Background: an optimization exercise with open tools, aiming at small area. Do not read the settings as production practice.
At most, simulation tests tie the RTL to the original design; equivalence was not proved.
The series may have gaps, and a smaller design here may also do less where the tests do not look.
The RTL of run 2 was laid out without a check of its function.
Power and IR drop assume default switching activity.

Run 1, met3 routing:
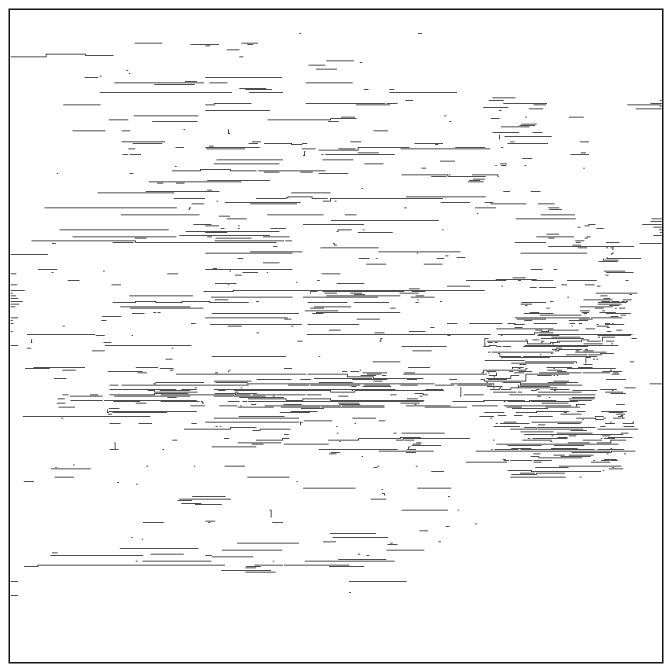
Run 1, ports around the boundary:
Scale bar: 100 um. Pins as bars across the die edge, other pins in gray.
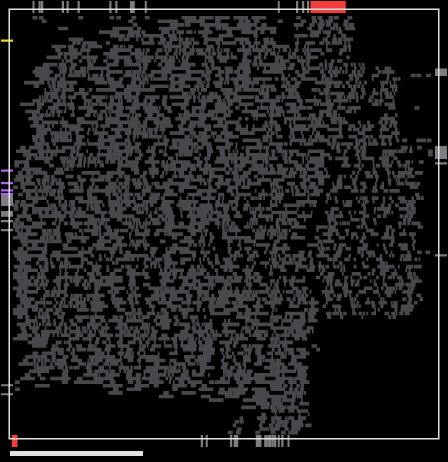
Run 1, gate families picked out:
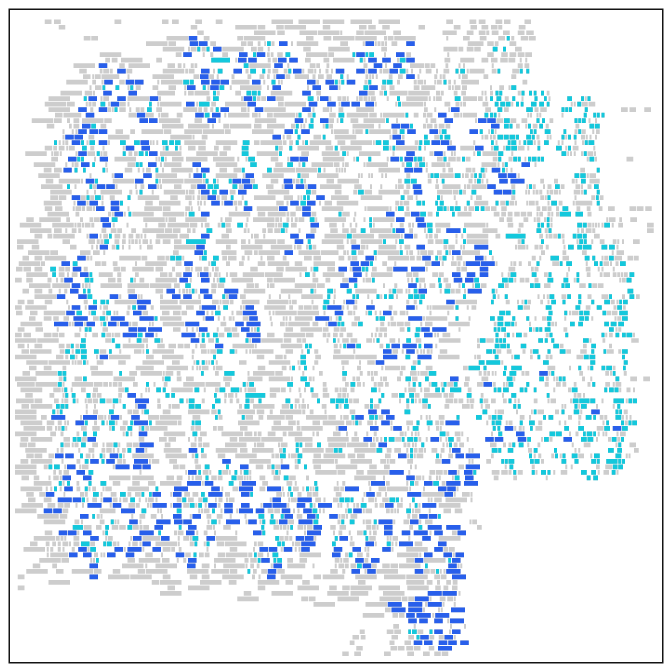
Run 1, clock wiring as the flow saved it:
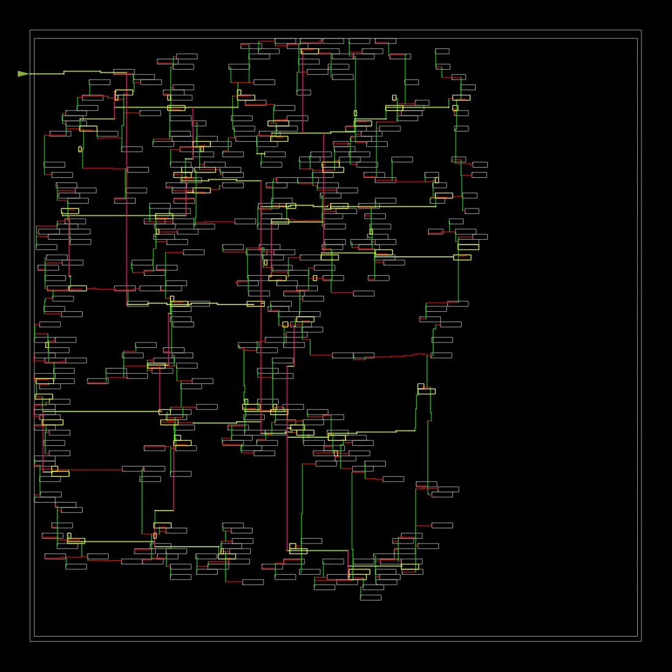
--- design/flow/run.sh ---
#!/bin/bash
# synth_recipe.tcl (not shown) runs the flow's synth.tcl, then flattens the netlist and writes it again
# the make line also repeats each setting of config.mk as NAME=value (left out here)
make -C /OpenROAD-flow-scripts/flow DESIGN_CONFIG=/design/flow/config.mk WORK_HOME=/design/flow/orfs CLKGATE_MAP_FILE= SYNTH_SCRIPT=/design/flow/synth_recipe.tcl finish
--- design/flow/config.mk ---
export PLATFORM = sky130hd
export DESIGN_NAME = wal_video
export DESIGN_NICKNAME = wal_video
export VERILOG_FILES = /design/flow/design.v
export SDC_FILE = /design/flow/constraint.sdc
export NUM_CORES = 4
export LEC_CHECK = 0
export CAP_MARGIN = 20
export CORE_MARGIN = 2
export CORE_UTILIZATION = 40
export SLEW_MARGIN = 20
export SYNTH_MEMORY_MAX_BITS = 32768
--- design/flow/constraint.sdc ---
create_clock -name core_clock -period 18.0 [get_ports {clk}]
set_input_delay 3.6000 -clock core_clock [delete_from_list [all_inputs] [get_ports {clk}]]
set_output_delay 3.6000 -clock core_clock [all_outputs]
set_load 0.01 [all_outputs]
--- design/flow/design.v ---
`timescale 1ns / 1ps
module sprite_rom(
        input [7:0]	  addr,
		output logic [63:0]  data );
	always_comb begin
		case (addr)
			8'd0: data = 64'h0000000001000000;
			8'd1: data = 64'h0000100012101000;
			8'd2: data = 64'h0001210132212100;
			8'd3: data = 64'h0013231233232100;
			8'd4: data = 64'h0012323233332100;
			8'd5: data = 64'h0012323333333100;
			8'd6: data = 64'h0013333333333100;
			8'd7: data = 64'h0013313333133100;
			8'd8: data = 64'h0013141331413100;
			8'd9: data = 64'h0012313333133100;
			8'd10: data = 64'h0012333333332100;
			8'd11: data = 64'h0012333333332100;
			8'd12: data = 64'h0012313333332100;
			8'd13: data = 64'h0001331111321000;
			8'd14: data = 64'h0000133333310000;
			8'd15: data = 64'h0000011111100000;
			8'd16: data = 64'h0000001331000000;
			8'd17: data = 64'h0000013333100000;
			8'd18: data = 64'h0000133333310000;
			8'd19: data = 64'h0001333333331000;
			8'd20: data = 64'h0013333333333100;
			8'd21: data = 64'h0133113333113310;
			8'd22: data = 64'h0131013333101310;
			8'd23: data = 64'h0010013333100100;
			8'd24: data = 64'h0000013333100000;
			8'd25: data = 64'h0000013333100000;
			8'd26: data = 64'h0000133113310000;
			8'd27: data = 64'h0000131001310000;
			8'd28: data = 64'h0000131001310000;
			8'd29: data = 64'h0000131001310000;
			8'd30: data = 64'h0000131001310000;
			8'd31: data = 64'h0000111001110000;
			8'd32: data = 64'h0001100000000000;
			8'd33: data = 64'h0013310000000000;
			8'd34: data = 64'h0112331000000000;
			8'd35: data = 64'h1231233100000000;
			8'd36: data = 64'h0123123310000000;
			8'd37: data = 64'h1313313311100000;
			8'd38: data = 64'h1231331333310000;
			8'd39: data = 64'h0123323333331000;
			8'd40: data = 64'h1312332331333100;
			8'd41: data = 64'h1231333314133100;
			8'd42: data = 64'h0133333331333100;
			8'd43: data = 64'h0123333333333100;
			8'd44: data = 64'h0012333133333100;
			8'd45: data = 64'h0001233311131000;
			8'd46: data = 64'h0000132223310000;
			8'd47: data = 64'h0000011111100000;
			8'd48: data = 64'h0000001331000000;
			8'd49: data = 64'h0000001331000000;
			8'd50: data = 64'h0000001331000000;
			8'd51: data = 64'h0000011331000000;
			8'd52: data = 64'h0000131333100000;
			8'd53: data = 64'h0001331333310000;
			8'd54: data = 64'h0013311331331000;
			8'd55: data = 64'h0013101331131000;
			8'd56: data = 64'h0001001331010000;
			8'd57: data = 64'h0000001331000000;
			8'd58: data = 64'h0000001331000000;
			8'd59: data = 64'h0000013331100000;
			8'd60: data = 64'h0000133313310000;
			8'd61: data = 64'h0001333101331000;
			8'd62: data = 64'h0001331000131000;
			8'd63: data = 64'h0000110000011000;
			8'd64: data = 64'h0000000000000000;
			8'd65: data = 64'h0000000000000000;
			8'd66: data = 64'h0000000000000000;
			8'd67: data = 64'h0000000000000000;
			8'd68: data = 64'h0000000000000000;
			8'd69: data = 64'h0000000000000000;
			8'd70: data = 64'h0000000000000000;
			8'd71: data = 64'h0000000000000000;
			8'd72: data = 64'h0000000000000000;
			8'd73: data = 64'h0000000000000000;
			8'd74: data = 64'h0000000000000000;
			8'd75: data = 64'h0000000000000000;
			8'd76: data = 64'h0000000000000000;
			8'd77: data = 64'h0000000000000000;
			8'd78: data = 64'h0000000000000000;
			8'd79: data = 64'h0000000000000000;
			8'd80: data = 64'h0000000000000000;
			8'd81: data = 64'h0000000000000000;
			8'd82: data = 64'h0000000000000000;
			8'd83: data = 64'h0000000000000000;
			8'd84: data = 64'h0000000000000000;
			8'd85: data = 64'h0000000000000000;
			8'd86: data = 64'h0000000000000000;
			8'd87: data = 64'h0000000000000000;
			8'd88: data = 64'h0000000000000000;
			8'd89: data = 64'h0000000000000000;
			8'd90: data = 64'h0000000000000000;
			8'd91: data = 64'h0000000000000000;
			8'd92: data = 64'h0000000000000000;
			8'd93: data = 64'h0000000000000000;
			8'd94: data = 64'h0000000000000000;
			8'd95: data = 64'h0000000000000000;
			8'd96: data = 64'h0000001000000000;
			8'd97: data = 64'h0000013100000000;
			8'd98: data = 64'h0000132310000000;
			8'd99: data = 64'h0001113111110000;
			8'd100: data = 64'h0013321333321000;
			8'd101: data = 64'h0133231333233100;
			8'd102: data = 64'h1332331332333310;
			8'd103: data = 64'h1323313123333331;
			8'd104: data = 64'h0111133311111131;
			8'd105: data = 64'h0013313333133110;
			8'd106: data = 64'h0013121331213100;
			8'd107: data = 64'h0013333333333100;
			8'd108: data = 64'h0013333333133100;
			8'd109: data = 64'h0131331111231000;
			8'd110: data = 64'h0133133332210000;
			8'd111: data = 64'h1331011111100000;
			8'd112: data = 64'h1310001331000000;
			8'd113: data = 64'h0100013333100000;
			8'd114: data = 64'h0000133333310000;
			8'd115: data = 64'h0001333333331000;
			8'd116: data = 64'h0013333333333100;
			8'd117: data = 64'h0133113333113310;
			8'd118: data = 64'h0131013333101310;
			8'd119: data = 64'h0010013333100100;
			8'd120: data = 64'h0000013333100000;
			8'd121: data = 64'h0000013333100000;
			8'd122: data = 64'h0000133113310000;
			8'd123: data = 64'h0000131001310000;
			8'd124: data = 64'h0000131001310000;
			8'd125: data = 64'h0000131001310000;
			8'd126: data = 64'h0000131001310000;
			8'd127: data = 64'h0000111001110000;
			8'd128: data = 64'h0000000000000000;
			8'd129: data = 64'h0000000000000000;
			8'd130: data = 64'h0000011111010000;
			8'd131: data = 64'h0000133233131000;
			8'd132: data = 64'h0001332333133100;
			8'd133: data = 64'h0013323331333210;
			8'd134: data = 64'h0133233111332331;
			8'd135: data = 64'h1332311333123331;
			8'd136: data = 64'h1321133333311110;
			8'd137: data = 64'h1213333331333100;
			8'd138: data = 64'h1313323312133100;
			8'd139: data = 64'h1313232333333100;
			8'd140: data = 64'h1313323133333100;
			8'd141: data = 64'h1331333311131000;
			8'd142: data = 64'h1310133333310000;
			8'd143: data = 64'h0100011111100000;
			8'd144: data = 64'h0000001331000000;
			8'd145: data = 64'h0000001331000000;
			8'd146: data = 64'h0000001331000000;
			8'd147: data = 64'h0000011331000000;
			8'd148: data = 64'h0000131333100000;
			8'd149: data = 64'h0001331333310000;
			8'd150: data = 64'h0013311331331000;
			8'd151: data = 64'h0013101331131000;
			8'd152: data = 64'h0001001331010000;
			8'd153: data = 64'h0000001331000000;
			8'd154: data = 64'h0000001331000000;
			8'd155: data = 64'h0000013331100000;
			8'd156: data = 64'h0000133313310000;
			8'd157: data = 64'h0001333101331000;
			8'd158: data = 64'h0001331000131000;
			8'd159: data = 64'h0000110000011000;
			8'd160: data = 64'h0000000000000000;
			8'd161: data = 64'h0000000000000000;
			8'd162: data = 64'h0000000000000000;
			8'd163: data = 64'h0000000000000000;
			8'd164: data = 64'h0000000000000000;
			8'd165: data = 64'h0000000000000000;
			8'd166: data = 64'h0000000000000000;
			8'd167: data = 64'h0000000000000000;
			8'd168: data = 64'h0000000000000000;
			8'd169: data = 64'h0000000000000000;
			8'd170: data = 64'h0000000000000000;
			8'd171: data = 64'h0000000000000000;
			8'd172: data = 64'h0000000000000000;
			8'd173: data = 64'h0000000000000000;
			8'd174: data = 64'h0000000000000000;
			8'd175: data = 64'h0000000000000000;
			8'd176: data = 64'h0000000000000000;
			8'd177: data = 64'h0000000000000000;
			8'd178: data = 64'h0000000000000000;
			8'd179: data = 64'h0000000000000000;
			8'd180: data = 64'h0000000000000000;
			8'd181: data = 64'h0000000000000000;
			8'd182: data = 64'h0000000000000000;
			8'd183: data = 64'h0000000000000000;
			8'd184: data = 64'h0000000000000000;
			8'd185: data = 64'h0000000000000000;
			8'd186: data = 64'h0000000000000000;
			8'd187: data = 64'h0000000000000000;
			8'd188: data = 64'h0000000000000000;
			8'd189: data = 64'h0000000000000000;
			8'd190: data = 64'h0000000000000000;
			8'd191: data = 64'h0000000000000000;
			8'd192: data = 64'h0000000000000000;
			8'd193: data = 64'h0000000000000000;
			8'd194: data = 64'h0000000000000000;
			8'd195: data = 64'h0000000000000000;
			8'd196: data = 64'h0000000000000000;
			8'd197: data = 64'h0000000000000000;
			8'd198: data = 64'h0000000000000000;
			8'd199: data = 64'h0000000000000000;
			8'd200: data = 64'h0000000000000000;
			8'd201: data = 64'h0000000000000000;
			8'd202: data = 64'h0000000000000000;
			8'd203: data = 64'h0000000000000000;
			8'd204: data = 64'h0000000000000000;
			8'd205: data = 64'h0000000000000000;
			8'd206: data = 64'h0000000000000000;
			8'd207: data = 64'h0000000000000000;
			8'd208: data = 64'h0000000000000000;
			8'd209: data = 64'h0000000000000000;
			8'd210: data = 64'h0000000000000000;
			8'd211: data = 64'h0000000000000000;
			8'd212: data = 64'h0000000000000000;
			8'd213: data = 64'h0000000000000000;
			8'd214: data = 64'h0000000000000000;
			8'd215: data = 64'h0000000000000000;
			8'd216: data = 64'h0000000000000000;
			8'd217: data = 64'h0000000000000000;
			8'd218: data = 64'h0000000000000000;
			8'd219: data = 64'h0000000000000000;
			8'd220: data = 64'h0000000000000000;
			8'd221: data = 64'h0000000000000000;
			8'd222: data = 64'h0000000000000000;
			8'd223: data = 64'h0000000000000000;
			8'd224: data = 64'h0000000000000000;
			8'd225: data = 64'h0000000000000000;
			8'd226: data = 64'h0000000000000000;
			8'd227: data = 64'h0000000000000000;
			8'd228: data = 64'h0000000000000000;
			8'd229: data = 64'h0000000000000000;
			8'd230: data = 64'h0000000000000000;
			8'd231: data = 64'h0000000000000000;
			8'd232: data = 64'h0000000000000000;
			8'd233: data = 64'h0000000000000000;
			8'd234: data = 64'h0000000000000000;
			8'd235: data = 64'h0000000000000000;
			8'd236: data = 64'h0000000000000000;
			8'd237: data = 64'h0000000000000000;
			8'd238: data = 64'h0000000000000000;
			8'd239: data = 64'h0000000000000000;
			8'd240: data = 64'h0000000000000000;
			8'd241: data = 64'h0000000000000000;
			8'd242: data = 64'h0000000000000000;
			8'd243: data = 64'h0000000000000000;
			8'd244: data = 64'h0000000000000000;
			8'd245: data = 64'h0000000000000000;
			8'd246: data = 64'h0000000000000000;
			8'd247: data = 64'h0000000000000000;
			8'd248: data = 64'h0000000000000000;
			8'd249: data = 64'h0000000000000000;
			8'd250: data = 64'h0000000000000000;
			8'd251: data = 64'h0000000000000000;
			8'd252: data = 64'h0000000000000000;
			8'd253: data = 64'h0000000000000000;
			8'd254: data = 64'h0000000000000000;
			8'd255: data = 64'h0000000000000000;
			default: data = 64'h0;
		endcase
	end
endmodule
`timescale 1ns / 1ps
module tile_rom(
        input [7:0]	  addr,
		output logic [7:0]  data );
	always_comb begin
		case (addr)
			8'd0: data = 8'b10000011;
			8'd1: data = 8'b01100011;
			8'd2: data = 8'b01110000;
			8'd3: data = 8'b00010000;
			8'd4: data = 8'b00011000;
			8'd5: data = 8'b00001110;
			8'd6: data = 8'b00000010;
			8'd7: data = 8'b00000011;
			8'd8: data = 8'b10000011;
			8'd9: data = 8'b01100011;
			8'd10: data = 8'b01110000;
			8'd11: data = 8'b00010000;
			8'd12: data = 8'b00011000;
			8'd13: data = 8'b00001110;
			8'd14: data = 8'b00000010;
			8'd15: data = 8'b00000011;
			8'd16: data = 8'b10000011;
			8'd17: data = 8'b01100011;
			8'd18: data = 8'b01110000;
			8'd19: data = 8'b00010000;
			8'd20: data = 8'b00011000;
			8'd21: data = 8'b00001110;
			8'd22: data = 8'b00000010;
			8'd23: data = 8'b00000011;
			8'd24: data = 8'b10000011;
			8'd25: data = 8'b01100011;
			8'd26: data = 8'b01110000;
			8'd27: data = 8'b00010000;
			8'd28: data = 8'b00011000;
			8'd29: data = 8'b00001110;
			8'd30: data = 8'b00000010;
			8'd31: data = 8'b00000011;
			8'd32: data = 8'b11111111;
			8'd33: data = 8'b10100001;
			8'd34: data = 8'b10010001;
			8'd35: data = 8'b10100011;
			8'd36: data = 8'b11000101;
			8'd37: data = 8'b10001001;
			8'd38: data = 8'b10010001;
			8'd39: data = 8'b10001001;
			8'd40: data = 8'b11111111;
			8'd41: data = 8'b10100001;
			8'd42: data = 8'b10010001;
			8'd43: data = 8'b10100011;
			8'd44: data = 8'b11000101;
			8'd45: data = 8'b10001001;
			8'd46: data = 8'b10010001;
			8'd47: data = 8'b10001001;
			8'd48: data = 8'b11111111;
			8'd49: data = 8'b10100001;
			8'd50: data = 8'b10010001;
			8'd51: data = 8'b10100011;
			8'd52: data = 8'b11000101;
			8'd53: data = 8'b10001001;
			8'd54: data = 8'b10010001;
			8'd55: data = 8'b10001001;
			8'd56: data = 8'b11111111;
			8'd57: data = 8'b10100001;
			8'd58: data = 8'b10010001;
			8'd59: data = 8'b10100011;
			8'd60: data = 8'b11000101;
			8'd61: data = 8'b10001001;
			8'd62: data = 8'b10010001;
			8'd63: data = 8'b10001001;
			8'd64: data = 8'b01000100;
			8'd65: data = 8'b00101000;
			8'd66: data = 8'b00010000;
			8'd67: data = 8'b00101000;
			8'd68: data = 8'b01000100;
			8'd69: data = 8'b10000010;
			8'd70: data = 8'b01000001;
			8'd71: data = 8'b00100010;
			8'd72: data = 8'b00010100;
			8'd73: data = 8'b00001000;
			8'd74: data = 8'b00001000;
			8'd75: data = 8'b00010100;
			8'd76: data = 8'b00100010;
			8'd77: data = 8'b01000001;
			8'd78: data = 8'b10000010;
			8'd79: data = 8'b01000100;
			8'd80: data = 8'b00000100;
			8'd81: data = 8'b00001010;
			8'd82: data = 8'b00000100;
			8'd83: data = 8'b00000000;
			8'd84: data = 8'b00100000;
			8'd85: data = 8'b01010000;
			8'd86: data = 8'b00100000;
			8'd87: data = 8'b00000000;
			8'd88: data = 8'b00000100;
			8'd89: data = 8'b00001010;
			8'd90: data = 8'b00000100;
			8'd91: data = 8'b00000000;
			8'd92: data = 8'b00100000;
			8'd93: data = 8'b01010000;
			8'd94: data = 8'b00100000;
			8'd95: data = 8'b00000000;
			8'd96: data = 8'b00000000;
			8'd97: data = 8'b00000000;
			8'd98: data = 8'b00011000;
			8'd99: data = 8'b00011000;
			8'd100: data = 8'b00011000;
			8'd101: data = 8'b00011000;
			8'd102: data = 8'b01111110;
			8'd103: data = 8'b01000010;
			8'd104: data = 8'b00100100;
			8'd105: data = 8'b00011000;
			8'd106: data = 8'b00000000;
			8'd107: data = 8'b00000000;
			8'd108: data = 8'b00000000;
			8'd109: data = 8'b01111110;
			8'd110: data = 8'b10000001;
			8'd111: data = 8'b10000001;
			8'd112: data = 8'b11111111;
			8'd113: data = 8'b10000001;
			8'd114: data = 8'b10000001;
			8'd115: data = 8'b10000001;
			8'd116: data = 8'b10011001;
			8'd117: data = 8'b10100101;
			8'd118: data = 8'b10100101;
			8'd119: data = 8'b10011001;
			8'd120: data = 8'b10010001;
			8'd121: data = 8'b10011001;
			8'd122: data = 8'b10010001;
			8'd123: data = 8'b10011001;
			8'd124: data = 8'b10000001;
			8'd125: data = 8'b10000001;
			8'd126: data = 8'b10000001;
			8'd127: data = 8'b11111111;
			8'd128: data = 8'b00010000;
			8'd129: data = 8'b00100000;
			8'd130: data = 8'b00010000;
			8'd131: data = 8'b00001000;
			8'd132: data = 8'b00010000;
			8'd133: data = 8'b00101000;
			8'd134: data = 8'b01000100;
			8'd135: data = 8'b00101000;
			8'd136: data = 8'b00010000;
			8'd137: data = 8'b00001000;
			8'd138: data = 8'b00000100;
			8'd139: data = 8'b00001000;
			8'd140: data = 8'b00010000;
			8'd141: data = 8'b00100000;
			8'd142: data = 8'b00010000;
			8'd143: data = 8'b00001000;
			8'd144: data = 8'b00000000;
			8'd145: data = 8'b00000000;
			8'd146: data = 8'b00000000;
			8'd147: data = 8'b00000000;
			8'd148: data = 8'b00000000;
			8'd149: data = 8'b00000000;
			8'd150: data = 8'b00000000;
			8'd151: data = 8'b00000000;
			8'd152: data = 8'b00000000;
			8'd153: data = 8'b00000000;
			8'd154: data = 8'b00000000;
			8'd155: data = 8'b00000000;
			8'd156: data = 8'b00000000;
			8'd157: data = 8'b00000000;
			8'd158: data = 8'b00000000;
			8'd159: data = 8'b00000000;
			8'd160: data = 8'b00000000;
			8'd161: data = 8'b00000000;
			8'd162: data = 8'b00000000;
			8'd163: data = 8'b00000000;
			8'd164: data = 8'b00000000;
			8'd165: data = 8'b00000000;
			8'd166: data = 8'b00000000;
			8'd167: data = 8'b00000000;
			8'd168: data = 8'b00000000;
			8'd169: data = 8'b00000000;
			8'd170: data = 8'b00000000;
			8'd171: data = 8'b00000000;
			8'd172: data = 8'b00000000;
			8'd173: data = 8'b00000000;
			8'd174: data = 8'b00000000;
			8'd175: data = 8'b00000000;
			8'd176: data = 8'b00000000;
			8'd177: data = 8'b00000000;
			8'd178: data = 8'b00000000;
			8'd179: data = 8'b00000000;
			8'd180: data = 8'b00000000;
			8'd181: data = 8'b00000000;
			8'd182: data = 8'b00000000;
			8'd183: data = 8'b00000000;
			8'd184: data = 8'b00000000;
			8'd185: data = 8'b00000000;
			8'd186: data = 8'b00000000;
			8'd187: data = 8'b00000000;
			8'd188: data = 8'b00000000;
			8'd189: data = 8'b00000000;
			8'd190: data = 8'b00000000;
			8'd191: data = 8'b00000000;
			8'd192: data = 8'b00000000;
			8'd193: data = 8'b00000000;
			8'd194: data = 8'b00000000;
			8'd195: data = 8'b00000000;
			8'd196: data = 8'b00000000;
			8'd197: data = 8'b00000000;
			8'd198: data = 8'b00000000;
			8'd199: data = 8'b00000000;
			8'd200: data = 8'b00000000;
			8'd201: data = 8'b00000000;
			8'd202: data = 8'b00000000;
			8'd203: data = 8'b00000000;
			8'd204: data = 8'b00000000;
			8'd205: data = 8'b00000000;
			8'd206: data = 8'b00000000;
			8'd207: data = 8'b00000000;
			8'd208: data = 8'b00000000;
			8'd209: data = 8'b00000000;
			8'd210: data = 8'b00000000;
			8'd211: data = 8'b00000000;
			8'd212: data = 8'b00000000;
			8'd213: data = 8'b00000000;
			8'd214: data = 8'b00000000;
			8'd215: data = 8'b00000000;
			8'd216: data = 8'b00000000;
			8'd217: data = 8'b00000000;
			8'd218: data = 8'b00000000;
			8'd219: data = 8'b00000000;
			8'd220: data = 8'b00000000;
			8'd221: data = 8'b00000000;
			8'd222: data = 8'b00000000;
			8'd223: data = 8'b00000000;
			8'd224: data = 8'b00000000;
			8'd225: data = 8'b00000000;
			8'd226: data = 8'b00000000;
			8'd227: data = 8'b00000000;
			8'd228: data = 8'b00000000;
			8'd229: data = 8'b00000000;
			8'd230: data = 8'b00000000;
			8'd231: data = 8'b00000000;
			8'd232: data = 8'b00000000;
			8'd233: data = 8'b00000000;
			8'd234: data = 8'b00000000;
			8'd235: data = 8'b00000000;
			8'd236: data = 8'b00000000;
			8'd237: data = 8'b00000000;
			8'd238: data = 8'b00000000;
			8'd239: data = 8'b00000000;
			8'd240: data = 8'b00000000;
			8'd241: data = 8'b00000000;
			8'd242: data = 8'b00000000;
			8'd243: data = 8'b00000000;
			8'd244: data = 8'b00000000;
			8'd245: data = 8'b00000000;
			8'd246: data = 8'b00000000;
			8'd247: data = 8'b00000000;
			8'd248: data = 8'b00000000;
			8'd249: data = 8'b00000000;
			8'd250: data = 8'b00000000;
			8'd251: data = 8'b00000000;
			8'd252: data = 8'b00000000;
			8'd253: data = 8'b00000000;
			8'd254: data = 8'b00000000;
			8'd255: data = 8'b00000000;
			default: data = 8'b0;
		endcase
	end
endmodule
module  vga_controller ( input        pixel_clk,         
                                      reset,             
                         output logic hs,                
								      vs,                
									  active_nblank,     
									  sync,       
						 output [9:0] drawX,      
						              drawY );    
    parameter [9:0] hpixels = 10'b1100011111;
    parameter [9:0] vlines = 10'b1000001100;
    logic [9:0] hc, vc;
	 logic display;
    assign sync = 1'b0;
   always_ff @ (posedge pixel_clk)
	begin: counter_proc
		  if ( reset ) 
			begin 
				 hc <= 10'b0000000000;
				 vc <= 10'b0000000000;
			end
		  else 
			 if ( hc == hpixels )   
			  begin 
					hc <= 10'b0000000000;
					if ( vc == vlines )    
						 vc <= 10'b0000000000;
					else 
						 vc <= (vc + 1);
			  end
			 else 
				  hc <= (hc + 1);   
	 end 
    assign drawX = hc;
    assign drawY = vc;
    always_ff @ (posedge pixel_clk)
    begin : hsync_proc
        if ( reset ) 
            hs <= 1'b0;
        else  
            if ((((hc + 1) >= 10'b1010010000) & ((hc + 1) < 10'b1011110000))) 
                hs <= 1'b0;
            else 
				    hs <= 1'b1;
    end
    always_ff @ (posedge pixel_clk)
    begin : vsync_proc
        if ( reset ) 
           vs <= 1'b0;
        else 
            if ( ((vc + 1) == 9'b111101010) | ((vc + 1) == 9'b111101011) ) 
			       vs <= 1'b0;
            else 
			       vs <= 1'b1;
    end
    always_comb
    begin 
        if ( (hc >= 10'b1010000000) | (vc >= 10'b0111100000) ) 
            display = 1'b0;
        else 
            display = 1'b1;
    end 
    assign active_nblank = display;    
endmodule
module  color_mapper ( input  logic [9:0] DrawX, DrawY,
                       output logic [3:0]  Red, Green, Blue,
                       output logic [11:0] VRAM_ADDR_IN,
                       input logic [31:0] VRAM_DATA_OUT,
                       input logic [31:0] SCENE_SELECT,
                       input logic [9:0][31:0] SPRITE_REG
                       );
	logic [11:0] fg_color;
	logic [11:0] bg_color;
	logic [7:0] ELM0, ELM1, ELM2, ELM3;
	logic shape_on;
	logic [10:0] shape_x;
	logic [10:0] shape_y;
	localparam logic [10:0] shape_size_x = 8;
	localparam logic [10:0] shape_size_y = 16;
	logic [7:0] current_elm;
	logic [11:0] vram_op;
	logic [7:0] tile_addr;
	logic [7:0] tile_data;
    assign vram_op = DrawX[9:3] + (DrawY[9:4]*80);
    assign VRAM_ADDR_IN = vram_op[11:2] + (SCENE_SELECT[7:0] << 9) + (SCENE_SELECT[7:0] << 6) + (SCENE_SELECT[7:0] << 4) + (SCENE_SELECT[7:0] << 3);
    logic sprite_on;
    logic [11:0] sprite_color;
	logic [10:0] sprite_x;
	logic [10:0] sprite_y;
	localparam logic [10:0] sprite_size_x = 16;
	localparam logic [10:0] sprite_size_y = 32; 
	logic [7:0] sprite_addr;
	logic [63:0] sprite_data;
	logic [6:0] active_sprite;
	int i;
	logic found;  
	sprite_rom sr(.addr(sprite_addr), .data(sprite_data));
    tile_rom tr(.addr(tile_addr), .data(tile_data));
 always_comb
    begin:Ball_on_proc
        ELM3 = VRAM_DATA_OUT[31:24];
        ELM2 = VRAM_DATA_OUT[23:16];
        ELM1 = VRAM_DATA_OUT[15:8];
        ELM0 = VRAM_DATA_OUT[7:0];
        case ( DrawX[4:3] )
            0 : current_elm = ELM0;
            1 : current_elm = ELM1;
            2 : current_elm = ELM2;
            3 : current_elm = ELM3;
            default : current_elm = 8'b0;
        endcase
        case ( current_elm[6:0] )
            0 : begin  
                fg_color = 'h630;
                bg_color = 'h0;
            end 
            1 : begin  
                fg_color = 'h630;
                bg_color = 'h0;
            end 
            2 : begin  
                fg_color = 'hf00;
                bg_color = 'ha20;
            end
            3 : begin  
                fg_color = 'h00f;
                bg_color = 'h019;
            end
            4 : begin  
                fg_color = 'hc60;
                bg_color = 'hf00;
            end
            5 : begin  
                fg_color = 'h0bf;
                bg_color = 'h00f;
            end
            6 : begin  
                fg_color = 'h000;
                bg_color = 'ha30;
            end
            7 : begin  
                fg_color = 'h000;
                bg_color = 'ha30;
            end
            8 : begin  
                fg_color = 'h070;
                bg_color = 'h330;
            end
            default : begin
                fg_color = 'hfff;
                bg_color = 'h0;
            end
        endcase
        shape_x = DrawX[9:3];
        shape_y = DrawY[9:4];
        tile_addr = DrawY[3:0] + (current_elm[3:0] << 4);
        shape_on = tile_data[3'd7-DrawX[2:0]];
        sprite_addr = 0;
        active_sprite = 'h7f;
        sprite_x = 0;
        found = 1'b0;
        for(i=0; i<10; i++) begin
            if( !found && SPRITE_REG[i][31] == 1'b1 && DrawX >= SPRITE_REG[i][23:12] && DrawX < SPRITE_REG[i][23:12] + sprite_size_x 
                && DrawY >= SPRITE_REG[i][11:0] && DrawY < SPRITE_REG[i][11:0] + sprite_size_y ) begin
                if( SPRITE_REG[i][30:24] == 2 )
                    sprite_addr = DrawY - SPRITE_REG[i][11:0] + 'h20;
                else if( SPRITE_REG[i][30:24] == 5 )
                    sprite_addr = DrawY - SPRITE_REG[i][11:0] + 'h80;
                else
                    sprite_addr = DrawY - SPRITE_REG[i][11:0] + (SPRITE_REG[i][30:24] << 5);
                active_sprite = SPRITE_REG[i][30:24];
                sprite_x = SPRITE_REG[i][23:12];
                found = 1'b1;
            end
        end
        case (active_sprite)
            0 : begin 
                case (sprite_data[(DrawX - sprite_x) << 2 +: 4])
                    0 : begin
                        sprite_color = 12'h0;
                        sprite_on = 0;
                    end
                    1 : begin
                        sprite_color = 12'h000;
                        sprite_on = 1;
                    end
                    2 : begin
                        sprite_color = 12'hf40;
                        sprite_on = 1;
                    end
                    3 : begin
                        sprite_color = 12'hf30;
                        sprite_on = 1;
                    end
                    4 : begin
                        sprite_color = 12'hef8;
                        sprite_on = 1;
                    end
                    default : begin
                        sprite_color = 12'h0;
                        sprite_on = 0;
                    end
                endcase
            end
            1 : begin
                case (sprite_data[(DrawX - sprite_x) << 2 +: 4])
                    0 : begin
                        sprite_color = 12'h0;
                        sprite_on = 0;
                    end
                    1 : begin
                        sprite_color = 12'h000;
                        sprite_on = 1;
                    end
                    2 : begin
                        sprite_color = 12'hf40;
                        sprite_on = 1;
                    end
                    3 : begin
                        sprite_color = 12'hf30;
                        sprite_on = 1;
                    end
                    4 : begin
                        sprite_color = 12'hef8;
                        sprite_on = 1;
                    end
                    default : begin
                        sprite_color = 12'h0;
                        sprite_on = 0;
                    end
                endcase
            end
            2 : begin
                case (sprite_data[( 10'd15 - (DrawX - sprite_x) ) << 2 +: 4])
                    0 : begin
                        sprite_color = 12'h0;
                        sprite_on = 0;
                    end
                    1 : begin
                        sprite_color = 12'h000;
                        sprite_on = 1;
                    end
                    2 : begin
                        sprite_color = 12'hf40;
                        sprite_on = 1;
                    end
                    3 : begin
                        sprite_color = 12'hf30;
                        sprite_on = 1;
                    end
                    4 : begin
                        sprite_color = 12'hef8;
                        sprite_on = 1;
                    end
                    default : begin
                        sprite_color = 12'h0;
                        sprite_on = 0;
                    end
                endcase
            end
            3 : begin
                case (sprite_data[(DrawX - sprite_x) << 2 +: 4])
                    0 : begin
                        sprite_color = 12'h0;
                        sprite_on = 0;
                    end
                    1 : begin
                        sprite_color = 12'h000;
                        sprite_on = 1;
                    end
                    2 : begin
                        sprite_color = 12'h1cf;
                        sprite_on = 1;
                    end
                    3 : begin
                        sprite_color = 12'h0af;
                        sprite_on = 1;
                    end
                    default : begin
                        sprite_color = 12'h0;
                        sprite_on = 0;
                    end
                endcase
            end
            4 : begin
                case (sprite_data[(DrawX - sprite_x) << 2 +: 4])
                    0 : begin
                        sprite_color = 12'h0;
                        sprite_on = 0;
                    end
                    1 : begin
                        sprite_color = 12'h000;
                        sprite_on = 1;
                    end
                    2 : begin
                        sprite_color = 12'h1cf;
                        sprite_on = 1;
                    end
                    3 : begin
                        sprite_color = 12'h0af;
                        sprite_on = 1;
                    end
                    default : begin
                        sprite_color = 12'h0;
                        sprite_on = 0;
                    end
                endcase
            end
            5 : begin
                case (sprite_data[( 10'd15 - (DrawX - sprite_x) ) << 2 +: 4])
                    0 : begin
                        sprite_color = 12'h0;
                        sprite_on = 0;
                    end
                    1 : begin
                        sprite_color = 12'h000;
                        sprite_on = 1;
                    end
                    2 : begin
                        sprite_color = 12'h1cf;
                        sprite_on = 1;
                    end
                    3 : begin
                        sprite_color = 12'h0af;
                        sprite_on = 1;
                    end
                    default : begin
                        sprite_color = 12'h0;
                        sprite_on = 0;
                    end
                endcase
            end
            default : begin
                sprite_on = 0;
                sprite_color = 12'h0;
            end
        endcase
     end 
    always_comb
    begin:RGB_Display
        if( sprite_on == 1'b1 ) begin
            Red = sprite_color[11:8];
            Green = sprite_color[9:4];
            Blue = sprite_color[3:0];
        end
        else if ( shape_on == 1'b1 ) begin 
            Red = fg_color[11:8];
            Green = fg_color[9:4];
            Blue = fg_color[3:0];
        end 
        else begin 
            Red = bg_color[11:8];
            Green = bg_color[9:4];
            Blue = bg_color[3:0];
        end      
    end 
endmodule
module wal_video (
    input  logic        clk,
    input  logic        rst,         
    input  logic        reg_we,
    input  logic [3:0]  reg_addr,    
    input  logic [31:0] reg_wdata,
    output logic [11:0] vram_addr,
    input  logic [31:0] vram_rdata,
    output logic        hs,
    output logic        vs,
    output logic        vde,
    output logic [3:0]  red,
    output logic [3:0]  green,
    output logic [3:0]  blue
);
    logic [31:0] scene_select;
    logic [9:0][31:0] sprite_reg;
    logic [9:0]  drawX, drawY;
    logic        sync;
    always_ff @(posedge clk) begin
        if (reg_we) begin
            if (reg_addr == 4'd10)
                scene_select <= reg_wdata;
            else if (reg_addr < 4'd10)
                sprite_reg[reg_addr] <= reg_wdata;
        end
    end
    vga_controller vga (
        .pixel_clk(clk),
        .reset(rst),
        .hs(hs),
        .vs(vs),
        .active_nblank(vde),
        .sync(sync),
        .drawX(drawX),
        .drawY(drawY)
    );
    color_mapper color_instance (
        .DrawX(drawX),
        .DrawY(drawY),
        .Red(red),
        .Green(green),
        .Blue(blue),
        .SCENE_SELECT(scene_select),
        .VRAM_ADDR_IN(vram_addr),
        .VRAM_DATA_OUT(vram_rdata),
        .SPRITE_REG(sprite_reg)
    );
endmodule
==> notes.md, run 1 <==
## Synth
* 20.8% — post-synthesis compound-gate area fraction
* 0.0406 mm^2 — synthesized area
* 350 — Seq cells post-synth
* 25.3% — portion of the post-synthesis area used by sequential elements
* compound AO/OA/AOI/OAI gates — combinational family with the most area after synthesis
* 7.96% — proportion of synthesized area in mux cells
* 328 — EDFF count, synth
* 4573 — cell count after synthesis
* 124 — number of different library cells in the post-synthesis netlist
* 5182 — Mapped Nets
* 5.29% — area share of xor/xnor cells in the synthesized design
* 8.88 um^2 — synthesized area divided by synthesized cell count
* edfxtp_1 — top flip-flop cell by instance count after synthesis
* 5 — warning count from the yosys run
* 18.2% — adder-cell share of the synthesized area
* 0% — proportion of synthesized flip-flops having asynchronous set or reset
* 16.1% — Simple-Gate Fraction of Synth Area

## Place
* 0.0429 mm^2 — Post-DP Area
* 93 — number of input and output port buffers inserted
* 3.92 ns — post-place setup slack
* 5882 — Cell Count Post-Placement
* 107000 um — DPL Wire Length
* 1.01 — Routability Congestion

## Power
* 0.0796 mV — IR drop worst, VDD
* 54.4 mW/mm^2 — areal power density over the cells
* 2410 uW — Tot Pwr
* 0.0181 uW — Static Leakage

## Finish
* ha_1 — most common cell after layout, fill and taps aside
* 11.4% — fraction of layout cells with a size suffix above 1
* 320 — number of flip-flops in the largest register
* 5964 — final cell count without fillers
* 0.0444 mm^2 — finished layout cell area
* 44.2% — utilization after layout
* 0.0278 mm^2 — total area of multi-input combinational cells
* 9.20% — signed area change from the synthesized netlist to the final layout
* 9924 — fill count
* 451 x ha_1, 410 x inv_1, 360 x nand2_1 — most used cells in the layout excluding fill and tap cells
* 5180 — final net count
* 0.0103 mm^2 — sequential cell area

## Global route
* 36.6% — met1 track demand over resource
* 220000 um — wire length of the first global-routing pass
* 35100 — via count of the first global-routing pass
* 178 — pin count of the biggest net entering global routing
* 0 — GRT Residual Overflow
* met2 — busiest layer in global routing
* 27.8% — GRT Total Usage
* 3.65% — global-route met3 utilization
* 44.9% — global routing met2 resource utilization
* 3 — initial antenna violation count

## Floorplanning
* 0.104 mm^2 — area of the die
* 323 um — die height
* 40.4% — initial core utilization
* 116 — num rows
* 323 um — Chip Width
* 98 — IO Count
* 0.100 mm^2 — Placeable Area

## Timing
* 0.542 ns — worst slack on hold paths
* false — RSZ-0062 raised after global routing
* 0 — final slew viol count
* 0 — final setup vio count
* 2.94 ns — min setup slack post-route
* 0.0664 GHz — highest clock rate
* 0 — final count of hold timing violations
* 1.26 ns — pin slew with the least headroom to its limit
* 83.7% — crit share post-route
* 15.06 ns — final critical-path required period
* 0 ns — setup tns final
* 15.9% — relative slew slack

## Setup path
* compound AO/OA/AOI/OAI gates — family of cells with the greatest summed delay on the critical path
* 14.40 ns — required time at the endpoint of the critical path
* 14.47 ns — setup slack of the worst register-to-register path
* flop to output port — classification of the worst setup path
* vga.vc[2] — timing startpoint of the critical path
* flop — Setup crit start kind
* 0.79 ns — largest stage delay on the critical path
* 29 — Stages on worst setup path
* 9 — R2R depth
* blue[2] — worst setup path endpoint
* a2111oi_1 — cell with the largest stage delay on the worst path
* vga.vc[2] — reg-to-reg critical path startpoint
* vga.vc[9] — capture point of the worst reg-to-reg path
* 6 — number of buffers and inverters on the critical path
* output port — Critical Path Sink Type
* 11.46 ns — data arrival time at the worst-slack endpoint
* 34 — peak fanout along the critical path

## Routing
* 36800 — count of vias placed by the detailed router
* 0 — number of nets still failing antenna checks after routing
* 6 — number of detailed-route iterations in the first pass
* met4 — highest layer used for signal routing
* 24.8 um — average wire per cell in the routed design
* 6.18 — drt via density
* 62000 um — detailed-route wire length on metal 1
* 0 — number of remaining DRC errors
* 3913 — DR iter-0 viols
* 10900 um — met3 wirelength from detailed routing
* 148000 um — Total Wirelength
* 66600 um — Detail Route met2 WL

## Clock tree
* 2 — H-tree levels
* 0 — post-CTS setup buffer count
* clkbuf_16 — root buffer cell
* 0 — post-CTS sizing
* 43 — CTS Buf Count
* 0.06 ns — clock-pin transition on the worst setup and hold timing paths
* 3 — buffer depth of the longest clock path
* done — clock tree from TritonCTS
* 350 — number of clock sinks
* 0 — number of hold buffers added after cts

## Run status
* complete, no violations — status

## Worst hold path
* flop to flop — type of the tightest min-delay check
* sprite_reg[319] — Hold Crit Start
* 2 — Worst Hold Depth
* sprite_reg[319] — worst hold endpoint

## Run
* 0 — Maximum Capacitance Violations

Notes on 'met3 routing' above:
- wire length on this layer: 10900 um
- share of all routed wire: 7.4%
- main direction: horizontal
- longest straight run: 124 um
- nets with wire on the layer: 458

Notes on 'ports around the boundary' above:
- purple: reg_addr (pins 4; direction input; edge left)
- red: vram_rdata (pins 32; direction input; edge 28 top, 4 bottom)
- yellow: clk (pins 1; direction input; edge left)

Notes on 'gate families picked out' above:
- cyan: aoi and oai cells (cells 1005; most used a21oi_1)
- blue: fa/ha/maj cells (cells 538; most used ha_1)

Notes on 'clock wiring as the flow saved it' above:
Clk power: 925 uW
Post-Route Skew: 0.0352 ns
insertion delay of the later-clocked pin in the worst-skew pair: 0.60 ns
FFs & Latches: 350

## run 1: final cells by class
type / instances / area share, %
antenna: 2 / 0.0113
clock buffer: 49 / 2.50
clock inverter: 30 / 0.790
inverter: 414 / 3.50
multi-input combinational: 3591 / 62.7
sequential: 350 / 23.2
tap: 1357 / 3.83
timing repair buffer: 171 / 3.45
## run 1: Yosys cell counts, types with 36 or more instances
cell      count  area, um^2
and3_1       51         319
nand4_1      69         432
nand2_1     360        1350
o21ai_0     219        1100
ha_1        451        5640
a31oi_1      60         375
o211ai_1     62         465
mux2_2      259        2920
nor3_1      104         521
a21oi_1     255        1280
nor2_1      284        1070
a211oi_1     48         360
a22o_1       37         324
buf_2        40         200
inv_1       410        1540
fa_1         87        1740
nand2b_1     36         225
nor4_1       43         269
o21a_1       36         270
a21o_1       51         383
o22ai_1      42         263
xor2_1       60         526
edfxtp_1    328        9850
nand3_1     153         766
clkbuf_1    111         417
xnor2_1     183        1600
## run 1: where the power goes
| part | switching (uW) | leakage (uW) | internal (uW) |
|---|---|---|---|
| logic | 279 | 0.0141 | 210 |
| registers | 50.5 | 0.00328 | 949 |
| clock network | 391 | 0.000714 | 534 |
Run 1, drive-strength map:
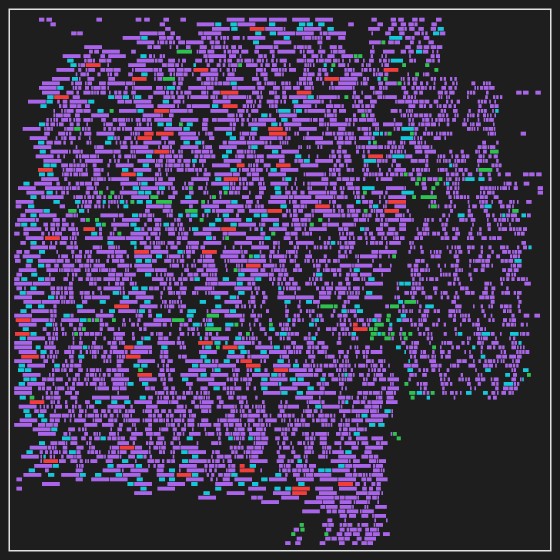

==> run 2: too many edits to list; what changed since run 1 <==
design/flow/design.v: 937 -> 1608 lines; modules unchanged: 0
  sprite_rom: edited, 265 -> 1123 lines
  tile_rom: edited, 265 -> 285 lines
  vga_controller: edited, 63 -> 23 lines
  color_mapper: edited, 293 -> 95 lines
  wal_video: edited, 49 -> 82 lines
==> module vga_controller as of run 2 <==
module vga_controller (
    input  logic       clk,
    input  logic       rst,
    output logic [9:0] x,        
    output logic [9:0] y,        
    output logic [9:0] yn,       
    output logic       hs,
    output logic       vs,
    output logic       vde
);
    logic       xlast;
    logic [9:0] xn;
    assign xlast = (x == 10'd799);
    assign xn = (rst | xlast) ? 10'd0 : x + 10'd1;
    assign yn = rst ? 10'd0 : xlast ? ((y == 10'd524) ? 10'd0 : y + 10'd1) : y;
    always_ff @(posedge clk) begin
        x <= xn;
        y <= yn;
        hs <= ~rst & ~((x >= 10'd655) & (x <= 10'd750));
        vs <= ~rst & ~((y == 10'd489) | (y == 10'd490));
    end
    assign vde = (x < 10'd640) & (y < 10'd480);
endmodule
==> module color_mapper as of run 2 <==
module color_mapper (
    input  logic [9:0]      x,
    input  logic [9:0]      y,
    input  logic [7:0]      scene,
    output logic [11:0]     vram_addr,
    input  logic [31:0]     vram_rdata,
    input  logic [9:0]      hit,       
    input  logic [9:0][2:0] ty,        
    input  logic [9:0][3:0] sxl,       
    input  logic [9:0][4:0] syl,       
    output logic [3:0]      red,
    output logic [3:0]      green,
    output logic [3:0]      blue
);
    assign vram_addr = {7'd0, x[9:5]} + {y[8:4], 4'd0} + {2'd0, y[8:4], 2'd0}
                     + {scene, 3'd0} + {scene[7:0], 4'd0} + {scene[5:0], 6'd0} + {scene[2:0], 9'd0};
    logic [6:0] t;
    always_comb begin
        case (x[4:3])
            2'd0: t = vram_rdata[6:0];
            2'd1: t = vram_rdata[14:8];
            2'd2: t = vram_rdata[22:16];
            default: t = vram_rdata[30:24];
        endcase
    end
    logic tfg;
    tile_rom tr (.t(t[3:0]), .y(y[3:0]), .x(x[2:0]), .fg(tfg));
    logic [11:0] tcol;
    always_comb begin
        case (t)
            7'd0, 7'd1: tcol = tfg ? 12'h630 : 12'h000;
            7'd2:       tcol = tfg ? 12'hf00 : 12'ha20;
            7'd3:       tcol = tfg ? 12'h00f : 12'h019;
            7'd4:       tcol = tfg ? 12'hc60 : 12'hf00;
            7'd5:       tcol = tfg ? 12'h0bf : 12'h00f;
            7'd6, 7'd7: tcol = tfg ? 12'h000 : 12'ha30;
            7'd8:       tcol = tfg ? 12'h070 : 12'h330;
            default:    tcol = tfg ? 12'hfff : 12'h000;
        endcase
    end
    logic [9:0] win;
    always_comb begin
        for (int i = 0; i < 10; i++) begin
            win[i] = hit[i];
            for (int j = 0; j < i; j++)
                if (hit[j]) win[i] = 1'b0;
        end
    end
    logic       any;
    logic [2:0] wty;
    logic [3:0] wsx;
    logic [4:0] wsy;
    always_comb begin
        any = |hit;
        wty = 3'd0;
        wsx = 4'd0;
        wsy = 5'd0;
        for (int i = 0; i < 10; i++) begin
            wty = wty | (ty[i]  & {3{win[i]}});
            wsx = wsx | (sxl[i] & {4{win[i]}});
            wsy = wsy | (syl[i] & {5{win[i]}});
        end
    end
    logic [3:0] dx, c;
    logic [4:0] dy;
    logic [2:0] code;
    assign dx = x[3:0] - wsx;
    assign dy = y[4:0] - wsy;
    assign c  = dx ^ {4{wty[0]}};
    sprite_rom sr (.img(wty[2:1]), .dy(dy), .c(c), .code(code));
    logic        son;
    logic [11:0] scol;
    always_comb begin
        son  = 1'b0;
        scol = 12'h000;
        if (wty[2]) begin
            case (code)
                3'd1: begin son = 1'b1; scol = 12'h000; end
                3'd2: begin son = 1'b1; scol = 12'h1cf; end
                3'd3: begin son = 1'b1; scol = 12'h0af; end
                default: ;
            endcase
        end else begin
            case (code)
                3'd1: begin son = 1'b1; scol = 12'h000; end
                3'd2: begin son = 1'b1; scol = 12'hf40; end
                3'd3: begin son = 1'b1; scol = 12'hf30; end
                3'd4: begin son = 1'b1; scol = 12'hef8; end
                default: ;
            endcase
        end
        if (~any | (~wty[1] & wty[0])) son = 1'b0;
    end
    assign {red, green, blue} = son ? scol : tcol;
endmodule
==> module wal_video as of run 2 <==
module wal_video (
    input  logic        clk,
    input  logic        rst,         
    input  logic        reg_we,
    input  logic [3:0]  reg_addr,    
    input  logic [31:0] reg_wdata,
    output logic [11:0] vram_addr,
    input  logic [31:0] vram_rdata,
    output logic        hs,
    output logic        vs,
    output logic        vde,
    output logic [3:0]  red,
    output logic [3:0]  green,
    output logic [3:0]  blue
);
    logic [9:0] x, y, yn;
    vga_controller vga (
        .clk(clk), .rst(rst), .x(x), .y(y), .yn(yn),
        .hs(hs), .vs(vs), .vde(vde)
    );
    logic [7:0]      scene;
    logic [9:0][9:0] sx;
    logic [9:0][8:0] sy;
    logic [9:0][2:0] ty;
    logic [9:0]      fx, fy, hx, hit;
    logic [9:0][3:0] sxl;
    logic [9:0][4:0] syl;
    logic [11:0] wsx, wsy;
    logic [6:0]  wtype;
    logic        wvalid, wfx, wfy;
    logic [2:0]  wty;
    logic [11:0] ddx, ddy;
    assign wsx    = reg_wdata[23:12];
    assign wsy    = reg_wdata[11:0];
    assign wtype  = reg_wdata[30:24];
    assign wvalid = reg_wdata[31] & (wsx < 12'd640) & (wsy < 12'd480);
    assign ddx    = {2'd0, x} - wsx;
    assign ddy    = {2'd0, yn} - wsy;
    assign wfx    = ~rst & (ddx < 12'd16);
    assign wfy    = wvalid & (ddy < 12'd32);
    always_comb begin
        case (wtype)
            7'd0:    wty = 3'b000;
            7'd1:    wty = 3'b010;
            7'd2:    wty = 3'b011;
            7'd3:    wty = 3'b100;
            7'd4:    wty = 3'b110;
            7'd5:    wty = 3'b111;
            default: wty = 3'b001;
        endcase
    end
    always_ff @(posedge clk) begin
        if (reg_we && reg_addr == 4'd10)
            scene <= reg_wdata[7:0];
    end
    for (genvar i = 0; i < 10; i++) begin : g_spr
        logic we;
        assign we = reg_we && (reg_addr == 4'(i));
        assign hx[i]  = (x == sx[i]) | (fx[i] & (x[3:0] != sx[i][3:0]));
        assign hit[i] = hx[i] & fy[i];
        assign sxl[i] = sx[i][3:0];
        assign syl[i] = sy[i][4:0];
        always_ff @(posedge clk) begin
            if (we) begin
                sx[i] <= wsx[9:0];
                sy[i] <= wvalid ? wsy[8:0] : 9'h1ff;
                ty[i] <= wty;
                fx[i] <= wfx;
                fy[i] <= wfy;
            end else begin
                fx[i] <= ~rst & hx[i];
                fy[i] <= (yn[8:0] == sy[i]) | (fy[i] & (yn != 10'd0) & (yn[4:0] != sy[i][4:0]));
            end
        end
    end
    color_mapper cm (
        .x(x), .y(y), .scene(scene),
        .vram_addr(vram_addr), .vram_rdata(vram_rdata),
        .hit(hit), .ty(ty), .sxl(sxl), .syl(syl),
        .red(red), .green(green), .blue(blue)
    );
endmodule
==> module tile_rom as of run 2 <==
module tile_rom(t, y, x, fg);
  input [3:0] t;
  wire [3:0] t;
  input [3:0] y;
  wire [3:0] y;
  input [2:0] x;
  wire [2:0] x;
  output fg;
  wire fg;
  wire _0_;
  wire _100_;
  wire _101_;
  wire _102_;
  wire _103_;
  wire _104_;
  wire _105_;
  wire _106_;
  wire _107_;
  wire _108_;
  wire _109_;
  wire _10_;
  wire _110_;
  wire _111_;
  wire _112_;
  wire _113_;
  wire _114_;
  wire _115_;
  wire _116_;
  wire _117_;
  wire _118_;
  wire _119_;
  wire _11_;
  wire _120_;
  wire _121_;
  wire _122_;
  wire _123_;
  wire _124_;
  wire _125_;
  wire _126_;
  wire _127_;
  wire _128_;
  wire _129_;
  wire _12_;
  wire _130_;
  wire _131_;
  wire _132_;
  wire _133_;
  wire _134_;
  wire _135_;
  wire _136_;
  wire _13_;
  wire _14_;
  wire _15_;
  wire _16_;
  wire _17_;
  wire _18_;
  wire _19_;
  wire _1_;
  wire _20_;
  wire _21_;
  wire _22_;
  wire _23_;
  wire _24_;
  wire _25_;
  wire _26_;
  wire _27_;
  wire _28_;
  wire _29_;
  wire _2_;
  wire _30_;
  wire _31_;
  wire _32_;
  wire _33_;
  wire _34_;
  wire _35_;
  wire _36_;
  wire _37_;
  wire _38_;
  wire _39_;
  wire _3_;
  wire _40_;
  wire _41_;
  wire _42_;
  wire _43_;
  wire _44_;
  wire _45_;
  wire _46_;
  wire _47_;
  wire _48_;
  wire _49_;
  wire _4_;
  wire _50_;
  wire _51_;
  wire _52_;
  wire _53_;
  wire _54_;
  wire _55_;
  wire _56_;
  wire _57_;
  wire _58_;
  wire _59_;
  wire _5_;
  wire _60_;
  wire _61_;
  wire _62_;
  wire _63_;
  wire _64_;
  wire _65_;
  wire _66_;
  wire _67_;
  wire _68_;
  wire _69_;
  wire _6_;
  wire _70_;
  wire _71_;
  wire _72_;
  wire _73_;
  wire _74_;
  wire _75_;
  wire _76_;
  wire _77_;
  wire _78_;
  wire _79_;
  wire _7_;
  wire _80_;
  wire _81_;
  wire _82_;
  wire _83_;
  wire _84_;
  wire _85_;
  wire _86_;
  wire _87_;
  wire _88_;
  wire _89_;
  wire _8_;
  wire _90_;
  wire _91_;
  wire _92_;
  wire _93_;
  wire _94_;
  wire _95_;
  wire _96_;
  wire _97_;
  wire _98_;
  wire _99_;
  wire _9_;
  assign _124_ = 4'h4 >> { x[2], y[0] };
  assign _123_ = 4'h1 >> { _124_, x[1] };
  assign _122_ = 4'h4 >> { y[2], x[0] };
  assign _121_ = 4'h4 >> { _122_, _123_ };
  assign _120_ = 4'h8 >> x[1:0];
  assign _119_ = 4'h1 >> x[1:0];
  assign _118_ = 4'h1 >> { _119_, _120_ };
  assign _117_ = 4'h4 >> y[1:0];
  assign _116_ = 4'h8 >> { _117_, _118_ };
  assign _115_ = 4'h8 >> x[2:1];
  assign _114_ = 4'h8 >> { y[0], x[0] };
  assign _113_ = 4'h4 >> { _114_, _115_ };
  assign _112_ = 4'h2 >> { _113_, t[1] };
  assign _111_ = 4'h4 >> { _112_, _116_ };
  assign _110_ = 4'h4 >> { _111_, _121_ };
  assign _109_ = 4'h4 >> { y[2], x[2] };
  assign _108_ = 4'h1 >> { x[2], x[0] };
  assign _107_ = 4'h2 >> { _108_, y[1] };
  assign _106_ = 4'h2 >> { _107_, _109_ };
  assign _105_ = 4'h8 >> { _106_, _120_ };
  assign _104_ = 4'h2 >> { y[2], x[2] };
  assign _103_ = 4'h4 >> { y[1], x[1] };
  assign _102_ = 4'h2 >> y[1:0];
  assign _101_ = 4'h4 >> { _102_, x[0] };
  assign _100_ = 4'h1 >> { _101_, _103_ };
  assign _99_ = 4'h2 >> { _100_, _104_ };
  assign _98_ = 4'h1 >> { _99_, _105_ };
  assign _97_ = 4'h8 >> { _98_, _110_ };
  assign _96_ = 4'h1 >> { _97_, t[2] };
  assign _95_ = 4'h1 >> { _96_, t[3] };
  assign _94_ = 4'h2 >> { y[1], x[1] };
  assign _93_ = 4'h2 >> { y[0], x[0] };
  assign _92_ = 4'h2 >> y[2:1];
  assign _91_ = 4'h2 >> { _92_, _93_ };
  assign _90_ = 4'h4 >> { y[0], x[0] };
  assign _89_ = 4'h1 >> { _90_, _104_ };
  assign _88_ = 4'h1 >> { _89_, y[2] };
  assign _87_ = 4'h1 >> { _88_, _91_ };
  assign _86_ = 4'h1 >> { _87_, _94_ };
  assign _85_ = 4'h1 >> { _103_, _109_ };
  assign _84_ = 4'h1 >> { _85_, _93_ };
  assign _83_ = 4'h4 >> { _94_, _109_ };
  assign _82_ = 4'h8 >> { _83_, _89_ };
  assign _81_ = 4'h1 >> { _82_, t[3] };
  assign _80_ = 4'h4 >> { _81_, _84_ };
  assign _79_ = 4'h4 >> { _80_, _86_ };
  assign _78_ = 4'h4 >> y[3:2];
  assign _77_ = 4'h2 >> y[3:2];
  assign _76_ = 4'h1 >> { _77_, _78_ };
  assign _75_ = 4'h2 >> { _76_, _117_ };
  assign _74_ = 4'h8 >> { x[2], y[0] };
  assign _73_ = 4'h1 >> { _74_, x[1] };
  assign _72_ = 4'h8 >> y[1:0];
  assign _71_ = 4'h2 >> { _72_, x[1] };
  assign _70_ = 4'h4 >> { _76_, _103_ };
  assign _69_ = 4'h4 >> { _70_, _71_ };
  assign _68_ = 4'h1 >> { _69_, _73_ };
  assign _67_ = 4'h4 >> { _78_, _124_ };
  assign _66_ = 4'h1 >> { _67_, _68_ };
  assign _65_ = 4'h2 >> { _66_, _75_ };
  assign _64_ = 4'h1 >> { _68_, _75_ };
  assign _63_ = 4'h8 >> { x[2], x[0] };
  assign _62_ = 4'h1 >> { _63_, _108_ };
  assign _61_ = 4'h2 >> { _62_, _78_ };
  assign _60_ = 4'h2 >> { _61_, _90_ };
  assign _59_ = 4'h1 >> { _60_, _93_ };
  assign _58_ = 4'h1 >> { t[2], t[0] };
  assign _57_ = 4'h8 >> { _58_, t[3] };
  assign _56_ = 4'h4 >> { _57_, _115_ };
  assign _55_ = 4'h4 >> { _56_, _59_ };
  assign _54_ = 4'h4 >> { _55_, _64_ };
  assign _53_ = 4'h4 >> { _54_, _65_ };
  assign _52_ = 4'h1 >> { _53_, _79_ };
  assign _51_ = 4'h1 >> { _52_, t[1] };
  assign _50_ = 4'h1 >> { _51_, _95_ };
  assign _49_ = 4'h4 >> { _72_, y[3] };
  assign _48_ = 4'h8 >> { _72_, y[2] };
  assign _47_ = 4'h1 >> y[1:0];
  assign _46_ = 4'h4 >> { _47_, y[3] };
  assign _45_ = 4'h1 >> { _46_, _48_ };
  assign _44_ = 4'h2 >> { _47_, _109_ };
  assign _43_ = 4'h2 >> { _44_, _45_ };
  assign _42_ = 4'h1 >> { _43_, _49_ };
  assign _41_ = 4'h1 >> { _42_, _104_ };
  assign _40_ = 4'h2 >> { y[3], x[0] };
  assign _39_ = 4'h4 >> { _40_, _91_ };
  assign _38_ = 4'h1 >> { _39_, x[1] };
  assign _37_ = 4'h4 >> { _38_, _41_ };
  assign _36_ = 4'h8 >> { _41_, x[1] };
  assign _35_ = 4'h1 >> { _36_, t[0] };
  assign _34_ = 4'h4 >> { _35_, _37_ };
  assign _33_ = 4'h1 >> { _107_, y[2] };
  assign _32_ = 4'h4 >> { y[3], t[0] };
  assign _31_ = 4'h4 >> { _32_, _33_ };
  assign _30_ = 4'h4 >> { _106_, _119_ };
  assign _29_ = 4'h1 >> { _30_, _31_ };
  assign _28_ = 4'h8 >> { _29_, _59_ };
  assign _27_ = 4'h4 >> { y[1], x[0] };
  assign _26_ = 4'h4 >> { _104_, _120_ };
  assign _25_ = 4'h4 >> { _26_, _27_ };
  assign _24_ = 4'h2 >> { _25_, t[0] };
  assign _23_ = 4'h1 >> { _24_, _31_ };
  assign _22_ = 4'h1 >> { _23_, _59_ };
  assign _21_ = 4'h1 >> { _22_, t[1] };
  assign _20_ = 4'h4 >> { _21_, _28_ };
  assign _19_ = 4'h4 >> { _20_, _34_ };
  assign _18_ = 4'h4 >> { _62_, _67_ };
  assign _17_ = 4'h2 >> { _77_, _118_ };
  assign _16_ = 4'h1 >> { _17_, _18_ };
  assign _15_ = 4'h2 >> { _45_, t[0] };
  assign _14_ = 4'h1 >> { _15_, _16_ };
  assign _13_ = 4'h8 >> y[2:1];
  assign _12_ = 4'h8 >> { _13_, y[3] };
  assign _11_ = 4'h1 >> { _12_, t[0] };
  assign _10_ = 4'h8 >> { _77_, _118_ };
  assign _9_ = 4'h4 >> { _10_, _45_ };
  assign _8_ = 4'h1 >> { _9_, _11_ };
  assign _7_ = 4'h4 >> { _8_, _14_ };
  assign _6_ = 4'h8 >> { _47_, _61_ };
  assign _5_ = 4'h2 >> { _118_, y[2] };
  assign _4_ = 4'h1 >> { y[3], y[1] };
  assign _3_ = 4'h4 >> { _4_, _5_ };
  assign _2_ = 4'h4 >> { _118_, y[2] };
  assign _1_ = 4'h4 >> { _48_, _118_ };
  assign _0_ = 4'h2 >> { _102_, y[3] };
  assign _136_ = 4'h1 >> { _0_, _1_ };
  assign _135_ = 4'h4 >> { _136_, _2_ };
  assign _134_ = 4'h4 >> { _135_, _3_ };
  assign _133_ = 4'h1 >> { _134_, _6_ };
  assign _132_ = 4'h2 >> { _72_, _118_ };
  assign _131_ = 4'h1 >> { _132_, _62_ };
  assign _130_ = 4'h1 >> { _131_, t[0] };
  assign _129_ = 4'h4 >> { _130_, _133_ };
  assign _128_ = 4'h1 >> { _129_, _7_ };
  assign _127_ = 4'h2 >> { _128_, t[1] };
  assign _126_ = 4'h2 >> { _127_, t[2] };
  assign _125_ = 4'h4 >> { _126_, _19_ };
  assign fg = 4'h1 >> { _125_, _50_ };
endmodule
--- a/design/flow/config.mk
+++ b/design/flow/config.mk
@@ -6,7 +6,8 @@
 export NUM_CORES = 4
 export LEC_CHECK = 0
+export ABC_AREA = 1
 export CAP_MARGIN = 20
 export CORE_MARGIN = 2
-export CORE_UTILIZATION = 40
+export CORE_UTILIZATION = 70
 export SLEW_MARGIN = 20
 export SYNTH_MEMORY_MAX_BITS = 32768
Run 2, drive-strength map:
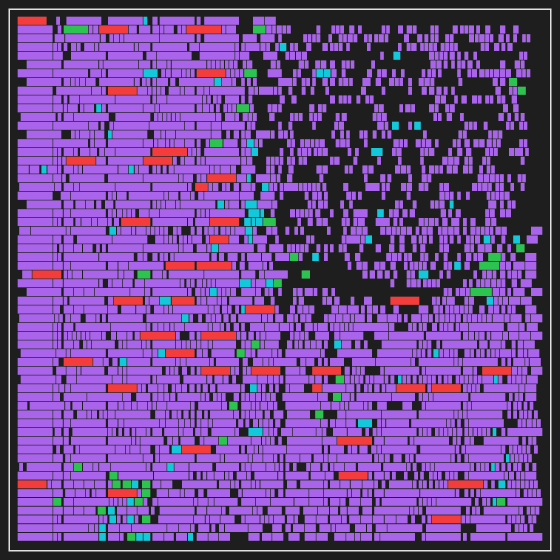
- green: x3 and x4 (cells 35)
- red: x6 and larger (cells 39)
- cyan: x2 (cells 70)
- purple: x1 and smaller (cells 2333)

==> run 2 against run 1 <==
Effect of this change:
- still clean
- die area is 73% lower
- clock power is about 30% lower
- sequential cell count is 80 lower
- setup slack better by 1.5 ns
- sequential share of layout area is 14 points higher
- clock skew is 0.012 ns lower
- global-route usage is 23 points higher
- power is 33% lower
- critical path depth is 9 higher
- largest cell class unchanged
- highest routed layer unchanged
==> notes.md, run 2 <==
## Run
* 0 — Maximum Capacitance Violations

## Global route
* 53 — pin count of the biggest net entering global routing
* 18700 — via count of the first global-routing pass
* 0 — GRT Residual Overflow
* 0 — initial antenna violation count
* 77.1% — global routing met2 resource utilization
* 108000 um — wire length of the first global-routing pass
* met2 — busiest layer in global routing

## Floorplanning
* 98 — IO Count
* 0.0267 mm^2 — Placeable Area
* 168 um — die height
* 70.6% — initial core utilization
* 0.0282 mm^2 — area of the die
* 60 — num rows

## Power
* 43.4% — Sequential Power Share
* 648 uW — Clk power
* 40.2% — clock share of power
* 1610 uW — Tot Pwr
* 0.00964 uW — Static Leakage
* 0.0998 mV — IR drop worst, VDD
* registers — power group with the largest share
* 77.2 mW/mm^2 — areal power density over the cells
* 266 uW — combinational gate power
* 454 uW — switching power of the nets
* 28.1% — net switching fraction of the power
* 1160 uW — cell internal power dissipation
* 700 uW — power of the sequential group

## Synth
* 2547 — Mapped Nets
* edfxtp_1 36%, nand2_1 14%, nand3_1 6.4%, inv_1 5.5%, ha_1 4.7% — leading cell types by total area after synthesis
* nand2_1 — most frequently used cell type in the post-synthesis netlist
* 62 — number of different library cells in the post-synthesis netlist
* 0% — proportion of synthesized flip-flops having asynchronous set or reset
* 2386 — cell count after synthesis
* edfxtp_1 — top flip-flop cell by instance count after synthesis
* 0.0188 mm^2 — synthesized area
* 4 — warning count from the yosys run
* 270 — Seq cells post-synth
* 228 — EDFF count, synth
* 36.4% — post-synth top area share

## Finish
* nand2_1 — most common cell after layout, fill and taps aside
* 2819 — final cell count without fillers
* 11.2% — signed area change from the synthesized netlist to the final layout
* 5.81% — fraction of layout cells with a size suffix above 1
* 100 — number of flip-flops in the largest register
* 706 x nand2_1, 274 x inv_1, 240 x nand3_1 — most used cells in the layout excluding fill and tap cells
* 2616 — final net count
* 78.5% — utilization after layout

## Setup path
* 14.40 ns — required time at the endpoint of the critical path
* 10.83 ns — setup slack of the worst register-to-register path
* vga.x[0] — reg-to-reg critical path startpoint
* 18 — peak fanout along the critical path
* red[1] — worst setup path endpoint
* fy[3] — capture point of the worst reg-to-reg path
* dfxtp_1 — cell with the largest stage delay on the worst path
* flop — Setup crit start kind
* vga.x[0] — timing startpoint of the critical path
* 0.98 ns — largest stage delay on the critical path
* output port — Critical Path Sink Type

## Worst hold path
* 4 — Worst Hold Depth
* fx[5] — worst hold endpoint

## Routing
* 0 — number of remaining DRC errors
* 23300 um — detailed-route wire length on metal 1
* 6.87 — drt via density
* 30900 um — Detail Route met2 WL
* 71800 um — Total Wirelength
* 0 — number of nets still failing antenna checks after routing

## Timing
* 1.25 ns — pin slew with the least headroom to its limit
* 0 — final setup vio count
* 0 — final count of hold timing violations
* 0 ns — setup tns final
* 0.0736 GHz — highest clock rate
* 0 — final slew viol count
* 16.0% — relative slew slack

## Clock tree
* 1 — H-tree levels
* done — clock tree from TritonCTS
* 0 — post-CTS setup buffer count
* 0.06 ns — clock-pin transition on the worst setup and hold timing paths
* 28 — CTS Buf Count
* 0 — post-CTS sizing
* 270 — number of clock sinks
* clkbuf_16 — root buffer cell

## Place
* 0.990 — Routability Congestion
* 2766 — Cell Count Post-Placement
* 93 — number of input and output port buffers inserted
* 46000 um — DPL Wire Length

## Run status
* complete, no violations — status

Run 2, ports around the boundary:
Scale bar: 50 um. Pins as bars across the die edge, other pins in gray.
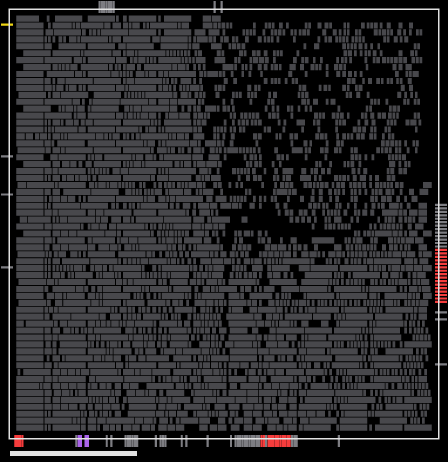
- red: vram_rdata (pins 32; direction input; edge 16 right, 16 bottom)
- purple: reg_addr (pins 4; direction input; edge bottom)
- yellow: clk (pins 1; direction input; edge left)
- all pins by edge: 53 bottom, 32 right, 9 top, 4 left

-- run 2: cell type report --
type / instances / area, um^2
Tap cell: 341 / 427
Clock buffer: 31 / 712
Fill cell: 1593 / 5730
Clock inverter: 21 / 302
Inverter: 295 / 1110
Multi-Input combinational cell: 1744 / 9580
Antenna cell: 1 / 2.50
Timing Repair Buffer: 116 / 1100
Sequential cell: 270 / 7690
-- run 2: kinds of logic (layout without fill, tap and decap cells) --
family | Yosys count | after routing | synth area share (%)
xor+xnor | 147 | 147 | 6.84
flops | 270 | 270 | 40.9
other cells | 0 | 1 | 0
buf+inv | 372 | 463 | 8.43
compound gates | 290 | 290 | 9.41
fa+ha+maj | 90 | 90 | 6.79
simple gates | 1217 | 1217 | 27.7
-- run 2: critical path: cells and delay by family, from the launching register on --
kind                     cells  cell delay (ns)
AND/OR/NAND/NOR             22             3.15
AO/OA/AOI/OAI                7             2.13
buffers and inverters        5             1.71
adder cells (fa/ha/maj)      4             1.44
flip-flops                   1             0.98
-- run 2: per-stage QoR --
stage,setup slack [ns],instance area [um^2]
final,4.41,20900
after global routing,4.20,20900
after CTS,5.20,20900
after global placement,6.24,19900
after detailed placement,6.00,19900
after floorplan,8.75,18800

afterwards: timing with drivers on the ports:
In the flow no input, the clock included, has a driving cell. The finished layouts below were timed again as built, in two steps.
Step 1 sets driving cells, clkbuf_16 on the clock port and buf_2 on the other inputs (assumed; they add their load-dependent delay and slew).
Step 2 adds t to the input delays and takes it off the output delays; t is the mean of the earliest and latest rising clock arrival at the registers after step 1. Input paths then give back, and output paths get back, about the clock's delay inside the block.
Slacks: ideal ports / drivers / drivers and shift; pairs: ideal ports / drivers.
| run | t (ns) | setup WS [ns] | latest minus earliest clock arrival (ns) | slew at the worst register clock pin (ns) | pins driven straight from the clock port |
|---|---|---|---|---|---|
| run 1 | 0.654 | 2.939 / 2.873 / 3.527 | 0.039 / 0.038 | 0.07 / 0.07 | 1 |
| run 2 | 0.611 | 4.408 / 4.351 / 4.962 | 0.027 / 0.027 | 0.07 / 0.07 | 1 |
After both steps every run listed still meets setup and hold.
